This design comes from an exercise in tuning for small area, a short achievable clock period and few clock cycles on the open sky130 flow, not from production work. At most, simulation tests tie the RTL to the original design; equivalence was not proved. Not every run is shown, and edits may drop behaviour that the tests do not exercise. Only the layout flow was run in runs 2 and 3; the RTL was not checked for function there.

--- flow/config.mk ---
export PLATFORM = sky130hd
export DESIGN_NAME = mips_multi
export DESIGN_NICKNAME = mips_multi
export VERILOG_FILES = /design/flow/design.v
export SDC_FILE = /design/flow/constraint.sdc
export NUM_CORES = 4
export LEC_CHECK = 0
export CAP_MARGIN = 20
export CORE_MARGIN = 2
export CORE_UTILIZATION = 40
export SLEW_MARGIN = 20
--- flow/constraint.sdc ---
create_clock -name core_clock -period 8.5 [get_ports {clk}]
set_input_delay 1.7000 -clock core_clock [delete_from_list [all_inputs] [get_ports {clk}]]
set_output_delay 1.7000 -clock core_clock [all_outputs]
set_load 0.01 [all_outputs]
--- flow/design.v ---
`timescale 1ns / 1ps
module sign_exten(
	input [15:0] i_16,
	output [31:0] o_32
    );
	assign o_32 = {{16{i_16[15]}}, i_16[15:0]};
endmodule
`timescale 1ns / 1ps
module Regs(
    input clk,
    input rst,
    input [4:0] reg_R_addr_A,
    input [4:0] reg_R_addr_B,
    input [4:0] reg_W_addr,
    input [31:0] wdata,
    input reg_we,
    output [31:0] rdata_A,
    output [31:0] rdata_B
    );
	 reg [31:0] register [1:31];
	 integer i;
	 assign rdata_A = (reg_R_addr_A==0)?0:register[reg_R_addr_A];
	 assign rdata_B = (reg_R_addr_B==0)?0:register[reg_R_addr_B];
	 always @ (posedge clk or posedge rst) begin
		if (rst==1) begin
			for (i=1;i<32;i=i+1)
			register [i] <= {31{1'b0}};		 
		end else begin
			if ((reg_W_addr != 0) && (reg_we == 1))
				register[reg_W_addr] <= wdata;
		end
	end
endmodule
`timescale 1ns / 1ps
module CPU(
	input [5:0] Op,
	input [3:0] state,
	output reg [3:0] next,
	output wire PCWriteCond, PCWrite, IorD, MemRead, MemWrite, MemtoReg, IRWrite, ALUSrcA, RegWrite, RegDst,
	output wire [1:0] PCSource, ALUOp, ALUSrcB
    );
	wire R = (Op==6'h0);
	wire LW = (Op==6'h23);
	wire SW = (Op==6'h2B);
	wire BEQ = (Op==6'h4);
	wire J = (Op==6'h2);
	always @(*) begin 
		case (state)
			0: next <= 1;
			1: begin 
					if (J) next <= 9;
					else if (BEQ) next <= 8;
					else if (R) next <= 6;
					else next <= 2;
				end
			2: begin
					if (SW) next <= 5;
					else if (LW) next <= 3;
					else next <= 0;
				end
			3: next <= 4;
			6: next <= 7;
			default: next <= 0;
		endcase
	end
	assign MemRead = (state == 0) || (state == 3);
	assign IRWrite = (state == 0);
	assign PCWrite = (state == 0) || (state == 9);
	assign PCWriteCond = (state == 8);
	assign IorD = (state == 3) || (state == 5);
	assign MemWrite = (state == 5);
	assign MemtoReg = (state == 4);
	assign PCSource[0] = (state == 8);
	assign PCSource[1] = (state == 9);
	assign ALUOp[1] = (state == 6);
	assign ALUOp[0] = (state == 8);
	assign ALUSrcB[1] = (state == 1) || (state == 2);
	assign ALUSrcB[0] = (state == 0) || (state == 1);
	assign ALUSrcA = (state == 2) || (state == 6) || (state == 8);
	assign RegWrite = (state == 4) || (state == 7);
	assign RegDst = (state == 7);
endmodule
`timescale 1ns / 1ps
module ALUctrl(
    input wire [1:0] ALUop,
    input wire [5:0] Func,
    output reg [2:0] ALUoper
    );
	 always @(*) begin
		case (ALUop)  
			2'b10: case (Func)
				6'b100000: ALUoper <= 3'b010;  
				6'b100010: ALUoper <= 3'b110;  
				6'b100100: ALUoper <= 3'b000;  
				6'b100101: ALUoper <= 3'b001;  
				6'b101010: ALUoper <= 3'b111;  
				6'b100111: ALUoper <= 3'b100;  
				default: ALUoper <= 3'b010;
			endcase
			2'b01: ALUoper<=3'b110;  
			default: ALUoper<=3'b010;  
		endcase
	end
endmodule
`timescale 1ns / 1ps
module ALU(
    input [31:0] A, B, 
    input [2:0] O, 
    output reg [31:0] result, 
    output zero
);
    always @* case (O)
        3'b000: result <= A & B;	 
        3'b001: result <= A | B;	 
        3'b010: result <= A + B;	 
        3'b110: result <= A - B;	 
        3'b100: result <= ~ (A | B);  
        3'b111: result <= (A < B) ? 32'h1 : 32'h0;	 
        default: result <= 32'h0;
    endcase
    assign zero = (result==0);
endmodule
`timescale 1ns / 1ps
module mips_multi(
	input clk, rst,
	output [29:0] mem_addr,
	output mem_we,
	output [31:0] mem_wdata,
	input [31:0] mem_rdata
    );
	reg [31:0] PC;
	reg [31:0] IR;
	reg [31:0] ALUout;
	reg [31:0] MDR;
	reg [31:0] A, B;
	reg [3:0] state;
	wire [3:0] next;
	wire zero, PCW;
	wire PCWriteCond, PCWrite, IorD, MemRead, MemWrite, MemtoReg, IRWrite, ALUSrcA, RegWrite, RegDst;
	wire [1:0] PCSource, ALUOp, ALUSrcB;
	wire [31:0] jump, ALUresult, sign_extend, PC_in;
	wire [31:0] _A, _B;
	wire [27:0] tmp;
	assign tmp = IR[25:0] << 2;
	assign jump = {PC[31:28], tmp};
	CPU multi(IR[31:26], state, next, PCWriteCond, PCWrite, IorD, MemRead, MemWrite, MemtoReg, IRWrite, ALUSrcA, RegWrite, RegDst, PCSource, ALUOp, ALUSrcB);
	wire [31:0] byte_addr;
	assign byte_addr = IorD == 0 ? PC : ALUout;
	assign mem_addr = byte_addr[31:2];
	assign mem_we = MemWrite;
	assign mem_wdata = B;
	sign_exten a0(IR[15:0], sign_extend);
	wire [2:0] O;
	ALUctrl alu_ctr(ALUOp, IR[5:0], O);
	wire [31:0] alu_b;
	assign alu_b = ALUSrcB == 2'b00 ? B :
						ALUSrcB == 2'b01 ? 4 :
						ALUSrcB == 2'b10 ? sign_extend : sign_extend << 2;
	ALU alu(ALUSrcA == 0 ? PC : A, alu_b, O, ALUresult, zero);
	wire [4:0] W_addr;
	wire [31:0] W_data;
	assign W_addr = RegDst == 0 ? IR[20:16] : IR[15:11];
	assign W_data = MemtoReg == 1 ? MDR : ALUout;
	Regs r(clk, rst, IR[25:21], IR[20:16], W_addr, W_data, RegWrite, _A, _B);
	assign PCW = (zero & PCWriteCond) | PCWrite;
	assign PC_in = PCSource == 2'b00 ? ALUresult :
						PCSource == 2'b01 ? ALUout :
						PCSource == 2'b10 ? jump : 0;
	always @ (posedge clk or posedge rst) begin
		if (rst) begin
			state <= 0;
			PC <= 0;
		end else begin
			state <= next;
			if (PCW) PC <= PC_in;
		end
	end
	always @ (posedge clk) begin
		if (MemRead) MDR <= mem_rdata;
		if (MemRead & IRWrite) IR <= mem_rdata;
		ALUout <= ALUresult;
		A <= _A;
		B <= _B;
	end
endmodule
--- flow/run.sh ---
#!/bin/bash
# synth_recipe.tcl (not shown) runs the flow's synth.tcl, then flattens the netlist and writes it again
# the make line also repeats each setting of config.mk as NAME=value (left out here)
make -C /OpenROAD-flow-scripts/flow DESIGN_CONFIG=/design/flow/config.mk WORK_HOME=/design/flow/orfs CLKGATE_MAP_FILE= SYNTH_SCRIPT=/design/flow/synth_recipe.tcl finish
==> summary.txt, run 1 <==
core area: 147000 um^2
grt total ovfl: 0
CP Class: reg -> reg
Slew HR: 14.3%
Placed Cells: 8136
Hold Crit Start: r.register[1][21]$_DFFE_PP0P_
Non-Filler Instances: 8381
DRT antenna net count: 0
most frequent cells in the layout: 1028 x dfrtp_1, 713 x a21oi_1, 670 x nor2_1
period utilisation layout: 87.3%
Critical Path End Type: register
HP Class: reg -> reg
EDFF count, synth: 64
measured slew at the worst slew-check pin: 1280 ps
vias in the first global route: 54800
Clock Sinks: 1188
setup_tns: 0 ps
Crit Path Max Fanout: 27
CTS root buf: clkbuf_16
Die Wd: 389 um
Synth Instances: 6507
CP startpoint: state[1]$_DFF_PP0_
destination of the critical timing path: PC[22]$_DFFE_PP0P_
first-pass GRT wire length: 425000 um
DRT Pass-1 Iters: 12
crit start category: register
r2r setup slk: 1080 ps
clock skew: 37.5 ps
Layout area overhead: 13.6%
outcome: no timing/DRC/antenna violations
Register Area: 29600 um^2
final hold viol count: 0
Post-DP HPWL: 181000 um
Inserted Clock Buffers: 121
RSZ-0062 raised after global routing: false
Final Max Tran Viols: 0
worst min-delay path endpoint: r.register[1][21]$_DFFE_PP0P_
Filler cells: 13900
initial antenna violation count: 21
H-tree levels: 3
post-synth cell types: 87
initial core utilization: 40.2%
FF-to-FF End: PC[22]$_DFFE_PP0P_
IO Port Bufs: 96
Final nets: 6469
Seq/Total Area, Yosys: 49.9%
max cap viols: 0
flip-flop and latch count after synthesis: 1188
fin util: 45.7%
Peak Freq: 135 MHz
asr flop ratio synth: 86.5%
Die Height: 389 um
drt drc: 0
# setup viols final: 0
largest net degree at the start of global routing: 161
post-synthesis area per instance: 9.10 um^2
Clock Pin Slew Worst Setup and Hold Paths: 60 ps
post-route design area: 67300 um^2
CTS tree: yes
clock buffer depth: 3
Iter 0 DRT Violations: 11600
pre-CTS setup slack: 1130 ps
Placement Cell Area: 62800 um^2
most common cell after layout, fill and taps aside: dfrtp_1
die area: 151000 um^2
hold path depth: 2
R2R cell count: 20
Vias per Instance: 7.07
hold bufs inserted after CTS: 0
FP Rows: 141
worst skew pair latency: 780 ps
post-cts resize count: 0
Worst Path Arrival: 8060 ps
ys flop type: dfrtp_1
postcts setup bufs: 0
Net Count, Synth: 6642
reg2reg start: state[1]$_DFF_PP0_
Ys Warns: 6
crit path time final: 7420 ps
Synth Cell Area: 59200 um^2
worst path required time: 9140 ps
layout cells sized above 1: 9.01%
PnR worst setup slack: 1080 ps
Testbench counts for the RTL of run 1, summed over its fixed seeds: cycles 170,476.
==> run 1: layout make-up <==
class                      count  area share [%]
clock buffer                 171            5.28
multi-input combinational   4598            41.4
tap                         1930            3.59
timing repair buffer         295            3.90
inverter                     130           0.731
clock inverter                55            1.08
antenna                       14          0.0521
sequential                  1188            44.0
==> run 1: state kept, by name, summed over array words and instances (netlist names) <==
signal / count
r.register: 992
ALUout: 32
A: 32
B: 32
IR: 32
MDR: 32
PC: 32
state: 4
==> run 1: worst max-delay path, stage by stage (launching register included) <==
cell and delay (ps):
dfrtp_1 810, buf_4 360, nor2b_1 360, and2_1 570, a221o_1 330, inv_1 90, ha_1 250, nor2b_1 170
a2111oi_1 480, a21oi_1 140, buf_4 200, a211oi_1 640, nand2b_1 210, a32o_1 300, a311o_1 330, or4_1 500
or4_4 490, nor4_4 280, nor3_2 70, buf_4 320, mux2_1 370
==> run 1: cells in the mapped netlist, drive strengths merged, types with 8 or more instances <==
library cell  number  area share (%)
mux2              15            0.29
nand2b            20            0.21
edfxtp            64             3.2
o21ai            614             5.2
or2                9           0.095
or4                8            0.11
o21bai            12            0.15
nor3              93            0.79
mux2i             74             1.3
ha                99             2.1
nor2             749             4.7
nand2            681             4.3
a22o             261             3.9
o211ai            25            0.32
o31ai             21            0.27
a211oi            19            0.25
dfrtp           1028              43
a221o             18            0.30
buf               49            0.38
nor4              22            0.26
nand3b             9            0.14
and3              10            0.11
clkbuf           542             3.4
o21a               8            0.10
xnor2             14            0.21
nand3            101            0.85
nand4            132             1.4
a21oi            716             6.1
a22oi            353             4.5
a222oi            88             1.5
a221oi           261             3.9
dfxtp             96             3.2
nor2b             20            0.21
and2              17            0.18
a21o              17            0.22
o22ai             10            0.11
a31oi             13            0.14
inv              130            0.82
==> run 1: per-layer routing <==
layer	global-route usage [%]	share of wire, %
met1	49.0	36
met4	25.4	8.0
met5	0	0.086
met2	56.5	41
met3	15.7	15
==> run 1: cell families after synthesis <==
family | count (synthesis) | synth area share (%)
flops | 1188 | 49.9
buf+inv | 721 | 4.64
mux | 89 | 1.54
compound gates | 2498 | 27.8
simple gates | 1892 | 13.7
xor+xnor | 18 | 0.266
fa+ha+maj | 101 | 2.16
### Clock network drawn from the DEF, run 1

Drawn at 2 px/um.
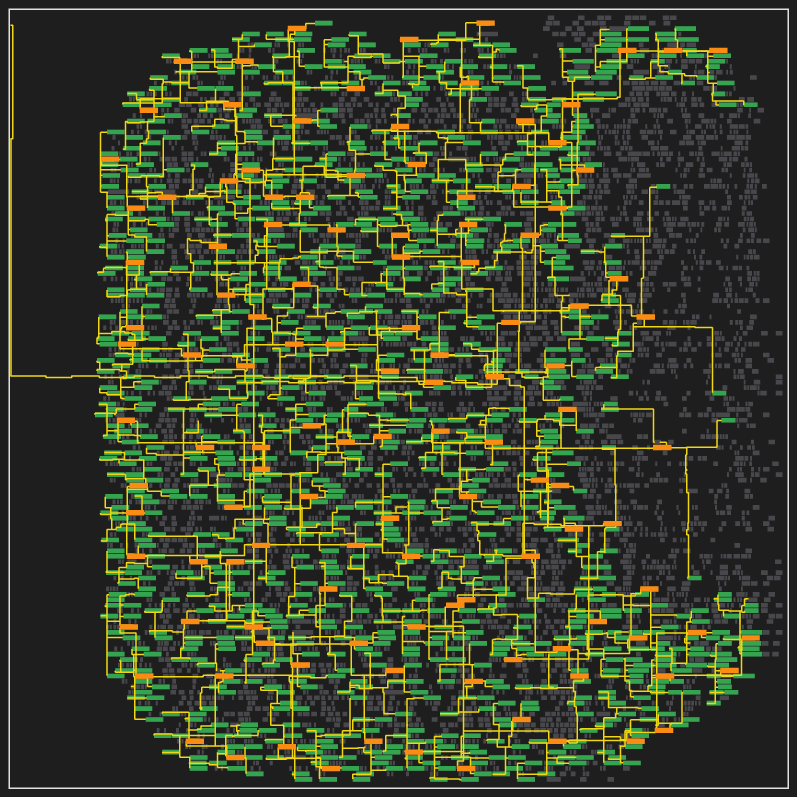
- flip-flops: green (count 1188)
- clock-net drivers: orange (count 121)
- clock wires: yellow (length 15700 um)
- routed clock nets: 122

### Metal 2, run 1

Drawn at 1 px/um. Cells faint in the background.
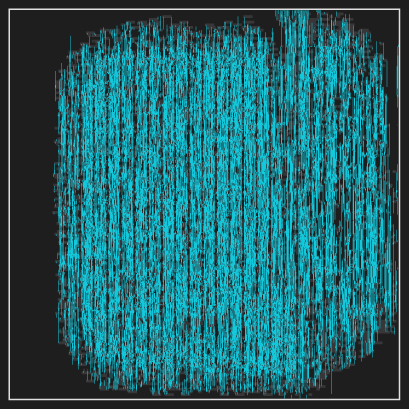
- main direction: vertical
- longest straight run: 119 um
- share of all routed wire: 41%
- nets with wire on the layer: 4999
- wire length on this layer: 126 mm
vias: 59200
drt total wl: 306000 um

### Sequential cells grouped by signal name, run 1

Drawn at 1 px/um. Other sequential cells in the stronger gray, the rest of the logic in the fainter gray.
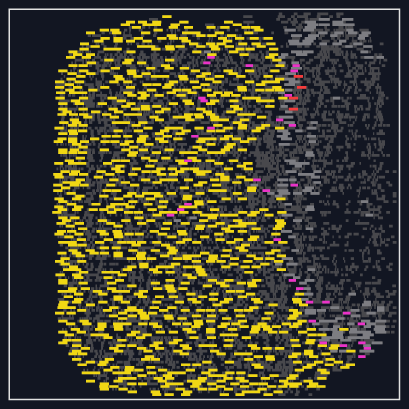
- A: magenta (sequential cells 32)
- state: red (sequential cells 4; where upper right)
- r.register: yellow (sequential cells 992)

### Metal layers overlaid, run 1

Drawn at 1 px/um.
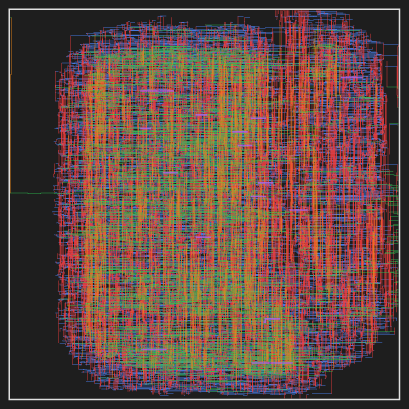
- M1: blue (wire length 110 mm)
- M3: green (wire length 45.3 mm)
- M2: red (wire length 126 mm)
- M4: orange (wire length 24.6 mm)
- M5: purple (wire length 265 um)
total routing usage reported by global routing: 39.4%
drt wl/cell: 36.5 um

### The clock tree on the layout, run 1

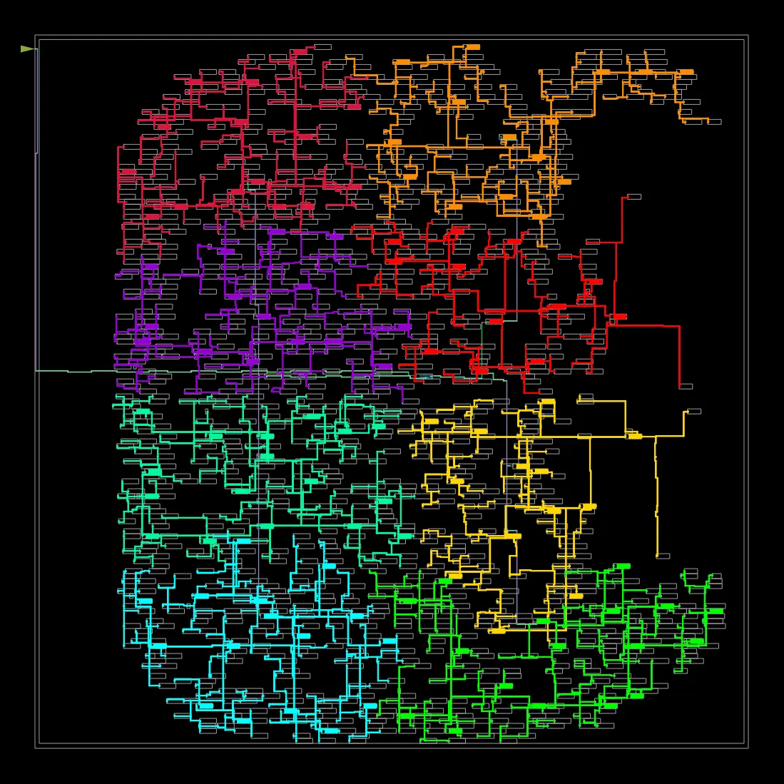

## Run 2: files that changed since run 1, shown whole
==> flow/design.v <==
`timescale 1ns / 1ps
`timescale 1ns / 1ps
`timescale 1ns / 1ps
`timescale 1ns / 1ps
`timescale 1ns / 1ps
`timescale 1ns / 1ps
module mips_multi(
	input clk, rst,
	output [29:0] mem_addr,
	output mem_we,
	output [31:0] mem_wdata,
	input [31:0] mem_rdata
    );
	reg  [29:0] fpc;             
	reg         d_v;             
	reg  [31:0] d_ir;            
	reg         e_wr;            
	reg         e_lwwr;          
	reg         e_sw, e_beq;     
	reg         e_sub, e_add, e_and, e_or, e_nor, e_slt;
	reg         e_mem;           
	reg  [31:0] e_a, e_b;
	reg  [15:0] e_imm;
	reg  [4:0]  e_rd;
	reg  [29:0] e_bt;            
	reg         e_bi0, e_bi1;    
	reg         m_v, m_sw;       
	reg  [29:0] m_addr;
	reg         x_ld, x_we;      
	reg  [4:0]  x_rd;
	reg  [31:0] w_d;             
	reg  [31:0] rf [1:31];       
	reg  [31:1] rv;              
	wire        wr_en = x_ld | x_we;
	wire [31:0] wr_d  = x_ld ? mem_rdata : w_d;
	always @(posedge clk)
		if (wr_en) rf[x_rd] <= wr_d;
	always @(posedge clk or posedge rst)
		if (rst) rv <= 31'b0;
		else if (wr_en) rv[x_rd] <= 1'b1;
	wire [5:0] op  = d_ir[31:26];
	wire [4:0] rs  = d_ir[25:21];
	wire [4:0] rt  = d_ir[20:16];
	wire [4:0] rd  = d_ir[15:11];
	wire [5:0] fn  = d_ir[5:0];
	wire d_r   = (op == 6'h00);
	wire d_lw  = (op == 6'h23);
	wire d_sw  = (op == 6'h2B);
	wire d_beq = (op == 6'h04);
	wire d_ub  = d_beq & (rs == rt);         
	wire f_sub = d_r & (fn == 6'h22);
	wire f_and = d_r & (fn == 6'h24);
	wire f_or  = d_r & (fn == 6'h25);
	wire f_nor = d_r & (fn == 6'h27);
	wire f_slt = d_r & (fn == 6'h2A);
	wire [4:0] d_dst = d_r ? rd : rt;
	wire d_use_rt = d_r | d_sw | d_beq;
	wire [29:0] d_bt = fpc + {{14{d_ir[15]}}, d_ir[15:0]};
	wire d_bi0 = (d_ir[15:0] == 16'd0);
	wire d_bi1 = (d_ir[15:0] == 16'd1);
	wire [31:0] opb = e_mem ? {{16{e_imm[15]}}, e_imm} : e_b;
	wire [32:0] sum = {1'b0, e_a} + {1'b0, opb ^ {32{e_sub}}} + {32'b0, e_sub};
	wire [31:0] alu = ({32{e_add}} & sum[31:0])
	                | ({32{e_and}} & (e_a & e_b))
	                | ({32{e_or}}  & (e_a | e_b))
	                | ({32{e_nor}} & ~(e_a | e_b))
	                | {31'b0, e_slt & ~sum[32]};
	wire taken  = e_beq & (e_a == e_b);
	wire kill_d = taken & ~e_bi0;             
	wire e_redir = kill_d & ~(e_bi1 & d_v);   
	wire stall = d_v & e_lwwr & ~d_ub &
	             ((e_rd == rs) | (d_use_rt & (e_rd == rt)));
	wire d_redir = d_v & d_ub & ~d_bi0 & ~kill_d;
	wire fetch   = ~m_v & ~(d_v & stall);
	wire squash  = e_redir | d_redir;
	wire [29:0] fpc1 = fpc + 30'd1;
	wire f_j = (mem_rdata[31:26] == 6'h02);
	wire d_go = d_v & ~stall & ~kill_d & ~d_ub;    
	reg  [31:0] rf_a, rf_b;
	integer i;
	always @* begin
		rf_a = 32'b0;
		rf_b = 32'b0;
		for (i = 1; i < 32; i = i + 1) begin
			rf_a = rf_a | ({32{rv[i] & (rs == i)}} & rf[i]);
			rf_b = rf_b | ({32{rv[i] & (rt == i)}} & rf[i]);
		end
	end
	wire [31:0] va = (e_wr & (e_rd == rs)) ? alu :
	                 (wr_en & (x_rd == rs)) ? wr_d : rf_a;
	wire [31:0] vb = (e_wr & (e_rd == rt)) ? alu :
	                 (wr_en & (x_rd == rt)) ? wr_d : rf_b;
	assign mem_addr  = m_v ? m_addr : fpc;
	assign mem_we    = m_sw;
	assign mem_wdata = w_d;
	always @(posedge clk or posedge rst) begin
		if (rst) begin
			fpc <= 30'b0;
			d_v <= 1'b0;
			e_wr <= 1'b0; e_lwwr <= 1'b0; e_sw <= 1'b0; e_beq <= 1'b0;
			m_v <= 1'b0; m_sw <= 1'b0;
			x_ld <= 1'b0; x_we <= 1'b0;
		end else begin
			if (e_redir)       fpc <= e_bt;
			else if (d_redir)  fpc <= d_bt;
			else if (fetch)    fpc <= f_j ? {fpc1[29:26], mem_rdata[25:0]} : fpc1;
			if (!(d_v & stall & ~kill_d))
				d_v <= fetch & ~squash & ~f_j;
			e_wr   <= d_go & d_r & (rd != 5'd0);
			e_lwwr <= d_go & d_lw & (rt != 5'd0);
			e_sw   <= d_go & d_sw;
			e_beq  <= d_go & d_beq;
			m_v  <= e_lwwr | e_sw;
			m_sw <= e_sw;
			x_ld <= e_lwwr;
			x_we <= e_wr;
		end
	end
	always @(posedge clk) begin
		if (!(d_v & stall)) d_ir <= mem_rdata;
		e_a   <= va;
		e_b   <= vb;
		e_imm <= d_ir[15:0];
		e_rd  <= d_dst;
		e_bt  <= d_bt;
		e_bi0 <= d_bi0;
		e_bi1 <= d_bi1;
		e_mem <= d_lw | d_sw;
		e_sub <= f_sub | f_slt;
		e_add <= ~(f_and | f_or | f_nor | f_slt);
		e_and <= f_and;
		e_or  <= f_or;
		e_nor <= f_nor;
		e_slt <= f_slt;
		m_addr <= alu[31:2];
		x_rd  <= e_rd;
		w_d   <= e_sw ? e_b : alu;
	end
endmodule
==> flow/config.mk <==
export PLATFORM = sky130hd
export DESIGN_NAME = mips_multi
export DESIGN_NICKNAME = mips_multi
export VERILOG_FILES = /design/flow/design.v
export SDC_FILE = /design/flow/constraint.sdc
export NUM_CORES = 4
export LEC_CHECK = 0
export ABC_CLOCK_PERIOD_IN_PS = 3500
export CAP_MARGIN = 20
export CORE_MARGIN = 2
export CORE_UTILIZATION = 40
export SETUP_SLACK_MARGIN = 4.5
export SLEW_MARGIN = 20
export TNS_END_PERCENT = 100
### The clock tree on the layout, run 2

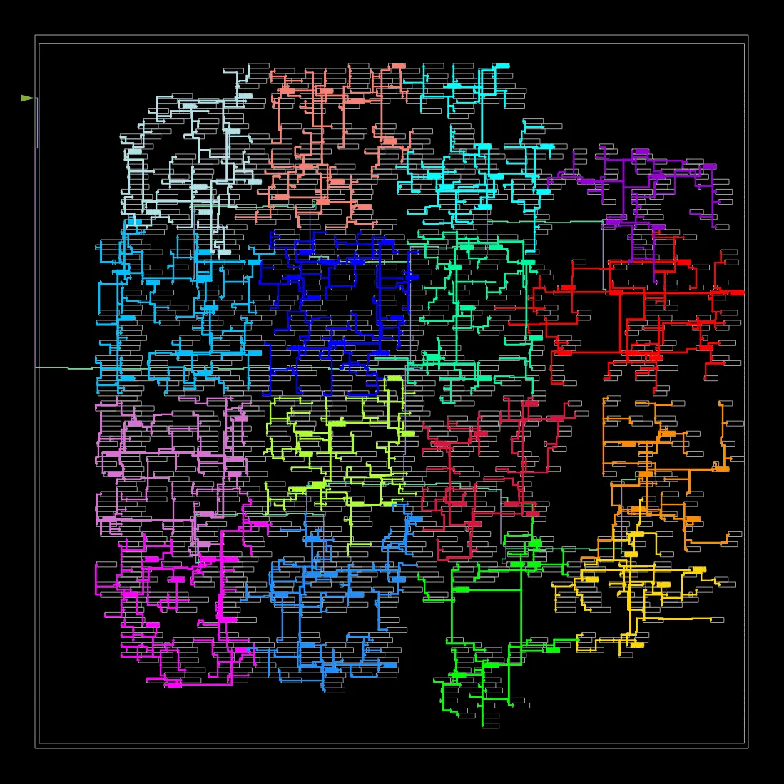
Clock Sinks: 1285
Inserted Clock Buffers: 140
CTS root buf: clkbuf_16

### Clock network drawn from the DEF, run 2

Drawn at 2 px/um.
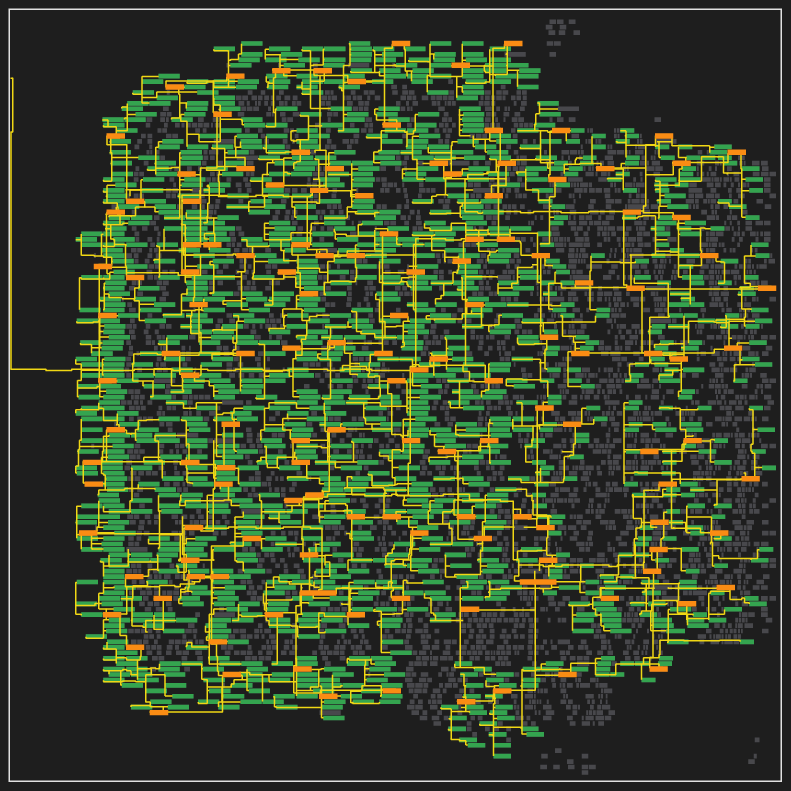
- flip-flops: green (count 1285)
- clock wires: yellow (length 15700 um)
- clock-net drivers: orange (count 140)
- flops lie: widely spread

==> run 2 against run 1 <==
Still clean on timing, DRC and antenna. Count of clock-buffer cells in the layout down 8. Worst hold slack got worse by 92 ps. Area after synthesis is 1.8% lower. Critical path depth decreased by 10. Synthesized cell count decreased by 30%. Critical path type unchanged. Critical endpoint is now e_b[20]$_DFF_P_. Highest routed layer unchanged.
==> summary.txt, run 2 <==
measured slew at the worst slew-check pin: 1220 ps
first-pass GRT wire length: 361000 um
post-synthesis area per instance: 12.8 um^2
largest net degree at the start of global routing: 66
WL met3: 45200 um
max cap viols: 0
largest family of logic cells by synthesized area: compound AO/OA/AOI/OAI gates
worst path required time: 9130 ps
Iter 0 DRT Violations: 10800
gp weighted congestion: 0.942
Critical Path End Type: register
H-tree levels: 4
final hold slack: 406 ps
final hold viol count: 0
Vias per Instance: 7.33
Compound-Gate Fraction of Synth Area: 19.3%
Synth top area share: 52.9%
Synth Cell Area: 58200 um^2
FP Rows: 139
clock skew: 46.1 ps
most frequent cells in the layout: 1024 x edfxtp_1, 483 x a22oi_1, 230 x a221oi_1
worst skew pair latency: 790 ps
post-synthesis mux area share: 1.89%
die area: 148000 um^2
Die Height: 385 um
Post-DP HPWL: 147000 um
CTS tree: yes
drt drc: 0
most common cell after layout, fill and taps aside: edfxtp_1
largest area contributor in the netlist: edfxtp_1
DRT antenna net count: 0
vias in the first global route: 45000
worst path bufs/invs: 1
max reg flops: 992
RSZ-0062 raised after global routing: true
Worst Path Arrival: 4700 ps
crit-path max cell delay: 990 ps
Die Wd: 385 um
flip-flop and latch count after synthesis: 1285
period utilisation layout: 48.0%
# setup viols final: 0
HP Class: reg -> reg
Ys Warns: 1
Net Count, Synth: 4725
Final Max Tran Viols: 0
Seq/Total Area, Yosys: 62.5%
post-synth cell types: 80
crit path time final: 4080 ps
most common cell in the netlist: edfxtp_1
Final nets: 4745
setup_tns: 0 ps
DRT Pass-1 Iters: 14
Max Used Layer: met5
crit start category: register
initial antenna violation count: 14
Simple-Gate Fraction of Synth Area: 8.15%
IO Count: 97
Layout area overhead: 14.5%
crit-path cells: and3_1 > and3_2 > buf_4 > a22o_1 > a221oi_1 > nand3_1 > nor3_1 > nand2_1 > o211ai_1 > o21ai_0
Crit Path Max Fanout: 19
IO Port Bufs: 96
CP Class: reg -> reg
asr flop ratio synth: 5.45%
Met2 Wirelength: 110000 um
delay-heaviest family, CP: simple AND/OR/NAND/NOR gates
Synth Instances: 4552
clock buffer depth: 3
Reg with most FFs: rf
crit path max-delay cell type: nor3_1
layout cells sized above 1: 11.8%
XOR/XNOR share of the synthesized area: 2.06%
hold bufs inserted after CTS: 0
WL met1: 90500 um
ys flop type: edfxtp_1
Peak Freq: 245 MHz
core area: 144000 um^2
most frequent cells after synthesis: 1024 x edfxtp_1, 483 x a22oi_1, 284 x clkbuf_1
initial core utilization: 40.4%
grt total ovfl: 0
Clock Pin Slew Worst Setup and Hold Paths: 60 ps
Slew HR: 17.8%
EDFF count, synth: 1024
outcome: no timing/DRC/antenna violations
Synth Area in Adders: 3.02%
ranking of synthesized cells by area: edfxtp_1 53%, dfxtp_1 6.6%, a22oi_1 6.2%, a221oi_1 3.5%, a22o_1 3.1%
### Metal 2, run 2

Drawn at 1 px/um. Cells faint in the background.
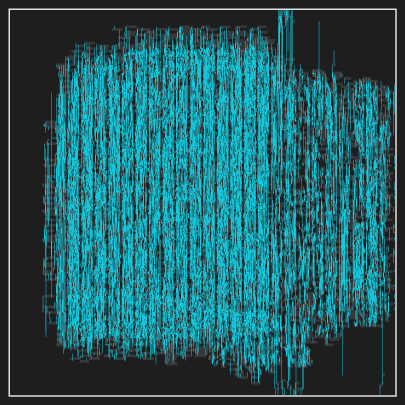
- share of all routed wire: 41%
- longest straight run: 116 um
- main direction: vertical
- wire length on this layer: 110 mm
- nets with wire on the layer: 4037
drt total wl: 267000 um
vias: 48400
M2 GR Usage: 50.8%

### Metal layers overlaid, run 2

Drawn at 1 px/um.
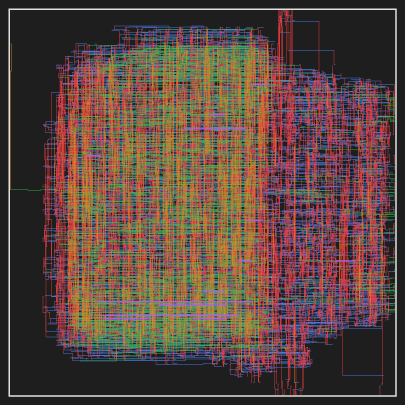
- M3: green (wire length 45.2 mm)
- M5: purple (wire length 601 um)
- M4: orange (wire length 20.7 mm)
- M1: blue (wire length 90.5 mm)
- M2: red (wire length 110 mm)
total routing usage reported by global routing: 35.0%
drt wl/cell: 40.5 um

==> run 2: path summary, 6_finish.rpt <==
| path | slack (ps) | endpoint | cells past startpoint | from |
|---|---|---|---|---|
| worst max register to register | 4420 | e_b[20]$_DFF_P_ | 10 | d_ir[17]$_DFFE_PN_ |
| worst min register to register | 410 | e_imm[9]$_DFF_P_ | 0 | d_ir[9]$_DFFE_PN_ |
| max in group asynchronous | 6140 | e_sw$_DFF_PP0_ | 3 | rst |
| min in group asynchronous | 1150 | fpc[23]$_DFFE_PP0P_ | 2 | rst |
| worst min-delay path | 410 | e_imm[9]$_DFF_P_ | 0 | d_ir[9]$_DFFE_PN_ |
| worst max-delay path | 4420 | e_b[20]$_DFF_P_ | 10 | d_ir[17]$_DFFE_PN_ |
==> run 2: timing repair <==
item / CTS / global route
setup endpoints to repair: 79 / 57
setup buffers: 1 / 10
gates resized for setup: 15 / 18
pin swaps: 1 / 4
==> run 2: layout make-up <==
class | instances | area (um^2)
clock inverter | 97 | 1150
timing repair buffer | 232 | 2050
tap | 1903 | 2380
clock buffer | 163 | 3640
antenna | 14 | 35.0
sequential | 1285 | 36300
multi-input combinational | 2799 | 20600
inverter | 114 | 430
fill | 12700 | 77400
==> run 2: cells by family (layout without fill, tap and decap cells) <==
kind of cell               after synthesis  after routing
muxes                                  102            102
other                                    0             14
AOI/OAI and AO/OA                     1484           1484
and+or+nand+nor                        937            937
buffers and inverters                  468            606
DFF                                   1285           1285
adders and majority gates              139            139
xor gates and xnor gates               137            137
==> run 2: per-layer routing <==
metal | up-vias | global-route usage [%]
li1 | 18400 | -
met1 | 23500 | 42.5
met2 | 5027 | 50.8
met3 | 1488 | 15.8
met4 | 26 | 20.7
met5 | - | 1.72
==> run 2: through the flow <==
stage	setup slack, ps	area (um^2)	std cells	utilization, %
3_3_place_gp	3980	61400	6321	42.7
4_1_cts	4490	66300	6582	46.1
3_5_place_dp	4010	61400	6321	42.7
2_1_floorplan	4770	58200	4552	-
6_report	4420	66600	6607	46.2
5_1_grt	4470	66500	6593	46.2
### Sequential cells grouped by signal name, run 2

Drawn at 1 px/um. Other sequential cells in the stronger gray, the rest of the logic in the fainter gray.
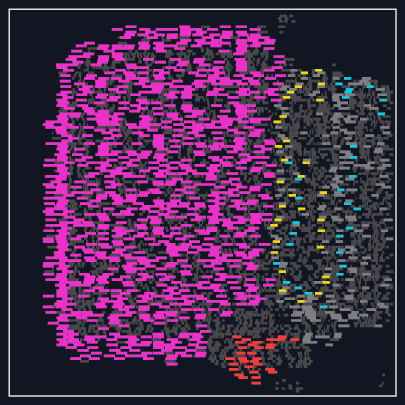

==> run 3: changes to the inputs <==
--- a/flow/config.mk
+++ b/flow/config.mk
@@ -6,9 +6,6 @@
 export NUM_CORES = 4
 export LEC_CHECK = 0
-export ABC_CLOCK_PERIOD_IN_PS = 3500
 export CAP_MARGIN = 20
 export CORE_MARGIN = 2
 export CORE_UTILIZATION = 40
-export SETUP_SLACK_MARGIN = 4.5
 export SLEW_MARGIN = 20
-export TNS_END_PERCENT = 100
### Sequential cells grouped by signal name, run 3

Drawn at 1 px/um. Other sequential cells in the stronger gray, the rest of the logic in the fainter gray.
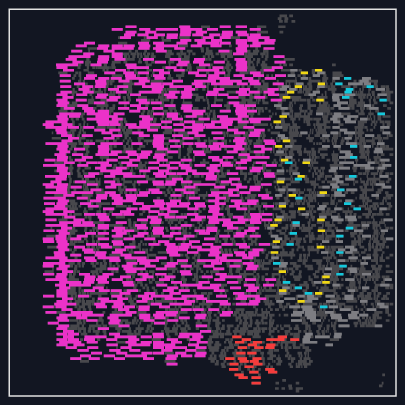
- e_b: yellow (sequential cells 32)
- m_addr: cyan (sequential cells 30)
- rv: red (sequential cells 31)
- rf: magenta (sequential cells 992)

### Metal layers overlaid, run 3

Drawn at 1 px/um.
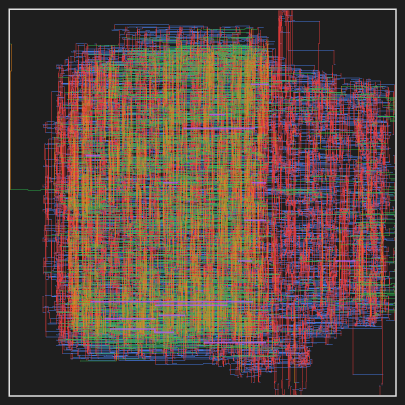
- M4: orange (wire length 21.0 mm)
- M2: red (wire length 110 mm)
- M1: blue (wire length 90.5 mm)
- M3: green (wire length 45.4 mm)
- M5: purple (wire length 623 um)
total routing usage reported by global routing: 34.9%
drt total wl: 267000 um
drt wl/cell: 40.5 um
vias: 48400

### The clock tree on the layout, run 3

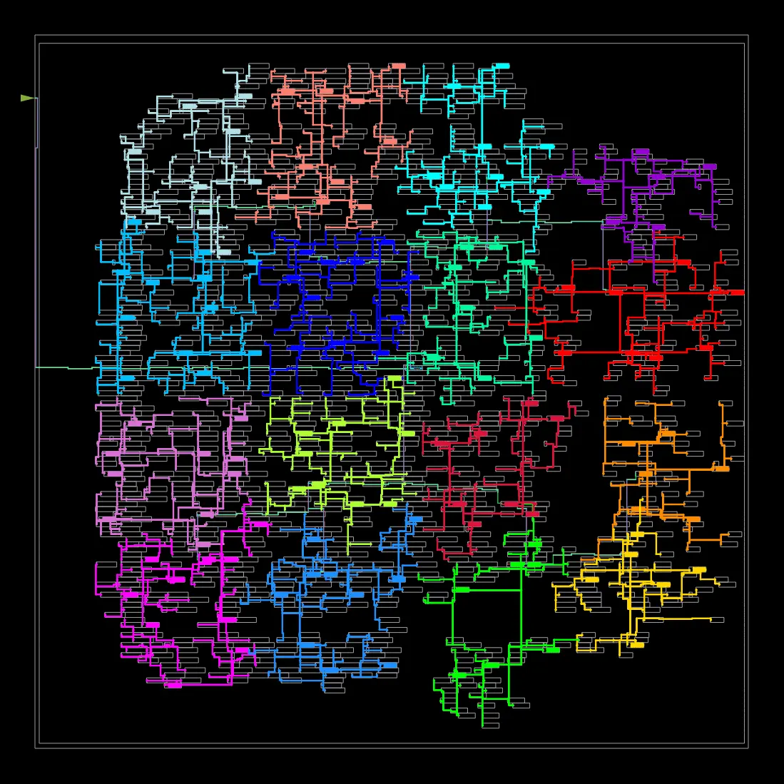
seq_cells: 1285
H-tree levels: 4

### Clock network drawn from the DEF, run 3

Drawn at 2 px/um.
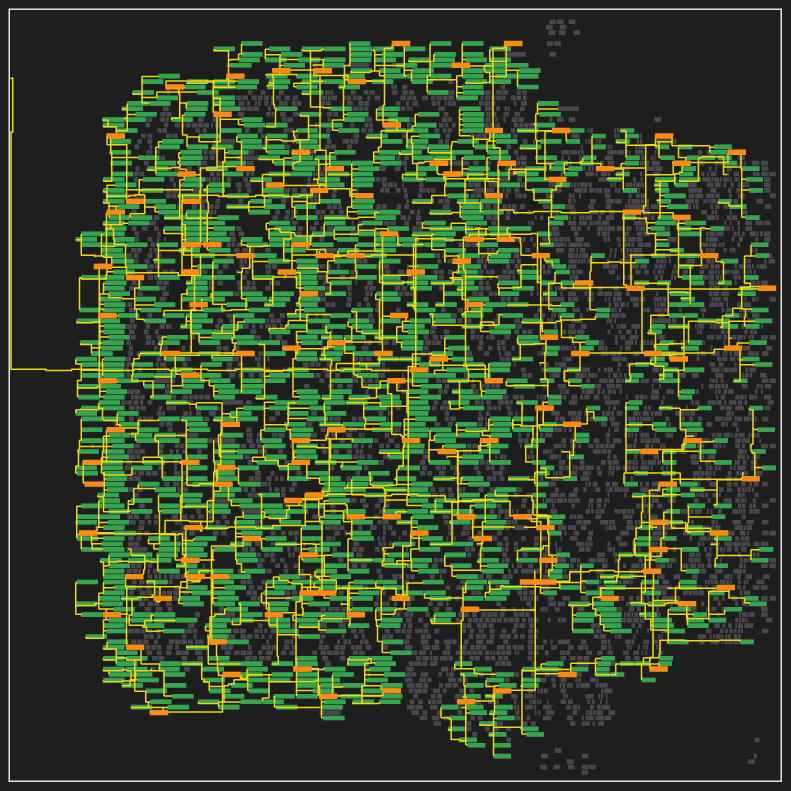
- clock wires: yellow (length 15700 um)
- clock-net drivers: orange (count 140)
- flip-flops: green (count 1285)
- flops lie: widely spread
clock skew: 46.4 ps
worst skew pair latency: 800 ps

==> run 3 against run 2 <==
Still clean on timing, DRC and antenna. Global-route usage about the same. Final cell count down 0.26%. Critical endpoint is now w_d[25]$_DFF_P_. Highest routed layer unchanged.
==> summary.txt, run 3 <==
most common cell after layout, fill and taps aside: edfxtp_1
asr flop ratio synth: 5.45%
most common cell in the netlist: edfxtp_1
pre-CTS setup slack: 4010 ps
layout cells sized above 1: 11.1%
Multi-input gate area: 20400 um^2
ys flop type: edfxtp_1
IO Port Bufs: 96
CTS root buf: clkbuf_16
Final nets: 4734
HP Class: reg -> reg
EDFF count, synth: 1024
FP Rows: 139
gp weighted congestion: 0.942
post-synth cell types: 80
CP startpoint: e_mem$_DFF_P_
FF-to-FF End: w_d[25]$_DFF_P_
Register Area: 36300 um^2
crit start category: register
RSZ-0062 raised after global routing: false
# setup viols final: 0
Post-DP HPWL: 147000 um
CP Class: reg -> reg
postcts setup bufs: 0
most frequent cells in the layout: 1024 x edfxtp_1, 483 x a22oi_1, 232 x a221oi_1
Clock Sinks: 1285
IO Count: 97
Final Max Tran Viols: 0
largest net degree at the start of global routing: 66
Vias per Instance: 7.34
clock buffer depth: 3
Seq/Total Area, Yosys: 62.5%
DRT Pass-1 Iters: 14
initial core utilization: 40.4%
outcome: no timing/DRC/antenna violations
destination of the critical timing path: w_d[25]$_DFF_P_
Critical Path End Type: register
vias in the first global route: 45000
Reg with most FFs: rf
grt total ovfl: 0
first-pass GRT wire length: 361000 um
R2R cell count: 14
period utilisation layout: 53.8%
Synth top area share: 52.9%
cell repeated most along the worst path: a21oi_1
Peak Freq: 219 MHz
delay-heaviest family, CP: compound AO/OA/AOI/OAI gates
worst path required time: 9120 ps
r2r setup slk: 3930 ps
Crit Path Max Fanout: 17
crit path max-delay cell type: a2111oi_0
final hold slack: 410 ps
setup_tns: 0 ps
Die Wd: 385 um
max cap viols: 0
Iter 0 DRT Violations: 10600
Synth Cell Area: 58200 um^2
post-synthesis area per instance: 12.8 um^2
crit-path cells: buf_4 > clkinv_1 > a21oi_1 > xnor2_1 > ha_1 > a2111oi_0 > o221a_2 > o31a_1 > o31ai_4 > a31oi_1 > o31ai_2 > xor2_1 > a21oi_1 > mux2i_1
Inserted Clock Buffers: 140
Die Height: 385 um
==> run 3: cell counts after synthesis <==
Identical to the previous run, type by type.
==> run 3: cell type report <==
type	count	share of cell area (%)
inverters	114	0.647
flip-flops and latches	1285	54.8
well taps	1903	3.59
diodes	8	0.0302
multi-input cells	2799	30.8
clock buffers	163	5.49
repair buffers	221	2.89
clock inverters	97	1.74
==> run 3: through the flow <==
stage | area (um^2) | instances
after floorplan | 58200 | 4552
after detailed placement | 61400 | 6321
after global routing | 66300 | 6582
final | 66300 | 6590
after global placement | 61400 | 6321
after CTS | 66200 | 6581
==> run 3: cells by family (layout without fill, tap and decap cells) <==
logic type,after synthesis,after routing,share of synthesized area (%)
AOI/OAI and AO/OA,1484,1484,19.3
xor gates and xnor gates,137,137,2.06
adders and majority gates,139,139,3.02
buffers and inverters,468,595,3.09
DFF,1285,1285,62.5
muxes,102,102,1.89
other,0,8,0
and+or+nand+nor,937,937,8.15
==> run 3: how the worst min path moves through the flow <==
stage                                  from                to  slack, ps  cells past startpoint
final                     d_ir[9]$_DFFE_PN_  e_imm[9]$_DFF_P_        410                      0
after global routing      d_ir[9]$_DFFE_PN_  e_imm[9]$_DFF_P_        410                      0
after CTS                 d_ir[9]$_DFFE_PN_  e_imm[9]$_DFF_P_        400                      0
after detailed placement    e_rd[1]$_DFF_P_   x_rd[1]$_DFF_P_        400                      0
after global placement      e_rd[4]$_DFF_P_   x_rd[4]$_DFF_P_        410                      0
after floorplan              e_sw$_DFF_PP0_    m_sw$_DFF_PP0_        350                      0
==> run 3: per-layer routing <==
layer  routed length (um)  up-vias  GRT usage (%)
met4                21000       31           20.8
li1                     -    18400              -
met5                  623        -           1.72
met3                45400     1499           15.7
met2               110000     5044           50.7
met1                90500    23500           42.5
### Metal 2, run 3

Drawn at 1 px/um. Cells faint in the background.
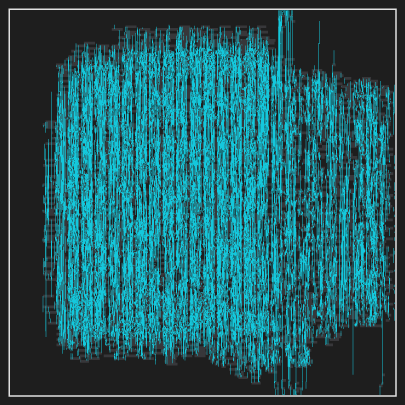

==> run 4: changes to the inputs <==
--- a/flow/design.v
+++ b/flow/design.v
@@ -32,4 +32,5 @@
 	reg  [31:0] rf [1:31];       
 	reg  [31:1] rv;              
+	wire [31:0] rvz = {rv, 1'b0};
 	wire        wr_en = x_ld | x_we;
 	wire [31:0] wr_d  = x_ld ? mem_rdata : w_d;
@@ -77,14 +78,6 @@
 	wire f_j = (mem_rdata[31:26] == 6'h02);
 	wire d_go = d_v & ~stall & ~kill_d & ~d_ub;    
-	reg  [31:0] rf_a, rf_b;
-	integer i;
-	always @* begin
-		rf_a = 32'b0;
-		rf_b = 32'b0;
-		for (i = 1; i < 32; i = i + 1) begin
-			rf_a = rf_a | ({32{rv[i] & (rs == i)}} & rf[i]);
-			rf_b = rf_b | ({32{rv[i] & (rt == i)}} & rf[i]);
-		end
-	end
+	wire [31:0] rf_a = rvz[rs] ? rf[rs] : 32'b0;
+	wire [31:0] rf_b = rvz[rt] ? rf[rt] : 32'b0;
 	wire [31:0] va = (e_wr & (e_rd == rs)) ? alu :
 	                 (wr_en & (x_rd == rs)) ? wr_d : rf_a;
### Metal 2, run 4

Drawn at 1 px/um. Cells faint in the background.
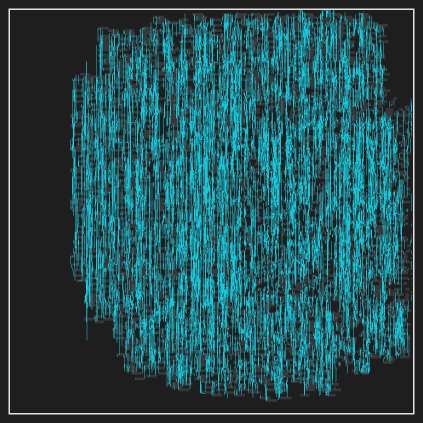
- nets with wire on the layer: 3701
- wire length on this layer: 89.5 mm

### Sequential cells grouped by signal name, run 4

Drawn at 1 px/um. Other sequential cells in the stronger gray, the rest of the logic in the fainter gray.
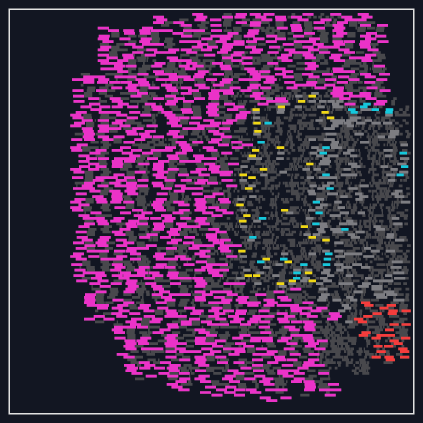
- rv: red (sequential cells 31; where lower right)
- m_addr: cyan (sequential cells 30)
- e_b: yellow (sequential cells 32)
- rf: magenta (sequential cells 992)
- not colored: 210
fin util: 45.2%
sequential fraction of total cell area: 51.1%
Register Area: 36600 um^2

### Metal layers overlaid, run 4

Drawn at 1 px/um.
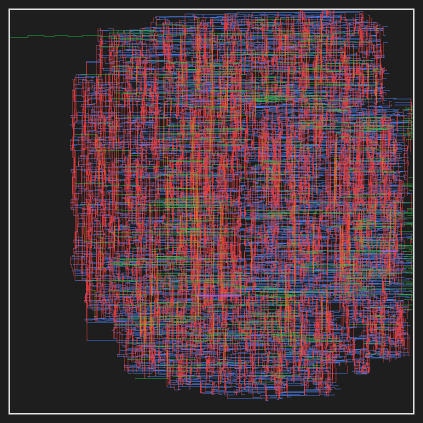
- M4: orange (wire length 5060 um)
- M5: purple (wire length 57.0 um)
- M2: red (wire length 89.5 mm)
- M3: green (wire length 14800 um)
- M1: blue (wire length 80.5 mm)
drt wl/cell: 30.4 um
total routing usage reported by global routing: 23.2%

### Clock network drawn from the DEF, run 4

Drawn at 2 px/um.
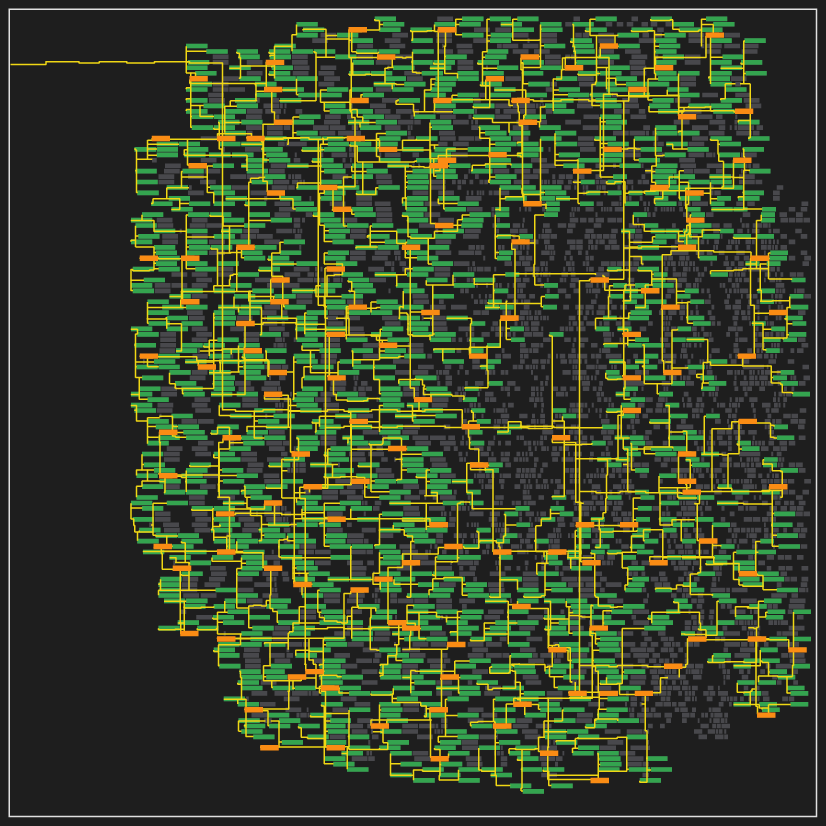
- clock-net drivers: orange (count 141)
- flip-flops: green (count 1295)
- clock wires: yellow (length 16500 um)
- flops lie: widely spread
- routed clock nets: 142

==> run 4 against run 3 <==
Still clean. Global-route usage down 12 points. Register-to-register slack better by 50 ps. Critical path depth down 11. Utilization down 0.84 points. Non-clock buffer count down 48. Critical path type is now reg -> out.
==> summary.txt, run 4 <==
drt total wl: 190000 um
largest net degree at the start of global routing: 120
H-tree levels: 4
worst skew pair latency: 790 ps
measured slew at the worst slew-check pin: 1080 ps
CTS tree: yes
FP Rows: 146
RSZ-0062 raised after global routing: false
CP Class: reg -> out
IO Port Bufs: 96
clock buffer depth: 3
R2R cell count: 15
Critical Path End Type: primary output
Clock Sinks: 1295
most frequent cells after synthesis: 1024 x edfxtp_1, 591 x mux4_2, 271 x nor2_1
postcts setup bufs: 0
drt drc: 0
largest family of logic cells by synthesized area: multiplexers
EDFF count, synth: 1024
Worst Path Arrival: 2890 ps
Synth Instances: 4016
layout cells sized above 1: 24.8%
Net Count, Synth: 4189
HP Class: reg -> reg
Reg with most FFs: rf
crit path max-delay cell type: dfrtp_1
DRT antenna net count: 0
asr flop ratio synth: 5.41%
period utilisation layout: 54.0%
ranking of synthesized cells by area: edfxtp_1 48%, mux4_2 21%, dfxtp_1 6.3%, mux2i_1 3.0%, dfrtp_1 2.8%
crit start category: register
die area: 162000 um^2
Die Height: 403 um
most common cell after layout, fill and taps aside: edfxtp_1
XOR/XNOR share of the synthesized area: 1.89%
Ys Warns: 1
worst path required time: 6800 ps
Clock Pin Slew Worst Setup and Hold Paths: 60 ps
Final Max Tran Viols: 0
Compound-Gate Fraction of Synth Area: 5.58%
first-pass GRT wire length: 273000 um
hold bufs inserted after CTS: 0
Seq/Total Area, Yosys: 57.4%
clock skew: 34.0 ps
crit-path cells: buf_4 > mux2_2 > clkdlybuf4s50_1
crit path time final: 4590 ps
post-cts resize count: 0
most frequent cells in the layout: 1024 x edfxtp_1, 591 x mux4_2, 250 x a21oi_1
CTS root buf: clkbuf_16
Die Wd: 403 um
grt total ovfl: 0
hold path depth: 0
Inserted Clock Buffers: 141
Layout area overhead: 12.4%
max reg flops: 992
final hold viol count: 0
post-synth cell types: 93
most common cell in the netlist: edfxtp_1
core area: 158000 um^2
crit-path max cell delay: 790 ps
Synth Area in Adders: 2.76%
Simple-Gate Fraction of Synth Area: 4.41%
Slew HR: 26.1%
gp weighted congestion: 0.913
# setup viols final: 0
IO Count: 97
vias: 38500
outcome: no timing/DRC/antenna violations
Peak Freq: 218 MHz
DRT Pass-1 Iters: 6
vias in the first global route: 38500
flip-flop and latch count after synthesis: 1295
Post-DP HPWL: 111000 um
Synth top area share: 48.3%
initial core utilization: 40.2%
Crit Path Max Fanout: 21
max cap viols: 0
post-synthesis mux area share: 25.4%
largest area contributor in the netlist: edfxtp_1
ys flop type: edfxtp_1
Final nets: 4238
Iter 0 DRT Violations: 4811
initial antenna violation count: 3
Synth Cell Area: 63600 um^2
setup_tns: 0 ps
post-synthesis area per instance: 15.8 um^2
Vias per Instance: 6.15
Testbench counts for the RTL of run 4, summed over its fixed seeds: cycles 61,336.
[run 4: cell types whose count changed after synthesis, moves of 103 or more]
cell	before	now
mux4_2	0	591
a22oi_1	483	5
a22o_1	209	1
a221oi_1	232	27
mux2i_1	40	191
clkbuf_1	284	160
nand3_1	153	42
a21oi_1	148	251
[run 4: final cells by class]
class                      count  area [um^2]
sequential                  1295        36600
antenna                        1         2.50
fill                       13700        86700
tap                         2072         2590
clock inverter                68          596
clock buffer                 188         3850
timing repair buffer         173         1600
inverter                     149          559
multi-input combinational   2305        25700
[run 4: worst max-delay path, delay by kind of cell (launching register included)]
kind	cells	cell delay (ps)
buffers and inverters	2	900
flip-flops	1	790
multiplexers	1	400
[run 4: final timing paths]
path,start,end,slack [ps]
max reg2reg,e_mem$_DFF_P_,e_b[31]$_DFF_P_,3980
max in group asynchronous,rst,e_sw$_DFF_PP0_,6050
max,m_v$_DFF_PP0_,mem_addr[24],3910
min in group asynchronous,rst,rv[6]$_DFFE_PP0P_,1360
min reg2reg,e_sw$_DFF_PP0_,m_sw$_DFF_PP0_,400
min,e_sw$_DFF_PP0_,m_sw$_DFF_PP0_,400
[run 4: metal layers]
layer	track usage [%]	vias to the layer above	wire length, um
li1	-	16200	-
met1	33.2	20300	80500
met2	36.8	1654	89500
met3	3.57	291	14800
met4	7.10	4	5060
met5	0	-	57
[run 4: metrics by stage]
step	instance area (um^2)	std cells	worst slack (ps)	hold WS, ps
detailed placement	67100	5994	4100	380
finish	71500	6251	3910	402
CTS	71500	6250	3820	396
floorplan	63600	4016	4870	354
global placement	67100	5994	4170	373
global route	71500	6250	3640	407
### The clock tree on the layout, run 4

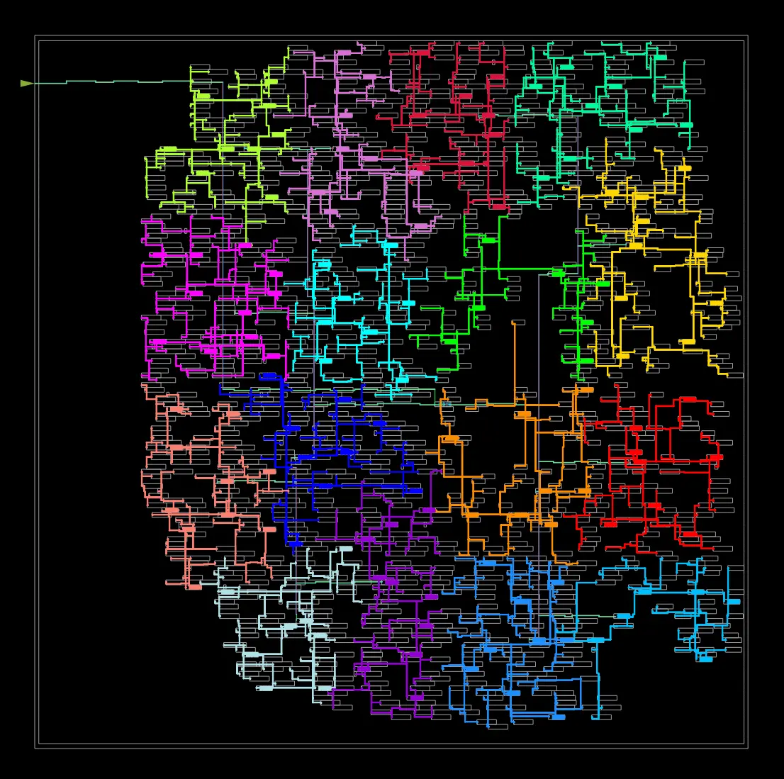

==> run 5: changes to the inputs <==
--- a/flow/design.v
+++ b/flow/design.v
@@ -26,5 +26,5 @@
 	reg         e_bi0, e_bi1;    
 	reg         m_v, m_sw;       
-	reg  [29:0] m_addr;
+	reg  [29:0] ar;              
 	reg         x_ld, x_we;      
 	reg  [4:0]  x_rd;
@@ -32,12 +32,17 @@
 	reg  [31:0] rf [1:31];       
 	reg  [31:1] rv;              
-	wire [31:0] rvz = {rv, 1'b0};
 	wire        wr_en = x_ld | x_we;
 	wire [31:0] wr_d  = x_ld ? mem_rdata : w_d;
-	always @(posedge clk)
-		if (wr_en) rf[x_rd] <= wr_d;
-	always @(posedge clk or posedge rst)
-		if (rst) rv <= 31'b0;
-		else if (wr_en) rv[x_rd] <= 1'b1;
+	genvar g;
+	generate
+		for (g = 1; g < 32; g = g + 1) begin : regs
+			wire we = wr_en & (x_rd == g);
+			always @(posedge clk)
+				if (we) rf[g] <= wr_d;
+			always @(posedge clk or posedge rst)
+				if (rst) rv[g] <= 1'b0;
+				else if (we) rv[g] <= 1'b1;
+		end
+	endgenerate
 	wire [5:0] op  = d_ir[31:26];
 	wire [4:0] rs  = d_ir[25:21];
@@ -77,12 +82,24 @@
 	wire [29:0] fpc1 = fpc + 30'd1;
 	wire f_j = (mem_rdata[31:26] == 6'h02);
+	wire [29:0] fpc_n = e_redir ? e_bt :
+	                    d_redir ? d_bt :
+	                    ~fetch  ? fpc :
+	                    f_j     ? {fpc1[29:26], mem_rdata[25:0]} : fpc1;
 	wire d_go = d_v & ~stall & ~kill_d & ~d_ub;    
-	wire [31:0] rf_a = rvz[rs] ? rf[rs] : 32'b0;
-	wire [31:0] rf_b = rvz[rt] ? rf[rt] : 32'b0;
+	reg  [31:0] rf_a, rf_b;
+	integer i;
+	always @* begin
+		rf_a = 32'b0;
+		rf_b = 32'b0;
+		for (i = 1; i < 32; i = i + 1) begin
+			rf_a = rf_a | ({32{rv[i] & (rs == i)}} & rf[i]);
+			rf_b = rf_b | ({32{rv[i] & (rt == i)}} & rf[i]);
+		end
+	end
 	wire [31:0] va = (e_wr & (e_rd == rs)) ? alu :
 	                 (wr_en & (x_rd == rs)) ? wr_d : rf_a;
 	wire [31:0] vb = (e_wr & (e_rd == rt)) ? alu :
 	                 (wr_en & (x_rd == rt)) ? wr_d : rf_b;
-	assign mem_addr  = m_v ? m_addr : fpc;
+	assign mem_addr  = ar;
 	assign mem_we    = m_sw;
 	assign mem_wdata = w_d;
@@ -90,4 +107,5 @@
 		if (rst) begin
 			fpc <= 30'b0;
+			ar <= 30'b0;
 			d_v <= 1'b0;
 			e_wr <= 1'b0; e_lwwr <= 1'b0; e_sw <= 1'b0; e_beq <= 1'b0;
@@ -95,7 +113,6 @@
 			x_ld <= 1'b0; x_we <= 1'b0;
 		end else begin
-			if (e_redir)       fpc <= e_bt;
-			else if (d_redir)  fpc <= d_bt;
-			else if (fetch)    fpc <= f_j ? {fpc1[29:26], mem_rdata[25:0]} : fpc1;
+			fpc <= fpc_n;
+			ar  <= (e_lwwr | e_sw) ? alu[31:2] : fpc_n;
 			if (!(d_v & stall & ~kill_d))
 				d_v <= fetch & ~squash & ~f_j;
@@ -126,5 +143,4 @@
 		e_nor <= f_nor;
 		e_slt <= f_slt;
-		m_addr <= alu[31:2];
 		x_rd  <= e_rd;
 		w_d   <= e_sw ? e_b : alu;
--- a/flow/config.mk
+++ b/flow/config.mk
@@ -6,6 +6,9 @@
 export NUM_CORES = 4
 export LEC_CHECK = 0
+export ABC_CLOCK_PERIOD_IN_PS = 3000
 export CAP_MARGIN = 20
 export CORE_MARGIN = 2
 export CORE_UTILIZATION = 40
+export SETUP_SLACK_MARGIN = 5
 export SLEW_MARGIN = 20
+export TNS_END_PERCENT = 100
### The clock tree on the layout, run 5

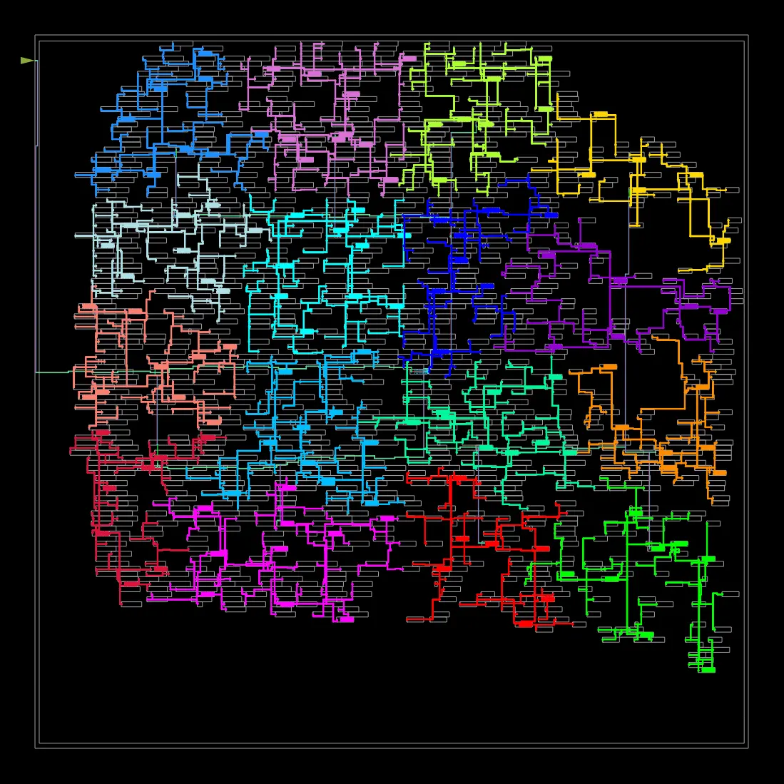
Inserted Clock Buffers: 137

### Sequential cells grouped by signal name, run 5

Drawn at 1 px/um. Other sequential cells in the stronger gray, the rest of the logic in the fainter gray.
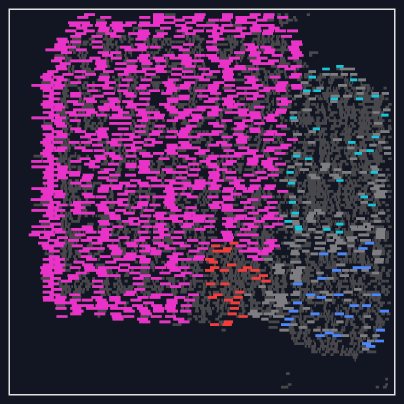
- e_b: cyan (sequential cells 32)
- fpc: blue (sequential cells 30; where lower right)
- rv: red (sequential cells 31)
- rf: magenta (sequential cells 992)
- not colored: 200
fin util: 47.1%
sequential fraction of total cell area: 54.0%

==> run 5 against run 4 <==
Largest cell class unchanged. Worst hold slack improved by 8.5 ps. Area after synthesis decreased by 9.2%. Flip-flop and latch count down 10. Critical path type is now reg -> reg. Sequential share of layout area rose by 2.9 points. Utilization up 1.9 points. Still clean. Die area fell by 9.1%. Wire length increased by 48%. Maximum frequency increased by 27%. Design area decreased by 5.5%.
==> summary.txt, run 5 <==
# setup viols final: 0
Synth Instances: 4500
FP Rows: 139
Seq/Total Area, Yosys: 63.1%
crit-path max cell delay: 530 ps
die area: 147000 um^2
ranking of synthesized cells by area: edfxtp_1 53%, a22oi_1 7.2%, dfxtp_1 5.6%, dfrtp_1 4.3%, a221oi_1 3.0%
max reg flops: 992
crit path max-delay cell type: edfxtp_1
M2 GR Usage: 51.1%
CTS tree: yes
GR Util met1: 44.3%
worst path required time: 9140 ps
crit start category: register
Max Used Layer: met5
Met2 Wirelength: 112000 um
post-cts resize count: 143
asr flop ratio synth: 7.78%
vias: 49100
CP Class: reg -> reg
outcome: no timing/DRC/antenna violations
crit path time final: 3620 ps
initial antenna violation count: 14
Slew HR: 22.4%
hold bufs inserted after CTS: 0
largest net degree at the start of global routing: 65
Net Count, Synth: 4661
flip-flop and latch count after synthesis: 1285
Crit Path Max Fanout: 18
WL met3: 47800 um
period utilisation layout: 42.6%
Iter 0 DRT Violations: 10700
most frequent cells after synthesis: 1024 x edfxtp_1, 551 x a22oi_1, 313 x clkbuf_1
most frequent cells in the layout: 1024 x edfxtp_1, 551 x a22oi_1, 190 x a221oi_1
layout cells sized above 1: 16.7%
total routing usage reported by global routing: 36.6%
Post-DP HPWL: 154000 um
IO Count: 97
cell repeated most along the worst path: buf_4
Final nets: 4770
initial core utilization: 40.3%
Synth top area share: 53.2%
drt wl/cell: 42.4 um
Filler cells: 12500
clock skew: 50.0 ps
worst skew pair latency: 820 ps
GRT met3 Usage: 17.0%
Ys Warns: 2
first-pass GRT wire length: 373000 um
crit-path cells: buf_4 > and3_1 > and3_4 > buf_4 > a22o_1 > a221oi_1 > nand4_1 > nor3_1 > nand3_2 > o211ai_1 > o21ai_0
Synth Cell Area: 57800 um^2
Clock Sinks: 1285
Layout area overhead: 17.0%
DRT Pass-1 Iters: 17
ys flop type: edfxtp_1
Die Wd: 384 um
drt drc: 0
Worst Path Arrival: 4260 ps
Peak Freq: 276 MHz
grt total ovfl: 0
setup_tns: 0 ps
measured slew at the worst slew-check pin: 1160 ps
Reg with most FFs: rf
Clock Pin Slew Worst Setup and Hold Paths: 60 ps
vias in the first global route: 45100
core area: 143000 um^2
Vias per Instance: 7.42
DRT antenna net count: 0
RSZ-0062 raised after global routing: true
H-tree levels: 4
post-synthesis area per instance: 12.8 um^2
HP Class: reg -> reg
post-synth cell types: 84
final hold viol count: 0
CTS root buf: clkbuf_16
Critical Path End Type: register
WL met1: 92700 um
clock buffer depth: 3
grt peak-use layer: met2
most common cell in the netlist: edfxtp_1
Final Max Tran Viols: 0
largest area contributor in the netlist: edfxtp_1
gp weighted congestion: 0.934
postcts setup bufs: 44
drt total wl: 281000 um
most common cell after layout, fill and taps aside: edfxtp_1
max cap viols: 0
Die Height: 384 um
IO Port Bufs: 96
EDFF count, synth: 1024
Testbench counts for the RTL of run 5, summed over its fixed seeds: cycles 61,336.
### Metal 2, run 5

Drawn at 1 px/um. Cells faint in the background.
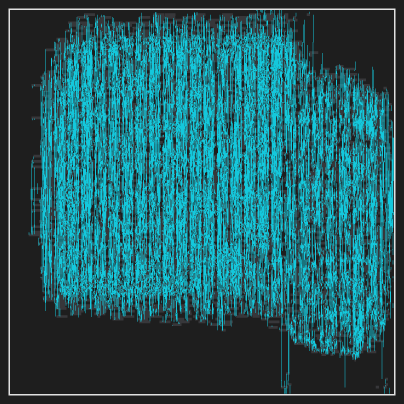
- wire length on this layer: 112 mm
- main direction: vertical
- share of all routed wire: 40%
- longest straight run: 142 um

### Metal layers overlaid, run 5

Drawn at 1 px/um.
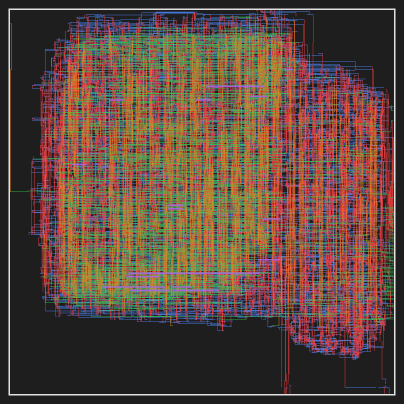
- M4: orange (wire length 27.2 mm)
- M5: purple (wire length 504 um)
- M3: green (wire length 47.8 mm)
- M2: red (wire length 112 mm)
- M1: blue (wire length 92.7 mm)

[run 5: cell type report]
cell class / instances / area [um^2] / share of cell area [%]
Timing Repair Buffer: 319 / 2820 / 4.17
Clock buffer: 166 / 3650 / 5.41
Antenna cell: 12 / 30.0 / 0.0444
Sequential cell: 1285 / 36500 / 54.0
Clock inverter: 74 / 759 / 1.12
Tap cell: 1903 / 2380 / 3.52
Multi-Input combinational cell: 2775 / 21100 / 31.2
Inverter: 91 / 353 / 0.522
[run 5: worst max-delay path: cells and delay by family (launching register included)]
kind	cells	cell delay, ps
buffers and inverters	2	570
AO/OA/AOI/OAI	4	1040
AND/OR/NAND/NOR	5	1310
flip-flops	1	530
[run 5: kinds of logic (layout without fill, tap and decap cells)]
family / count (synthesis) / count (layout) / share of synthesized area, %
simple gates: 955 / 958 / 8.47
compound gates: 1489 / 1489 / 19.3
mux: 93 / 93 / 1.73
fa+ha+maj: 127 / 127 / 2.78
other cells: 0 / 12 / 0
xor+xnor: 108 / 108 / 1.64
flops: 1285 / 1285 / 63.1
buf+inv: 443 / 650 / 2.90
[run 5: final timing paths]
check / start / endpoint / slack [ps] / cells after the start
setup reg to reg: d_ir[19]$_DFFE_PN_ / e_b[0]$_DFF_P_ / 4880 / 11
max in group asynchronous: rst / x_ld$_DFF_PP0_ / 5550 / 4
setup / recovery: d_ir[19]$_DFFE_PN_ / e_b[0]$_DFF_P_ / 4880 / 11
hold reg to reg: e_rd[2]$_DFF_P_ / x_rd[2]$_DFF_P_ / 410 / 0
hold / removal: e_rd[2]$_DFF_P_ / x_rd[2]$_DFF_P_ / 410 / 0
min in group asynchronous: rst / fpc[14]$_DFF_PP0_ / 1500 / 3
[run 5: stage by stage]
| step | hold slack [ps] | util [%] | worst slack (ps) | cells | area (um^2) |
|---|---|---|---|---|---|
| 3_5_place_dp | 390 | 42.6 | 3270 | 6271 | 61100 |
| 3_3_place_gp | 396 | 42.6 | 3310 | 6271 | 61100 |
| 5_1_grt | 419 | 47.1 | 4780 | 6616 | 67600 |
| 6_report | 410 | 47.1 | 4880 | 6625 | 67600 |
| 2_1_floorplan | 365 | - | 4970 | 4500 | 57800 |
| 4_1_cts | 407 | 46.3 | 4970 | 6556 | 66400 |
### Clock network drawn from the DEF, run 5

Drawn at 2 px/um.
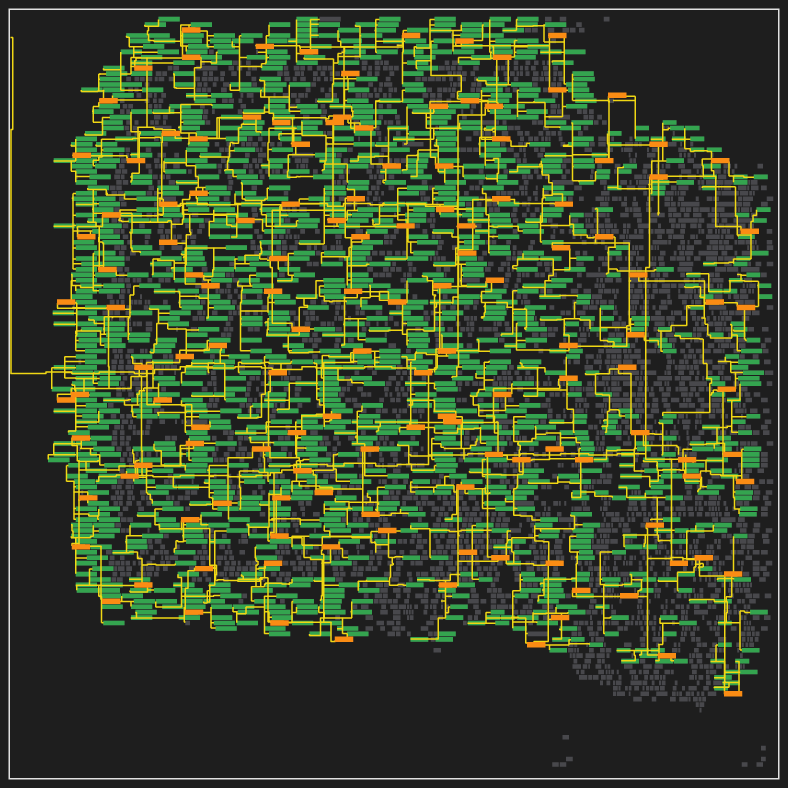

==> run 6: changes to the inputs <==
--- a/flow/design.v
+++ b/flow/design.v
@@ -19,7 +19,6 @@
 	reg         e_sw, e_beq;     
 	reg         e_sub, e_add, e_and, e_or, e_nor, e_slt;
-	reg         e_mem;           
 	reg  [31:0] e_a, e_b;
-	reg  [15:0] e_imm;
+	reg  [31:0] e_sd;            
 	reg  [4:0]  e_rd;
 	reg  [29:0] e_bt;            
@@ -65,6 +64,25 @@
 	wire d_bi0 = (d_ir[15:0] == 16'd0);
 	wire d_bi1 = (d_ir[15:0] == 16'd1);
-	wire [31:0] opb = e_mem ? {{16{e_imm[15]}}, e_imm} : e_b;
-	wire [32:0] sum = {1'b0, e_a} + {1'b0, opb ^ {32{e_sub}}} + {32'b0, e_sub};
+	wire [31:0] bx = e_b;
+	wire [31:0] p0 = e_a ^ bx;
+	wire [31:0] gk [0:5];
+	wire [31:0] pk [0:5];
+	assign gk[0] = (e_a & bx) | {31'b0, p0[0] & e_sub};
+	assign pk[0] = p0;
+	genvar l, k;
+	generate
+		for (l = 0; l < 5; l = l + 1) begin : pfx
+			for (k = 0; k < 32; k = k + 1) begin : bt
+				if (k >= (1 << l)) begin : m
+					assign gk[l+1][k] = gk[l][k] | (pk[l][k] & gk[l][k - (1 << l)]);
+					assign pk[l+1][k] = pk[l][k] & pk[l][k - (1 << l)];
+				end else begin : c
+					assign gk[l+1][k] = gk[l][k];
+					assign pk[l+1][k] = pk[l][k];
+				end
+			end
+		end
+	endgenerate
+	wire [32:0] sum = {gk[5][31], p0 ^ {gk[5][30:0], e_sub}};
 	wire [31:0] alu = ({32{e_add}} & sum[31:0])
 	                | ({32{e_and}} & (e_a & e_b))
@@ -114,5 +132,5 @@
 		end else begin
 			fpc <= fpc_n;
-			ar  <= (e_lwwr | e_sw) ? alu[31:2] : fpc_n;
+			ar  <= (e_lwwr | e_sw) ? sum[31:2] : fpc_n;
 			if (!(d_v & stall & ~kill_d))
 				d_v <= fetch & ~squash & ~f_j;
@@ -130,11 +148,10 @@
 		if (!(d_v & stall)) d_ir <= mem_rdata;
 		e_a   <= va;
-		e_b   <= vb;
-		e_imm <= d_ir[15:0];
+		e_b   <= ((d_lw | d_sw) ? {{16{d_ir[15]}}, d_ir[15:0]} : vb) ^ {32{f_sub | f_slt}};
+		e_sd  <= vb;
 		e_rd  <= d_dst;
 		e_bt  <= d_bt;
 		e_bi0 <= d_bi0;
 		e_bi1 <= d_bi1;
-		e_mem <= d_lw | d_sw;
 		e_sub <= f_sub | f_slt;
 		e_add <= ~(f_and | f_or | f_nor | f_slt);
@@ -144,5 +161,5 @@
 		e_slt <= f_slt;
 		x_rd  <= e_rd;
-		w_d   <= e_sw ? e_b : alu;
+		w_d   <= e_sw ? e_sd : alu;
 	end
 endmodule
--- a/flow/config.mk
+++ b/flow/config.mk
@@ -6,8 +6,9 @@
 export NUM_CORES = 4
 export LEC_CHECK = 0
-export ABC_CLOCK_PERIOD_IN_PS = 3000
 export CAP_MARGIN = 20
 export CORE_MARGIN = 2
 export CORE_UTILIZATION = 40
+export CTS_CLUSTER_DIAMETER = 80
+export CTS_CLUSTER_SIZE = 24
 export SETUP_SLACK_MARGIN = 5
 export SLEW_MARGIN = 20
### Clock network drawn from the DEF, run 6

Drawn at 2 px/um.
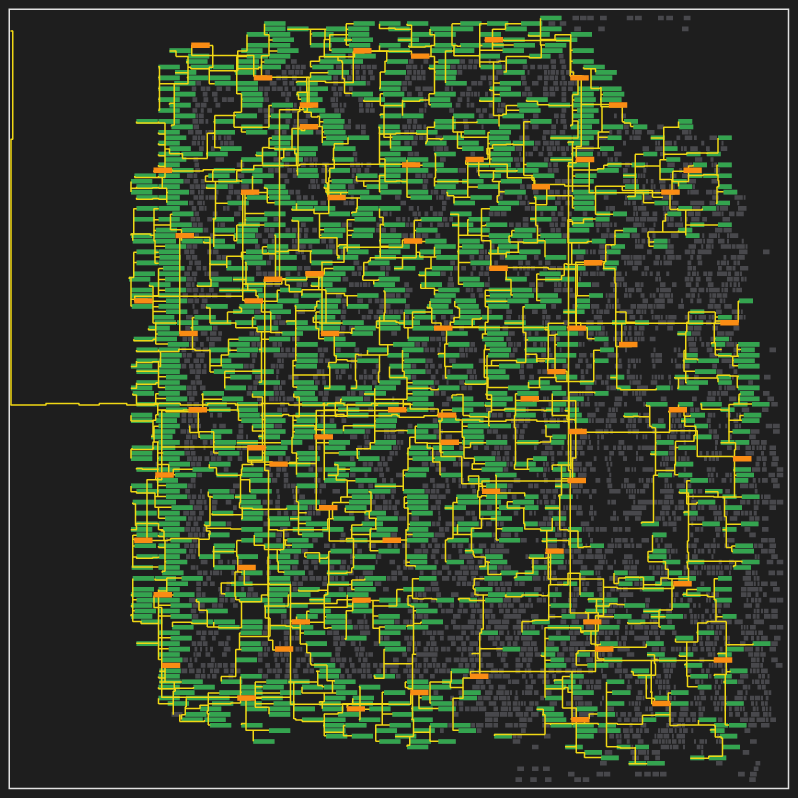
- clock-net drivers: orange (count 67)
- clock wires: yellow (length 14500 um)
- flip-flops: green (count 1300)
- flops lie: widely spread
- routed clock nets: 68

### Metal layers overlaid, run 6

Drawn at 1 px/um.
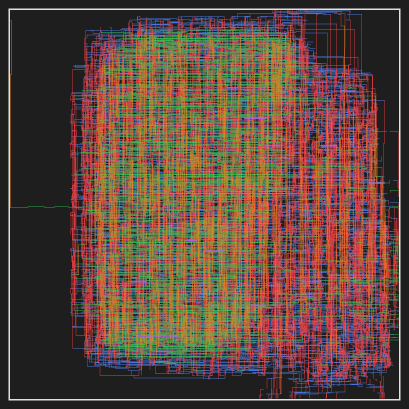
- M2: red (wire length 117 mm)
- M3: green (wire length 47.6 mm)
- M5: purple (wire length 202 um)
- M1: blue (wire length 94.0 mm)
- M4: orange (wire length 26.5 mm)
vias: 49800
total routing usage reported by global routing: 36.3%
drt total wl: 286000 um
drt wl/cell: 42.7 um

==> run 6 against run 5 <==
Still clean on timing, DRC and antenna. Area after synthesis rose by 2.6%. Critical path depth is the same. Die area up 2.5%. Count of clock-buffer cells in the layout down 76. Register-to-register slack worse by 40 ps. Non-clock buffer count fell by 24. First-iteration DRC count grew 7.6%. Utilization fell by 2.5 points. Via count rose by 1.3%. Critical endpoint is now e_b[31]$_DFF_P_. Highest routed layer unchanged.
==> summary.txt, run 6 <==
Critical Path End Type: register
outcome: no timing/DRC/antenna violations
initial core utilization: 40.2%
Clock Sinks: 1300
measured slew at the worst slew-check pin: 1190 ps
Placement Cell Area: 62400 um^2
largest net degree at the start of global routing: 63
Peak Freq: 273 MHz
Layout area overhead: 11.0%
most frequent cells after synthesis: 1024 x edfxtp_1, 694 x a22oi_1, 234 x nand2_1
CTS root buf: clkbuf_16
Final Max Tran Viols: 0
IO Port Bufs: 96
flip-flop and latch count after synthesis: 1300
Seq/Total Area, Yosys: 62.1%
HP Class: reg -> reg
Synth Instances: 4707
H-tree levels: 3
asr flop ratio synth: 7.69%
Inserted Clock Buffers: 67
first-pass GRT wire length: 380000 um
hold bufs inserted after CTS: 0
grt total ovfl: 0
worst skew pair latency: 710 ps
CTS tree: yes
worst path required time: 9050 ps
Slew HR: 20.7%
layout cells sized above 1: 13.0%
post-synthesis area per instance: 12.6 um^2
crit start category: register
Placed Cells: 6498
Non-Filler Instances: 6689
Final nets: 4849
Clock Pin Slew Worst Setup and Hold Paths: 100 ps
Worst Path Arrival: 4210 ps
post-synth cell types: 97
vias in the first global route: 45800
setup_tns: 0 ps
most common cell in the netlist: edfxtp_1
clock buffer depth: 3
EDFF count, synth: 1024
final hold slack: 410 ps
post-route design area: 65800 um^2
Iter 0 DRT Violations: 11500
# setup viols final: 0
crit-path cells: buf_4 > and3_1 > and3_2 > buf_6 > a2111oi_1 > nand3_1 > nor4_1 > a31oi_1 > a221o_1 > nor3_1 > a211oi_1
most common cell after layout, fill and taps aside: edfxtp_1
period utilisation layout: 43.1%
drt drc: 0
initial antenna violation count: 26
clock skew: 35.7 ps
max cap viols: 0
crit-path max cell delay: 510 ps
DRT Pass-1 Iters: 15
Synth Cell Area: 59300 um^2
crit path time final: 3660 ps
Reg with most FFs: rf
crit path max-delay cell type: a2111oi_1
die area: 151000 um^2
Ys Warns: 2
CP Class: reg -> reg
Crit Path Max Fanout: 19
Synth top area share: 51.9%
final hold viol count: 0
IO Count: 97
most frequent cells in the layout: 1024 x edfxtp_1, 694 x a22oi_1, 227 x nand2_1
Vias per Instance: 7.44
RSZ-0062 raised after global routing: true
largest area contributor in the netlist: edfxtp_1
max reg flops: 992
Die Height: 389 um
ys flop type: edfxtp_1
ranking of synthesized cells by area: edfxtp_1 52%, a22oi_1 8.8%, dfxtp_1 5.9%, dfrtp_1 4.2%, ha_1 2.0%
Post-DP HPWL: 157000 um
Die Wd: 389 um
Net Count, Synth: 4838
Testbench counts for the RTL of run 6, summed over its fixed seeds: cycles 61,336.
### Sequential cells grouped by signal name, run 6

Drawn at 1 px/um. Other sequential cells in the stronger gray, the rest of the logic in the fainter gray.
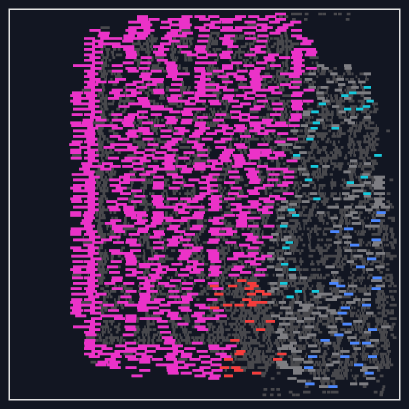
- rv: red (sequential cells 31; where bottom center)
- rf: magenta (sequential cells 992)
- fpc: blue (sequential cells 30; where lower right)
- e_b: cyan (sequential cells 32)
sequential fraction of total cell area: 56.0%
Register Area: 36800 um^2
fin util: 44.6%

### Metal 2, run 6

Drawn at 1 px/um. Cells faint in the background.
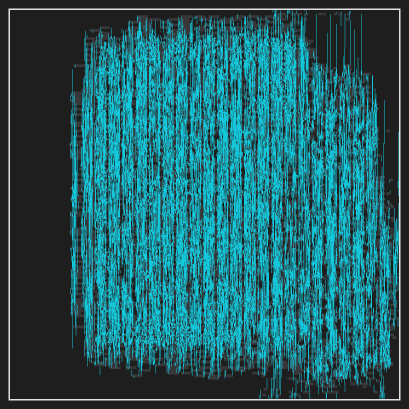
- share of all routed wire: 41%
- longest straight run: 147 um
- wire length on this layer: 117 mm

[run 6: changes by cell type after synthesis, moves of 28 or more]
cell,previous run,this run
a22oi_1,551,694
a221oi_1,201,100
a22o_1,186,101
clkbuf_1,313,232
buf_2,5,81
nand2_1,193,234
nor2_1,156,193
mux2_2,42,78
ha_1,125,94
nor3_1,54,82
[run 6: metrics by stage]
step	worst slack, ps
finish	4840
global route	4930
CTS	5000
detailed placement	3840
global placement	3820
floorplan	5100
[run 6: routing by layer]
| layer | track usage [%] | part of all wire [%] |
|---|---|---|
| met1 | 43.6 | 33 |
| met2 | 53.0 | 41 |
| met3 | 14.9 | 17 |
| met4 | 25.2 | 9.3 |
| met5 | 0 | 0.070 |
[run 6: worst paths after layout]
| path | startpoint | end | slack, ps | cells after the start |
|---|---|---|---|---|
| min in group asynchronous | rst | ar[21]$_DFF_PP0_ | 1550 | 3 |
| max | d_ir[19]$_DFFE_PN_ | e_b[31]$_DFF_P_ | 4840 | 11 |
| min reg2reg | e_rd[4]$_DFF_P_ | x_rd[4]$_DFF_P_ | 410 | 0 |
| min | e_rd[4]$_DFF_P_ | x_rd[4]$_DFF_P_ | 410 | 0 |
| max reg2reg | d_ir[19]$_DFFE_PN_ | e_b[31]$_DFF_P_ | 4840 | 11 |
| max in group asynchronous | rst | e_sw$_DFF_PP0_ | 5690 | 4 |
[run 6: cell type report]
cell class              count  area [um^2]
clock inverters            12          183
flip-flops and latches   1300        36800
diodes                      8         20.0
repair buffers            295         2720
clock buffers              90         1810
fillers                 13300        81700
inverters                 115          444
well taps                1930         2410
multi-input cells        2939        21400
[run 6: repair_timing]
item,CTS,global route
setup buffers,47,30
resized for setup,94,94
cloned,3,1
setup endpoints to repair,205,64
pin swaps,12,17
[run 6: critical path, delay by kind of cell, from the launching register on]
kind                   cells  cell delay (ps)
DFF                        1              500
buffers and inverters      2              430
AOI/OAI and AO/OA          4             1240
and+or+nand+nor            5             1340
[run 6: cells by family after synthesis]
family	synth area share, %
adder cells (fa/ha/maj)	2.09
AO/OA/AOI/OAI	19.0
flip-flops	62.1
XOR/XNOR	1.52
AND/OR/NAND/NOR	9.88
buffers and inverters	3.34
multiplexers	2.06
### The clock tree on the layout, run 6

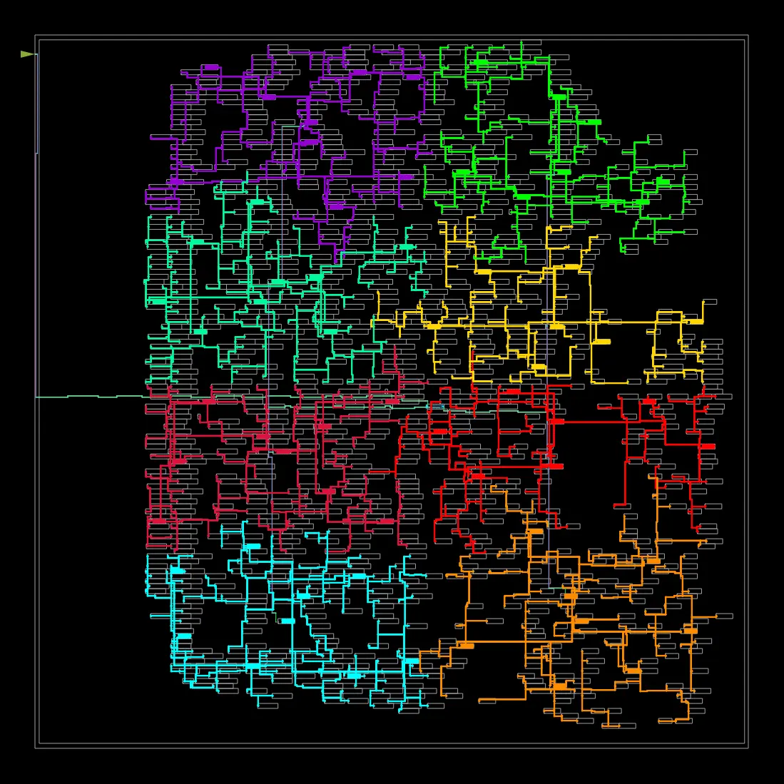

==> run 7: changes to the inputs <==
--- a/flow/design.v
+++ b/flow/design.v
@@ -15,4 +15,5 @@
 	reg         d_v;             
 	reg  [31:0] d_ir;            
+	reg  [31:1] d_sa, d_sb;      
 	reg         e_wr;            
 	reg         e_lwwr;          
@@ -111,6 +112,6 @@
 		rf_b = 32'b0;
 		for (i = 1; i < 32; i = i + 1) begin
-			rf_a = rf_a | ({32{rv[i] & (rs == i)}} & rf[i]);
-			rf_b = rf_b | ({32{rv[i] & (rt == i)}} & rf[i]);
+			rf_a = rf_a | ({32{rv[i] & d_sa[i]}} & rf[i]);
+			rf_b = rf_b | ({32{rv[i] & d_sb[i]}} & rf[i]);
 		end
 	end
@@ -146,5 +147,11 @@
 	end
 	always @(posedge clk) begin
-		if (!(d_v & stall)) d_ir <= mem_rdata;
+		if (!(d_v & stall)) begin
+			d_ir <= mem_rdata;
+			for (i = 1; i < 32; i = i + 1) begin
+				d_sa[i] <= (mem_rdata[25:21] == i);
+				d_sb[i] <= (mem_rdata[20:16] == i);
+			end
+		end
 		e_a   <= va;
 		e_b   <= ((d_lw | d_sw) ? {{16{d_ir[15]}}, d_ir[15:0]} : vb) ^ {32{f_sub | f_slt}};
==> flow/flow/run.sh (new file) <==
#!/bin/bash
set -euo pipefail
bash standard.sh SETUP_SLACK_MARGIN=5.5 finish > standard.log 2>&1
==> flow/standard.sh (new file) <==
#!/bin/bash
# synth_recipe.tcl (not shown) runs the flow's synth.tcl, then flattens the netlist and writes it again
# the make line also repeats each setting of config.mk as NAME=value (left out here)
make -C /OpenROAD-flow-scripts/flow DESIGN_CONFIG=/design/flow/config.mk WORK_HOME=/design/flow/orfs CLKGATE_MAP_FILE= SYNTH_SCRIPT=/design/flow/synth_recipe.tcl "${@:-finish}"
--- a/flow/config.mk
+++ b/flow/config.mk
@@ -11,5 +11,4 @@
 export CTS_CLUSTER_DIAMETER = 80
 export CTS_CLUSTER_SIZE = 24
-export SETUP_SLACK_MARGIN = 5
 export SLEW_MARGIN = 20
 export TNS_END_PERCENT = 100
removed: flow/run.sh
### The clock tree on the layout, run 7

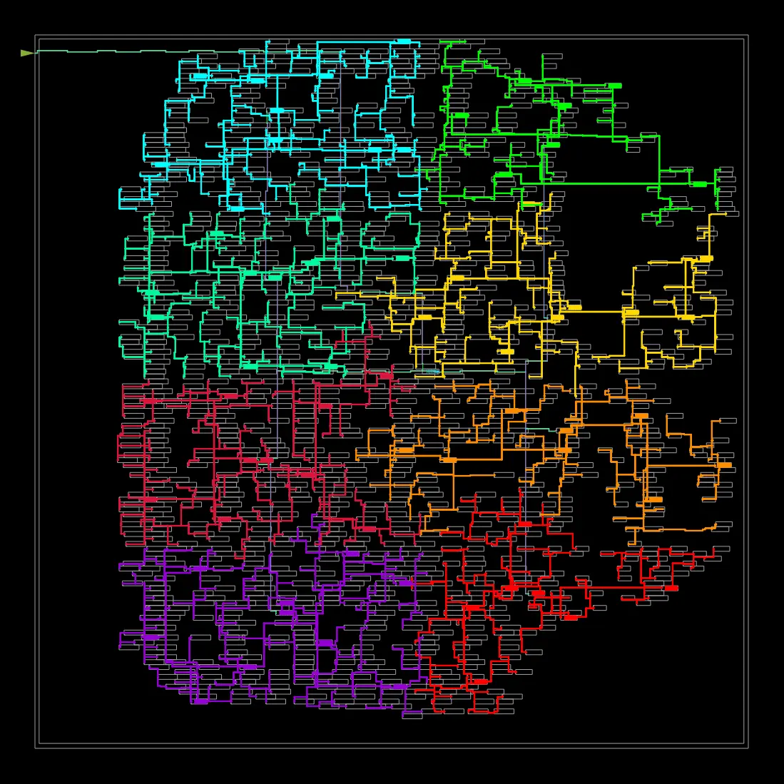
Clock Sinks: 1362
Inserted Clock Buffers: 72
H-tree levels: 3

### Clock network drawn from the DEF, run 7

Drawn at 2 px/um.
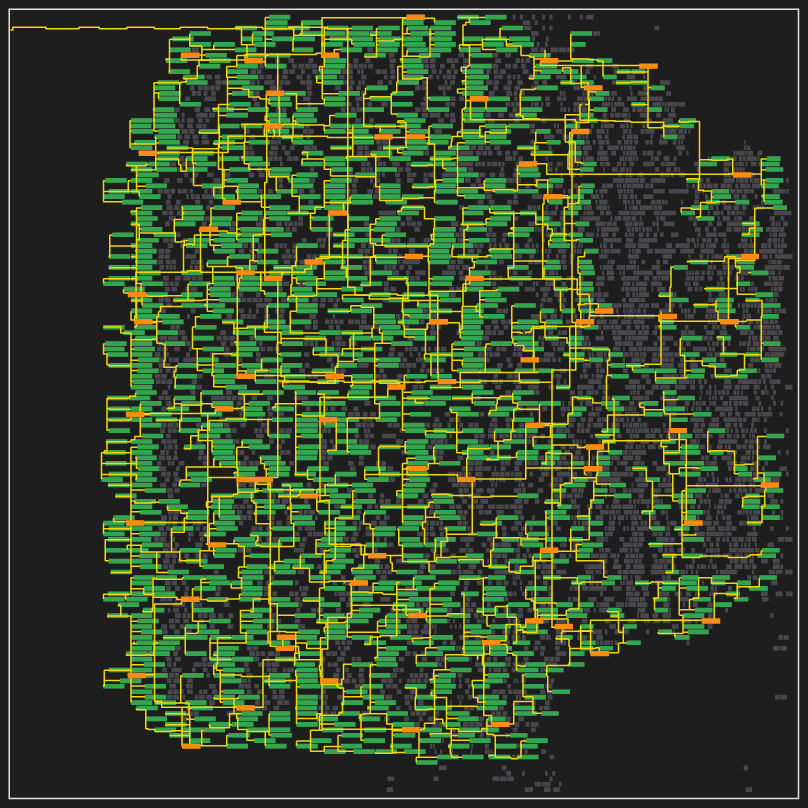
- clock-net drivers: orange (count 72)
- flip-flops: green (count 1362)
- clock wires: yellow (length 15400 um)
- flops lie: widely spread
clock skew: 60.7 ps
worst skew pair latency: 740 ps

==> run 7 against run 6 <==
Wire length rose by 3.0%. Critical endpoint is now rf[11][22]$_DFFE_PP_. Global-route usage fell by 0.56 points. Worst hold slack got worse by 3.8 ps. Die area rose by 2.6%. Critical path type unchanged. Maximum frequency rose by 16%. Register-to-register slack improved by 510 ps. Still clean. Clock skew rose by 25 ps.
==> summary.txt, run 7 <==
outcome: no timing/DRC/antenna violations
layout cells sized above 1: 20.1%
Multi-input gate area: 22400 um^2
most common cell in the netlist: edfxtp_1
first-pass GRT wire length: 387000 um
DRT Pass-1 Iters: 11
Die Height: 394 um
die area: 155000 um^2
ranking of synthesized cells by area: edfxtp_1 54%, dfxtp_1 5.8%, a22oi_1 5.4%, dfrtp_1 4.1%, a221oi_1 3.7%
max cap viols: 0
Non-Filler Instances: 6922
final hold viol count: 0
Crit Path Max Fanout: 19
Critical Path End Type: register
Ys Warns: 2
EDFF count, synth: 1086
delay-heaviest family, CP: simple AND/OR/NAND/NOR gates
CTS root buf: clkbuf_16
Layout area overhead: 15.3%
final hold slack: 407 ps
max reg flops: 992
most frequent cells in the layout: 1086 x edfxtp_1, 439 x a22oi_1, 235 x a221oi_1
CTS tree: yes
RSZ-0062 raised after global routing: true
post-synthesis area per instance: 12.9 um^2
worst path bufs/invs: 1
DRT antenna net count: 0
crit start category: register
grt total ovfl: 0
CP Class: reg -> reg
crit path max-delay cell type: nor2_4
gp weighted congestion: 0.963
HP Class: reg -> reg
Seq/Total Area, Yosys: 63.5%
Post-DP HPWL: 165000 um
vias in the first global route: 47300
Peak Freq: 318 MHz
most frequent cells after synthesis: 1086 x edfxtp_1, 440 x a22oi_1, 318 x clkbuf_1
post-synth cell types: 87
FP Rows: 143
crit-path cells: nor2_2 > nor2_1 > nand3_1 > nor2_4 > buf_4
Vias per Instance: 7.45
Clock Pin Slew Worst Setup and Hold Paths: 100 ps
ys flop type: edfxtp_1
Synth Instances: 4703
Filler cells: 13400
Net Count, Synth: 4834
drt drc: 0
initial core utilization: 40.2%
initial antenna violation count: 27
Die Wd: 394 um
Synth top area share: 53.6%
# setup viols final: 0
flip-flop and latch count after synthesis: 1362
crit-path max cell delay: 910 ps
Final Max Tran Viols: 0
period utilisation layout: 37.0%
worst path required time: 8860 ps
Synth Cell Area: 60800 um^2
largest net degree at the start of global routing: 64
asr flop ratio synth: 7.34%
Reg with most FFs: rf
crit path time final: 3150 ps
Final nets: 4959
core area: 151000 um^2
largest area contributor in the netlist: edfxtp_1
Worst Path Arrival: 3500 ps
Iter 0 DRT Violations: 11000
Register Area: 38700 um^2
measured slew at the worst slew-check pin: 1220 ps
IO Port Bufs: 96
clock buffer depth: 3
Placed Cells: 6607
setup_tns: 0 ps
most common cell after layout, fill and taps aside: edfxtp_1
Slew HR: 18.6%
IO Count: 97
Testbench counts for the RTL of run 7, summed over its fixed seeds: cycles 61,336.
### Metal layers overlaid, run 7

Drawn at 1 px/um.
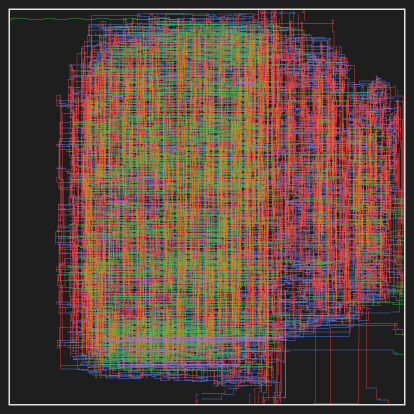
- M4: orange (wire length 26.2 mm)
- M5: purple (wire length 573 um)
- M1: blue (wire length 96.2 mm)
- M3: green (wire length 49.8 mm)
- M2: red (wire length 121 mm)
total routing usage reported by global routing: 35.7%
drt wl/cell: 42.5 um
drt total wl: 294000 um

### Metal 2, run 7

Drawn at 1 px/um. Cells faint in the background.
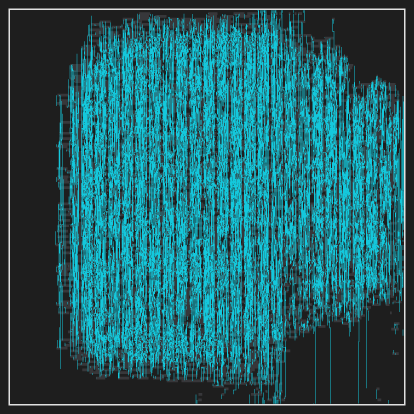
- wire length on this layer: 121 mm
- share of all routed wire: 41%
- main direction: vertical
- longest straight run: 131 um
M2 GR Usage: 52.6%
vias: 51500

## run 7: metrics by stage
step / instance area [um^2] / worst slack, ps / util [%]
finish: 70100 / 5350 / 46.3
global route: 70100 / 5330 / 46.3
CTS: 68100 / 5430 / 45.0
detailed placement: 64400 / 4130 / 42.5
global placement: 64400 / 4100 / 42.5
floorplan: 60900 / 5450 / -
## run 7: layout make-up
cell class                 count  share of cell area, %
timing repair buffer         406                   5.29
timing repair inverter         3                 0.0410
sequential                  1362                   55.3
inverter                     112                  0.642
multi-input combinational   2871                   32.0
tap                         2030                   3.62
clock inverter                20                  0.337
clock buffer                  92                   2.72
antenna                       26                 0.0928
## run 7: metal layers
layer | vias to the layer above | track usage (%) | part of all wire (%) | wire length [um]
met2 | 5579 | 52.6 | 41 | 121000
met4 | 20 | 23.4 | 8.9 | 26200
met1 | 25100 | 42.6 | 33 | 96200
li1 | 19200 | - | - | -
met3 | 1679 | 15.3 | 17 | 49800
met5 | - | 0.216 | 0.19 | 573
## run 7: logic make-up (layout without fill, tap and decap cells)
| logic type | Yosys count | in the layout | synth area share (%) |
|---|---|---|---|
| fa+ha+maj | 97 | 97 | 2.03 |
| mux | 122 | 130 | 2.16 |
| flops | 1362 | 1362 | 63.5 |
| xor+xnor | 107 | 107 | 1.54 |
| other cells | 0 | 26 | 0 |
| compound gates | 1499 | 1499 | 18.8 |
| simple gates | 1033 | 1038 | 8.87 |
| buf+inv | 483 | 633 | 3.03 |
## run 7: timing repair
action,in CTS,in global routing
resized for setup,560,273
pin swaps,38,92
gates cloned,9,12
setup endpoints to repair,310,180
hold buffers,0,0
setup buffers,66,89
## run 7: worst paths after layout
kind | start | endpoint | slack (ps) | cells past startpoint
min in group asynchronous | rst | ar[4]$_DFF_PP0_ | 1370 | 2
max in group asynchronous | rst | ar[23]$_DFF_PP0_ | 6090 | 3
min reg2reg | e_rd[1]$_DFF_P_ | x_rd[1]$_DFF_P_ | 410 | 0
max reg2reg | x_ld$_DFF_PP0_ | rf[11][22]$_DFFE_PP_ | 5350 | 5
max | x_ld$_DFF_PP0_ | rf[11][22]$_DFFE_PP_ | 5350 | 5
min | e_rd[1]$_DFF_P_ | x_rd[1]$_DFF_P_ | 410 | 0
### Sequential cells grouped by signal name, run 7

Drawn at 1 px/um. Other sequential cells in the stronger gray, the rest of the logic in the fainter gray.
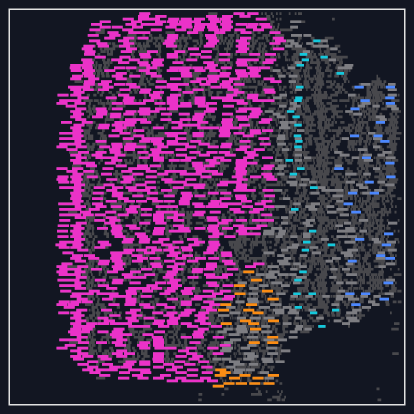

==> run 8: changes to the inputs <==
--- a/flow/config.mk
+++ b/flow/config.mk
@@ -8,5 +8,5 @@
 export CAP_MARGIN = 20
 export CORE_MARGIN = 2
-export CORE_UTILIZATION = 40
+export CORE_UTILIZATION = 50
 export CTS_CLUSTER_DIAMETER = 80
 export CTS_CLUSTER_SIZE = 24
### Sequential cells grouped by signal name, run 8

Drawn at 1.5 px/um. Other sequential cells in the stronger gray, the rest of the logic in the fainter gray.
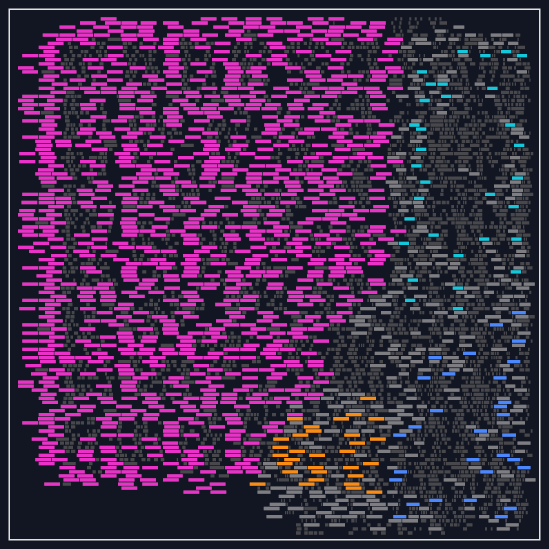
- d_sb: orange (sequential cells 31; where bottom center)
- e_b: cyan (sequential cells 32)
- rf: magenta (sequential cells 992)
- fpc: blue (sequential cells 30; where lower right)
sequential fraction of total cell area: 55.8%

### Metal 2, run 8

Drawn at 1 px/um. Cells faint in the background.
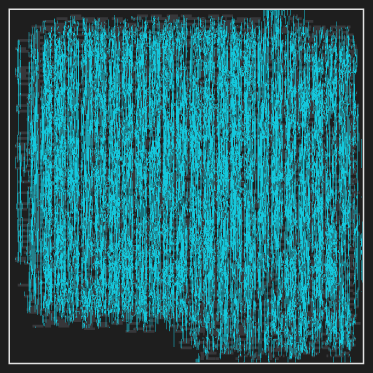
- main direction: vertical
- nets with wire on the layer: 4286
- longest straight run: 172 um
- wire length on this layer: 119 mm
- share of all routed wire: 41%

### The clock tree on the layout, run 8

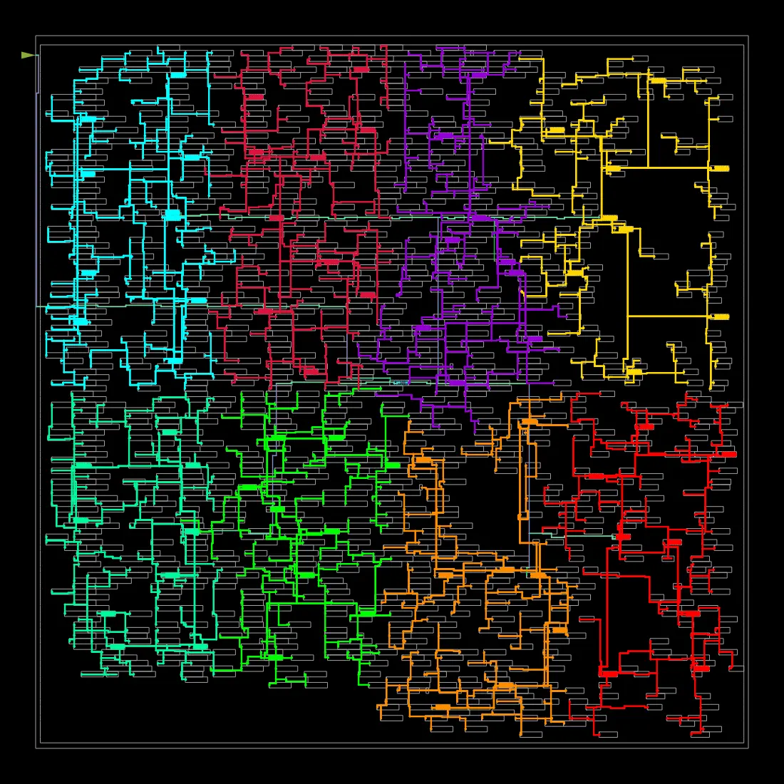
Inserted Clock Buffers: 73
seq_cells: 1362

### Clock network drawn from the DEF, run 8

Drawn at 2 px/um.
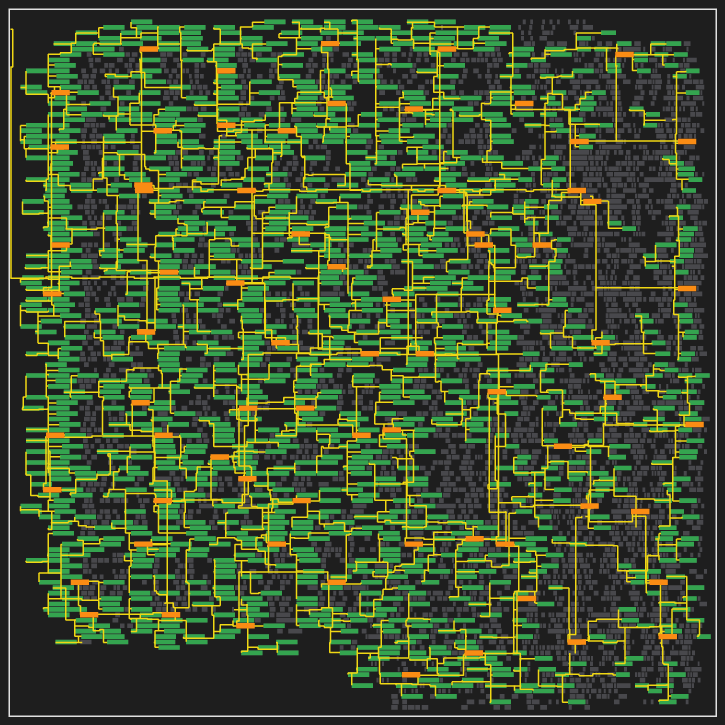
- clock-net drivers: orange (count 73)
- clock wires: yellow (length 15200 um)
- flip-flops: green (count 1362)
- routed clock nets: 74
clock skew: 31.1 ps
worst skew pair latency: 720 ps

==> run 8 against run 7 <==
Non-clock buffer count fell by 22. Largest cell class unchanged. Maximum frequency rose by 0.24%. Final cell count fell by 6.7%. Utilization rose by 11 points.
==> summary.txt, run 8 <==
total routing usage reported by global routing: 44.9%
most frequent cells after synthesis: 1086 x edfxtp_1, 440 x a22oi_1, 318 x clkbuf_1
CTS tree: yes
Critical Path End Type: register
layout cells sized above 1: 19.5%
drt wl/cell: 45.4 um
period utilisation layout: 36.9%
fin util: 57.7%
worst path required time: 9100 ps
Ys Warns: 2
first-pass GRT wire length: 387000 um
# setup viols final: 0
measured slew at the worst slew-check pin: 1190 ps
Seq/Total Area, Yosys: 63.5%
initial antenna violation count: 12
clock buffer depth: 3
core area: 120000 um^2
ranking of synthesized cells by area: edfxtp_1 54%, dfxtp_1 5.8%, a22oi_1 5.4%, dfrtp_1 4.1%, a221oi_1 3.7%
Non-Filler Instances: 6461
post-synthesis area per instance: 12.9 um^2
EDFF count, synth: 1086
initial core utilization: 50.6%
ys flop type: edfxtp_1
Peak Freq: 319 MHz
H-tree levels: 3
RSZ-0062 raised after global routing: true
Clock Pin Slew Worst Setup and Hold Paths: 100 ps
PnR worst setup slack: 5360 ps
most frequent cells in the layout: 1086 x edfxtp_1, 440 x a22oi_1, 233 x a221oi_1
crit path max-delay cell type: nand4_1
crit-path cells: and2_2 > buf_6 > a22o_1 > a221oi_1 > nand4_1 > nor3_1 > nand4_1 > o211ai_1 > o21ai_0
CTS root buf: clkbuf_16
Die Wd: 353 um
R2R cell count: 9
post-route design area: 69500 um^2
setup_tns: 0 ps
largest net degree at the start of global routing: 68
FP Rows: 127
final hold slack: 410 ps
Placed Cells: 6170
Crit Path Max Fanout: 32
CP Class: reg -> reg
vias: 51300
flip-flop and latch count after synthesis: 1362
most common cell in the netlist: edfxtp_1
Iter 0 DRT Violations: 12000
Post-DP HPWL: 156000 um
IO Port Bufs: 96
Synth top area share: 53.6%
HP Class: reg -> reg
Synth Cell Area: 60800 um^2
max reg flops: 992
Layout area overhead: 14.2%
Reg with most FFs: rf
cell repeated most along the worst path: nand4_1
crit start category: register
drt drc: 0
DRT antenna net count: 0
hold bufs inserted after CTS: 0
crit path time final: 3140 ps
final hold viol count: 0
Final Max Tran Viols: 0
Worst Path Arrival: 3740 ps
asr flop ratio synth: 7.34%
outcome: no timing/DRC/antenna violations
largest area contributor in the netlist: edfxtp_1
hold path depth: 0
most common cell after layout, fill and taps aside: edfxtp_1
Slew HR: 20.4%
DRT Pass-1 Iters: 17
Die Height: 353 um
crit-path max cell delay: 510 ps
IO Count: 97
grt total ovfl: 0
Vias per Instance: 7.94
vias in the first global route: 46800
Final nets: 4935
post-synth cell types: 87
pre-CTS setup slack: 4270 ps
Net Count, Synth: 4834
Placement Cell Area: 63700 um^2
die area: 124000 um^2
gp weighted congestion: 0.963
Clock Sinks: 1362
drt total wl: 293000 um
Synth Instances: 4703
max cap viols: 0
## run 8: cell counts after synthesis
Identical to the previous run, type by type.
## run 8: worst max-delay path: cells and delay by family (launching register included)
kind	cells	cell delay, ps
AOI/OAI and AO/OA	4	1050
DFF	1	410
and+or+nand+nor	4	1170
buffers and inverters	1	260
## run 8: worst paths after layout
check	startpoint	slack [ps]	endpoint
worst min-delay path	e_rd[2]$_DFF_P_	410	x_rd[2]$_DFF_P_
worst max-delay path	rv[1]$_DFFE_PP0P_	5360	e_a[22]$_DFF_P_
max in group asynchronous	rst	5800	fpc[0]$_DFF_PP0_
worst min register to register	e_rd[2]$_DFF_P_	410	x_rd[2]$_DFF_P_
min in group asynchronous	rst	1500	ar[20]$_DFF_PP0_
worst max register to register	rv[1]$_DFFE_PP0P_	5360	e_a[22]$_DFF_P_
## run 8: kinds of logic after synthesis
logic type | after synthesis | synth area share [%]
XOR/XNOR | 107 | 1.54
AO/OA/AOI/OAI | 1499 | 18.8
multiplexers | 122 | 2.16
AND/OR/NAND/NOR | 1033 | 8.87
flip-flops | 1362 | 63.5
buffers and inverters | 483 | 3.03
adder cells (fa/ha/maj) | 97 | 2.03
## run 8: repair_timing
action	CTS	global route
cloned	8	8
buffers inserted	79	76
gates resized for setup	583	252
pin swaps	65	83
setup endpoints to repair	307	135
## run 8: per-layer routing
| layer | up-vias | share of wire, % | track usage (%) |
|---|---|---|---|
| li1 | 19100 | - | - |
| met1 | 25100 | 33 | 55.4 |
| met2 | 5602 | 41 | 64.3 |
| met3 | 1485 | 18 | 19.7 |
| met4 | 30 | 8.9 | 29.0 |
| met5 | - | 0.20 | 0.566 |
## run 8: cell type report
cell class                      instances  area (um^2)
Clock buffer                           95         2040
Tap cell                             1612         2020
Clock inverter                         21          244
Sequential cell                      1362        38700
Multi-Input combinational cell       2868        22400
Timing Repair Buffer                  384         3540
Inverter                              112          450
Antenna cell                            4         10.0
Timing Repair inverter                  3         26.3
Fill cell                            9833        50800
### Metal layers overlaid, run 8

Drawn at 1 px/um.
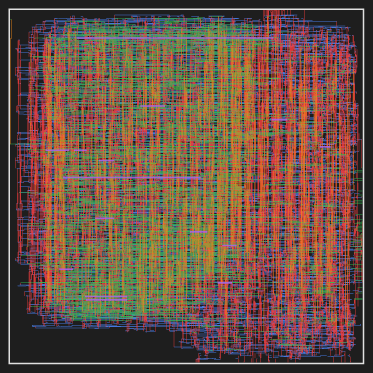

==> run 9: changes to the inputs <==
==> flow/flow/run.sh (replaced) <==
#!/bin/bash
set -euo pipefail
bash standard.sh SETUP_SLACK_MARGIN=5.4 finish > standard.log 2>&1
### Metal layers overlaid, run 9

Drawn at 1 px/um.
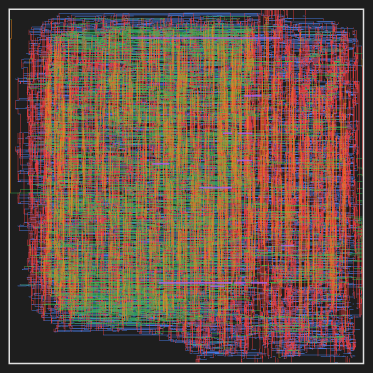
- M1: blue (wire length 94.7 mm)
- M3: green (wire length 50.6 mm)
- M4: orange (wire length 26.6 mm)
- M2: red (wire length 119 mm)
- M5: purple (wire length 364 um)
drt wl/cell: 45.5 um
drt total wl: 291000 um

### Metal 2, run 9

Drawn at 1 px/um. Cells faint in the background.
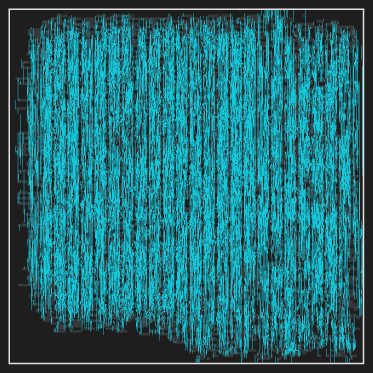
- longest straight run: 235 um
- main direction: vertical

### The clock tree on the layout, run 9

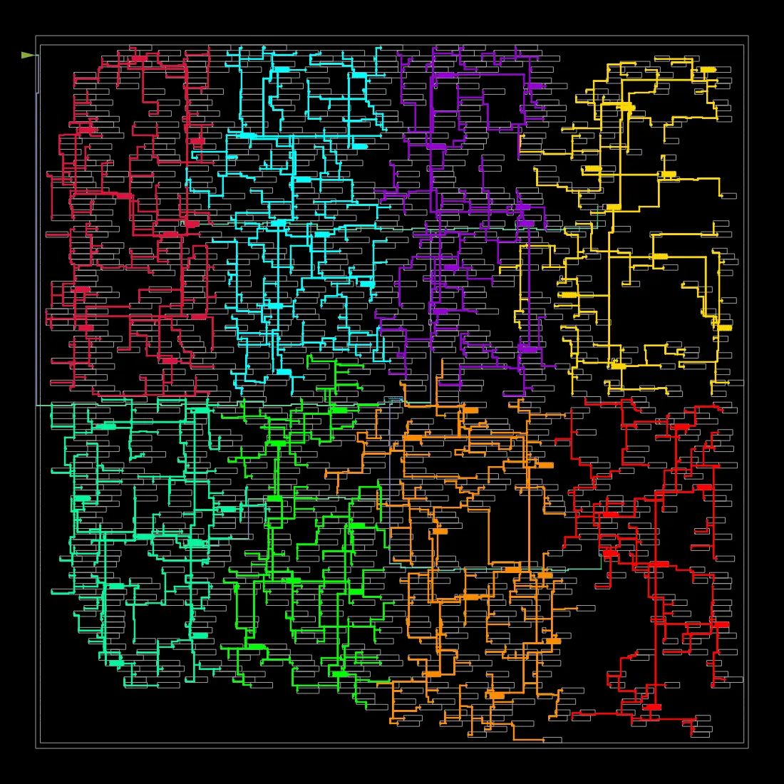
Inserted Clock Buffers: 72

### Clock network drawn from the DEF, run 9

Drawn at 2 px/um.
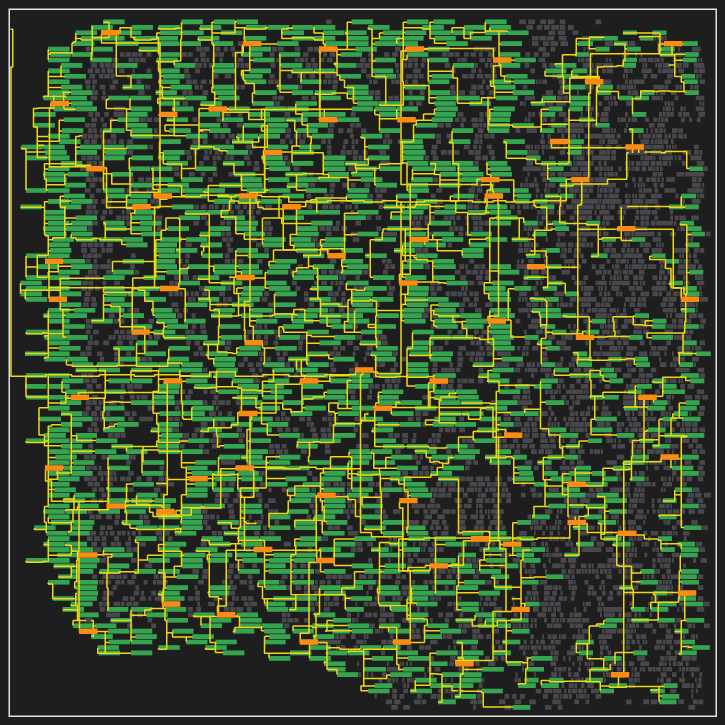
- clock-net drivers: orange (count 72)
- flip-flops: green (count 1362)
- clock wires: yellow (length 15200 um)
- routed clock nets: 73
clock skew: 44.3 ps

==> run 9 against run 8 <==
Register-to-register slack worse by 50 ps. Still clean. Global-route usage hardly changed. Highest routed layer unchanged. Worst hold slack lost 21 ps. Area after synthesis unchanged. Sequential share of layout area rose by 0.77 points. Maximum frequency shrank 1.5%. Utilization shrank 0.86 points.
==> summary.txt, run 9 <==
Worst Path Arrival: 3720 ps
Die Height: 353 um
first-pass GRT wire length: 387000 um
crit path time final: 3190 ps
initial antenna violation count: 21
largest area contributor in the netlist: edfxtp_1
Clock Pin Slew Worst Setup and Hold Paths: 100 ps
ranking of synthesized cells by area: edfxtp_1 54%, dfxtp_1 5.8%, a22oi_1 5.4%, dfrtp_1 4.1%, a221oi_1 3.7%
largest net degree at the start of global routing: 52
post-synthesis area per instance: 12.9 um^2
gp weighted congestion: 0.986
worst path bufs/invs: 2
post-synth cell types: 87
Placed Cells: 6177
measured slew at the worst slew-check pin: 1210 ps
Ys Warns: 2
die area: 124000 um^2
most frequent cells after synthesis: 1086 x edfxtp_1, 440 x a22oi_1, 318 x clkbuf_1
CP Class: reg -> reg
Layout area overhead: 12.5%
CTS tree: yes
Synth Instances: 4703
asr flop ratio synth: 7.34%
outcome: no timing/DRC/antenna violations
Die Wd: 353 um
# setup viols final: 0
Peak Freq: 314 MHz
worst skew pair latency: 720 ps
Placement Cell Area: 63700 um^2
Post-DP HPWL: 157000 um
HP Class: reg -> reg
worst path required time: 9030 ps
setup_tns: 0 ps
DRT Pass-1 Iters: 10
Synth top area share: 53.6%
crit start category: register
Clock Sinks: 1362
vias: 50700
EDFF count, synth: 1086
r2r setup slk: 5310 ps
delay-heaviest family, CP: simple AND/OR/NAND/NOR gates
crit-path max cell delay: 540 ps
Non-Filler Instances: 6398
FP Rows: 127
Synth Cell Area: 60800 um^2
vias in the first global route: 46700
Vias per Instance: 7.93
Slew HR: 19.5%
initial core utilization: 50.6%
Critical Path End Type: register
fin util: 56.9%
layout cells sized above 1: 16.0%
RSZ-0062 raised after global routing: true
crit path max-delay cell type: nand4_1
post-route design area: 68400 um^2
most common cell in the netlist: edfxtp_1
hold bufs inserted after CTS: 0
final hold slack: 388 ps
drt drc: 0
Crit Path Max Fanout: 20
cell repeated most along the worst path: nand4_1
flip-flop and latch count after synthesis: 1362
max reg flops: 992
## run 9: cell counts after synthesis
Identical to the previous run, type by type.
## run 9: logic make-up (layout without fill, tap and decap cells)
family	after synthesis	count (layout)	synth area share [%]
adder cells (fa/ha/maj)	97	97	2.03
other	0	4	0
buffers and inverters	483	557	3.03
multiplexers	122	124	2.16
flip-flops	1362	1362	63.5
AND/OR/NAND/NOR	1033	1036	8.87
AO/OA/AOI/OAI	1499	1499	18.8
XOR/XNOR	107	107	1.54
## run 9: layout make-up
| cell class | count | area [um^2] |
|---|---|---|
| antenna | 4 | 10.0 |
| clock buffer | 89 | 1920 |
| clock inverter | 25 | 279 |
| fill | 9798 | 51900 |
| inverter | 112 | 440 |
| multi-input combinational | 2863 | 21900 |
| sequential | 1362 | 38700 |
| tap | 1612 | 2020 |
| timing repair buffer | 329 | 3150 |
| timing repair inverter | 2 | 17.5 |
## run 9: layer usage
layer	global-route usage, %	vias up	wire length, um
li1	-	19000	-
met2	64.0	5476	119000
met1	55.8	24700	94700
met3	18.5	1520	50600
met5	0.151	-	364
met4	30.9	24	26600
## run 9: metrics by stage
stage / worst slack [ps]
after floorplan: 5390
after global placement: 4280
after detailed placement: 4320
after CTS: 5370
after global routing: 5350
final: 5310
## run 9: repair_timing
item,in CTS,in global routing
gates cloned,8,2
resized for setup,306,220
setup buffers,40,53
setup endpoints to repair,224,106
pin swaps,33,64
## run 9: path summary, 6_finish.rpt
kind / cells after the start / from / to
max: 9 / rv[13]$_DFFE_PP0P_ / e_a[8]$_DFF_P_
max reg2reg: 9 / rv[13]$_DFFE_PP0P_ / e_a[8]$_DFF_P_
min: 0 / e_rd[4]$_DFF_P_ / x_rd[4]$_DFF_P_
min in group asynchronous: 3 / rst / fpc[28]$_DFF_PP0_
min reg2reg: 0 / e_rd[4]$_DFF_P_ / x_rd[4]$_DFF_P_
max in group asynchronous: 4 / rst / rv[25]$_DFFE_PP0P_

==> re-timing with driven ports <==
The results above use ideal ports. As a check the final layouts listed here were re-extracted and re-timed, cells and wires unchanged. Step 1 assumes that a clkbuf_16 drives the clock port and a buf_2 every other input. Step 2 adds t to the input delays and takes it off the output delays; t is the mean of the earliest and latest rising clock arrival at the registers after step 1. Input paths then give back, and output paths get back, about the clock's delay inside the block. a / b / c = no drivers / after step 1 / after step 2; a / b = the first two.
run | shift t [ns] | setup WS [ns] | clock arrival spread, ns | worst data-port slew with drivers (ns) | cell pins on the clock port's net
run 1 | 0.837 | 1.079 / 1.079 / 1.079 | 0.038 / 0.038 | 0.10 | 1
run 2 | 0.845 | 4.423 / 4.423 / 4.045 | 0.047 / 0.047 | 0.08 | 1
run 3 | 0.849 | 3.931 / 3.931 / 3.931 | 0.050 / 0.051 | 0.09 | 1
run 4 | 0.857 | 3.911 / 3.826 / 3.977 | 0.038 / 0.037 | 0.04 | 1
run 5 | 0.879 | 4.882 / 4.882 / 4.273 | 0.051 / 0.051 | 0.04 | 1
run 6 | 0.773 | 4.840 / 4.840 / 4.252 | 0.036 / 0.036 | 0.14 | 1
run 7 | 0.798 | 5.354 / 5.321 / 4.673 | 0.061 / 0.061 | 0.05 | 1
run 8 | 0.782 | 5.361 / 5.361 / 4.777 | 0.041 / 0.042 | 0.04 | 1
run 9 | 0.772 | 5.314 / 5.287 / 4.694 | 0.051 / 0.051 | 0.10 | 1
After both steps every run listed still meets setup and hold. The setup slack of run 7, which loses most, moves by -0.033 ns with the drivers and by -0.681 ns with both steps.
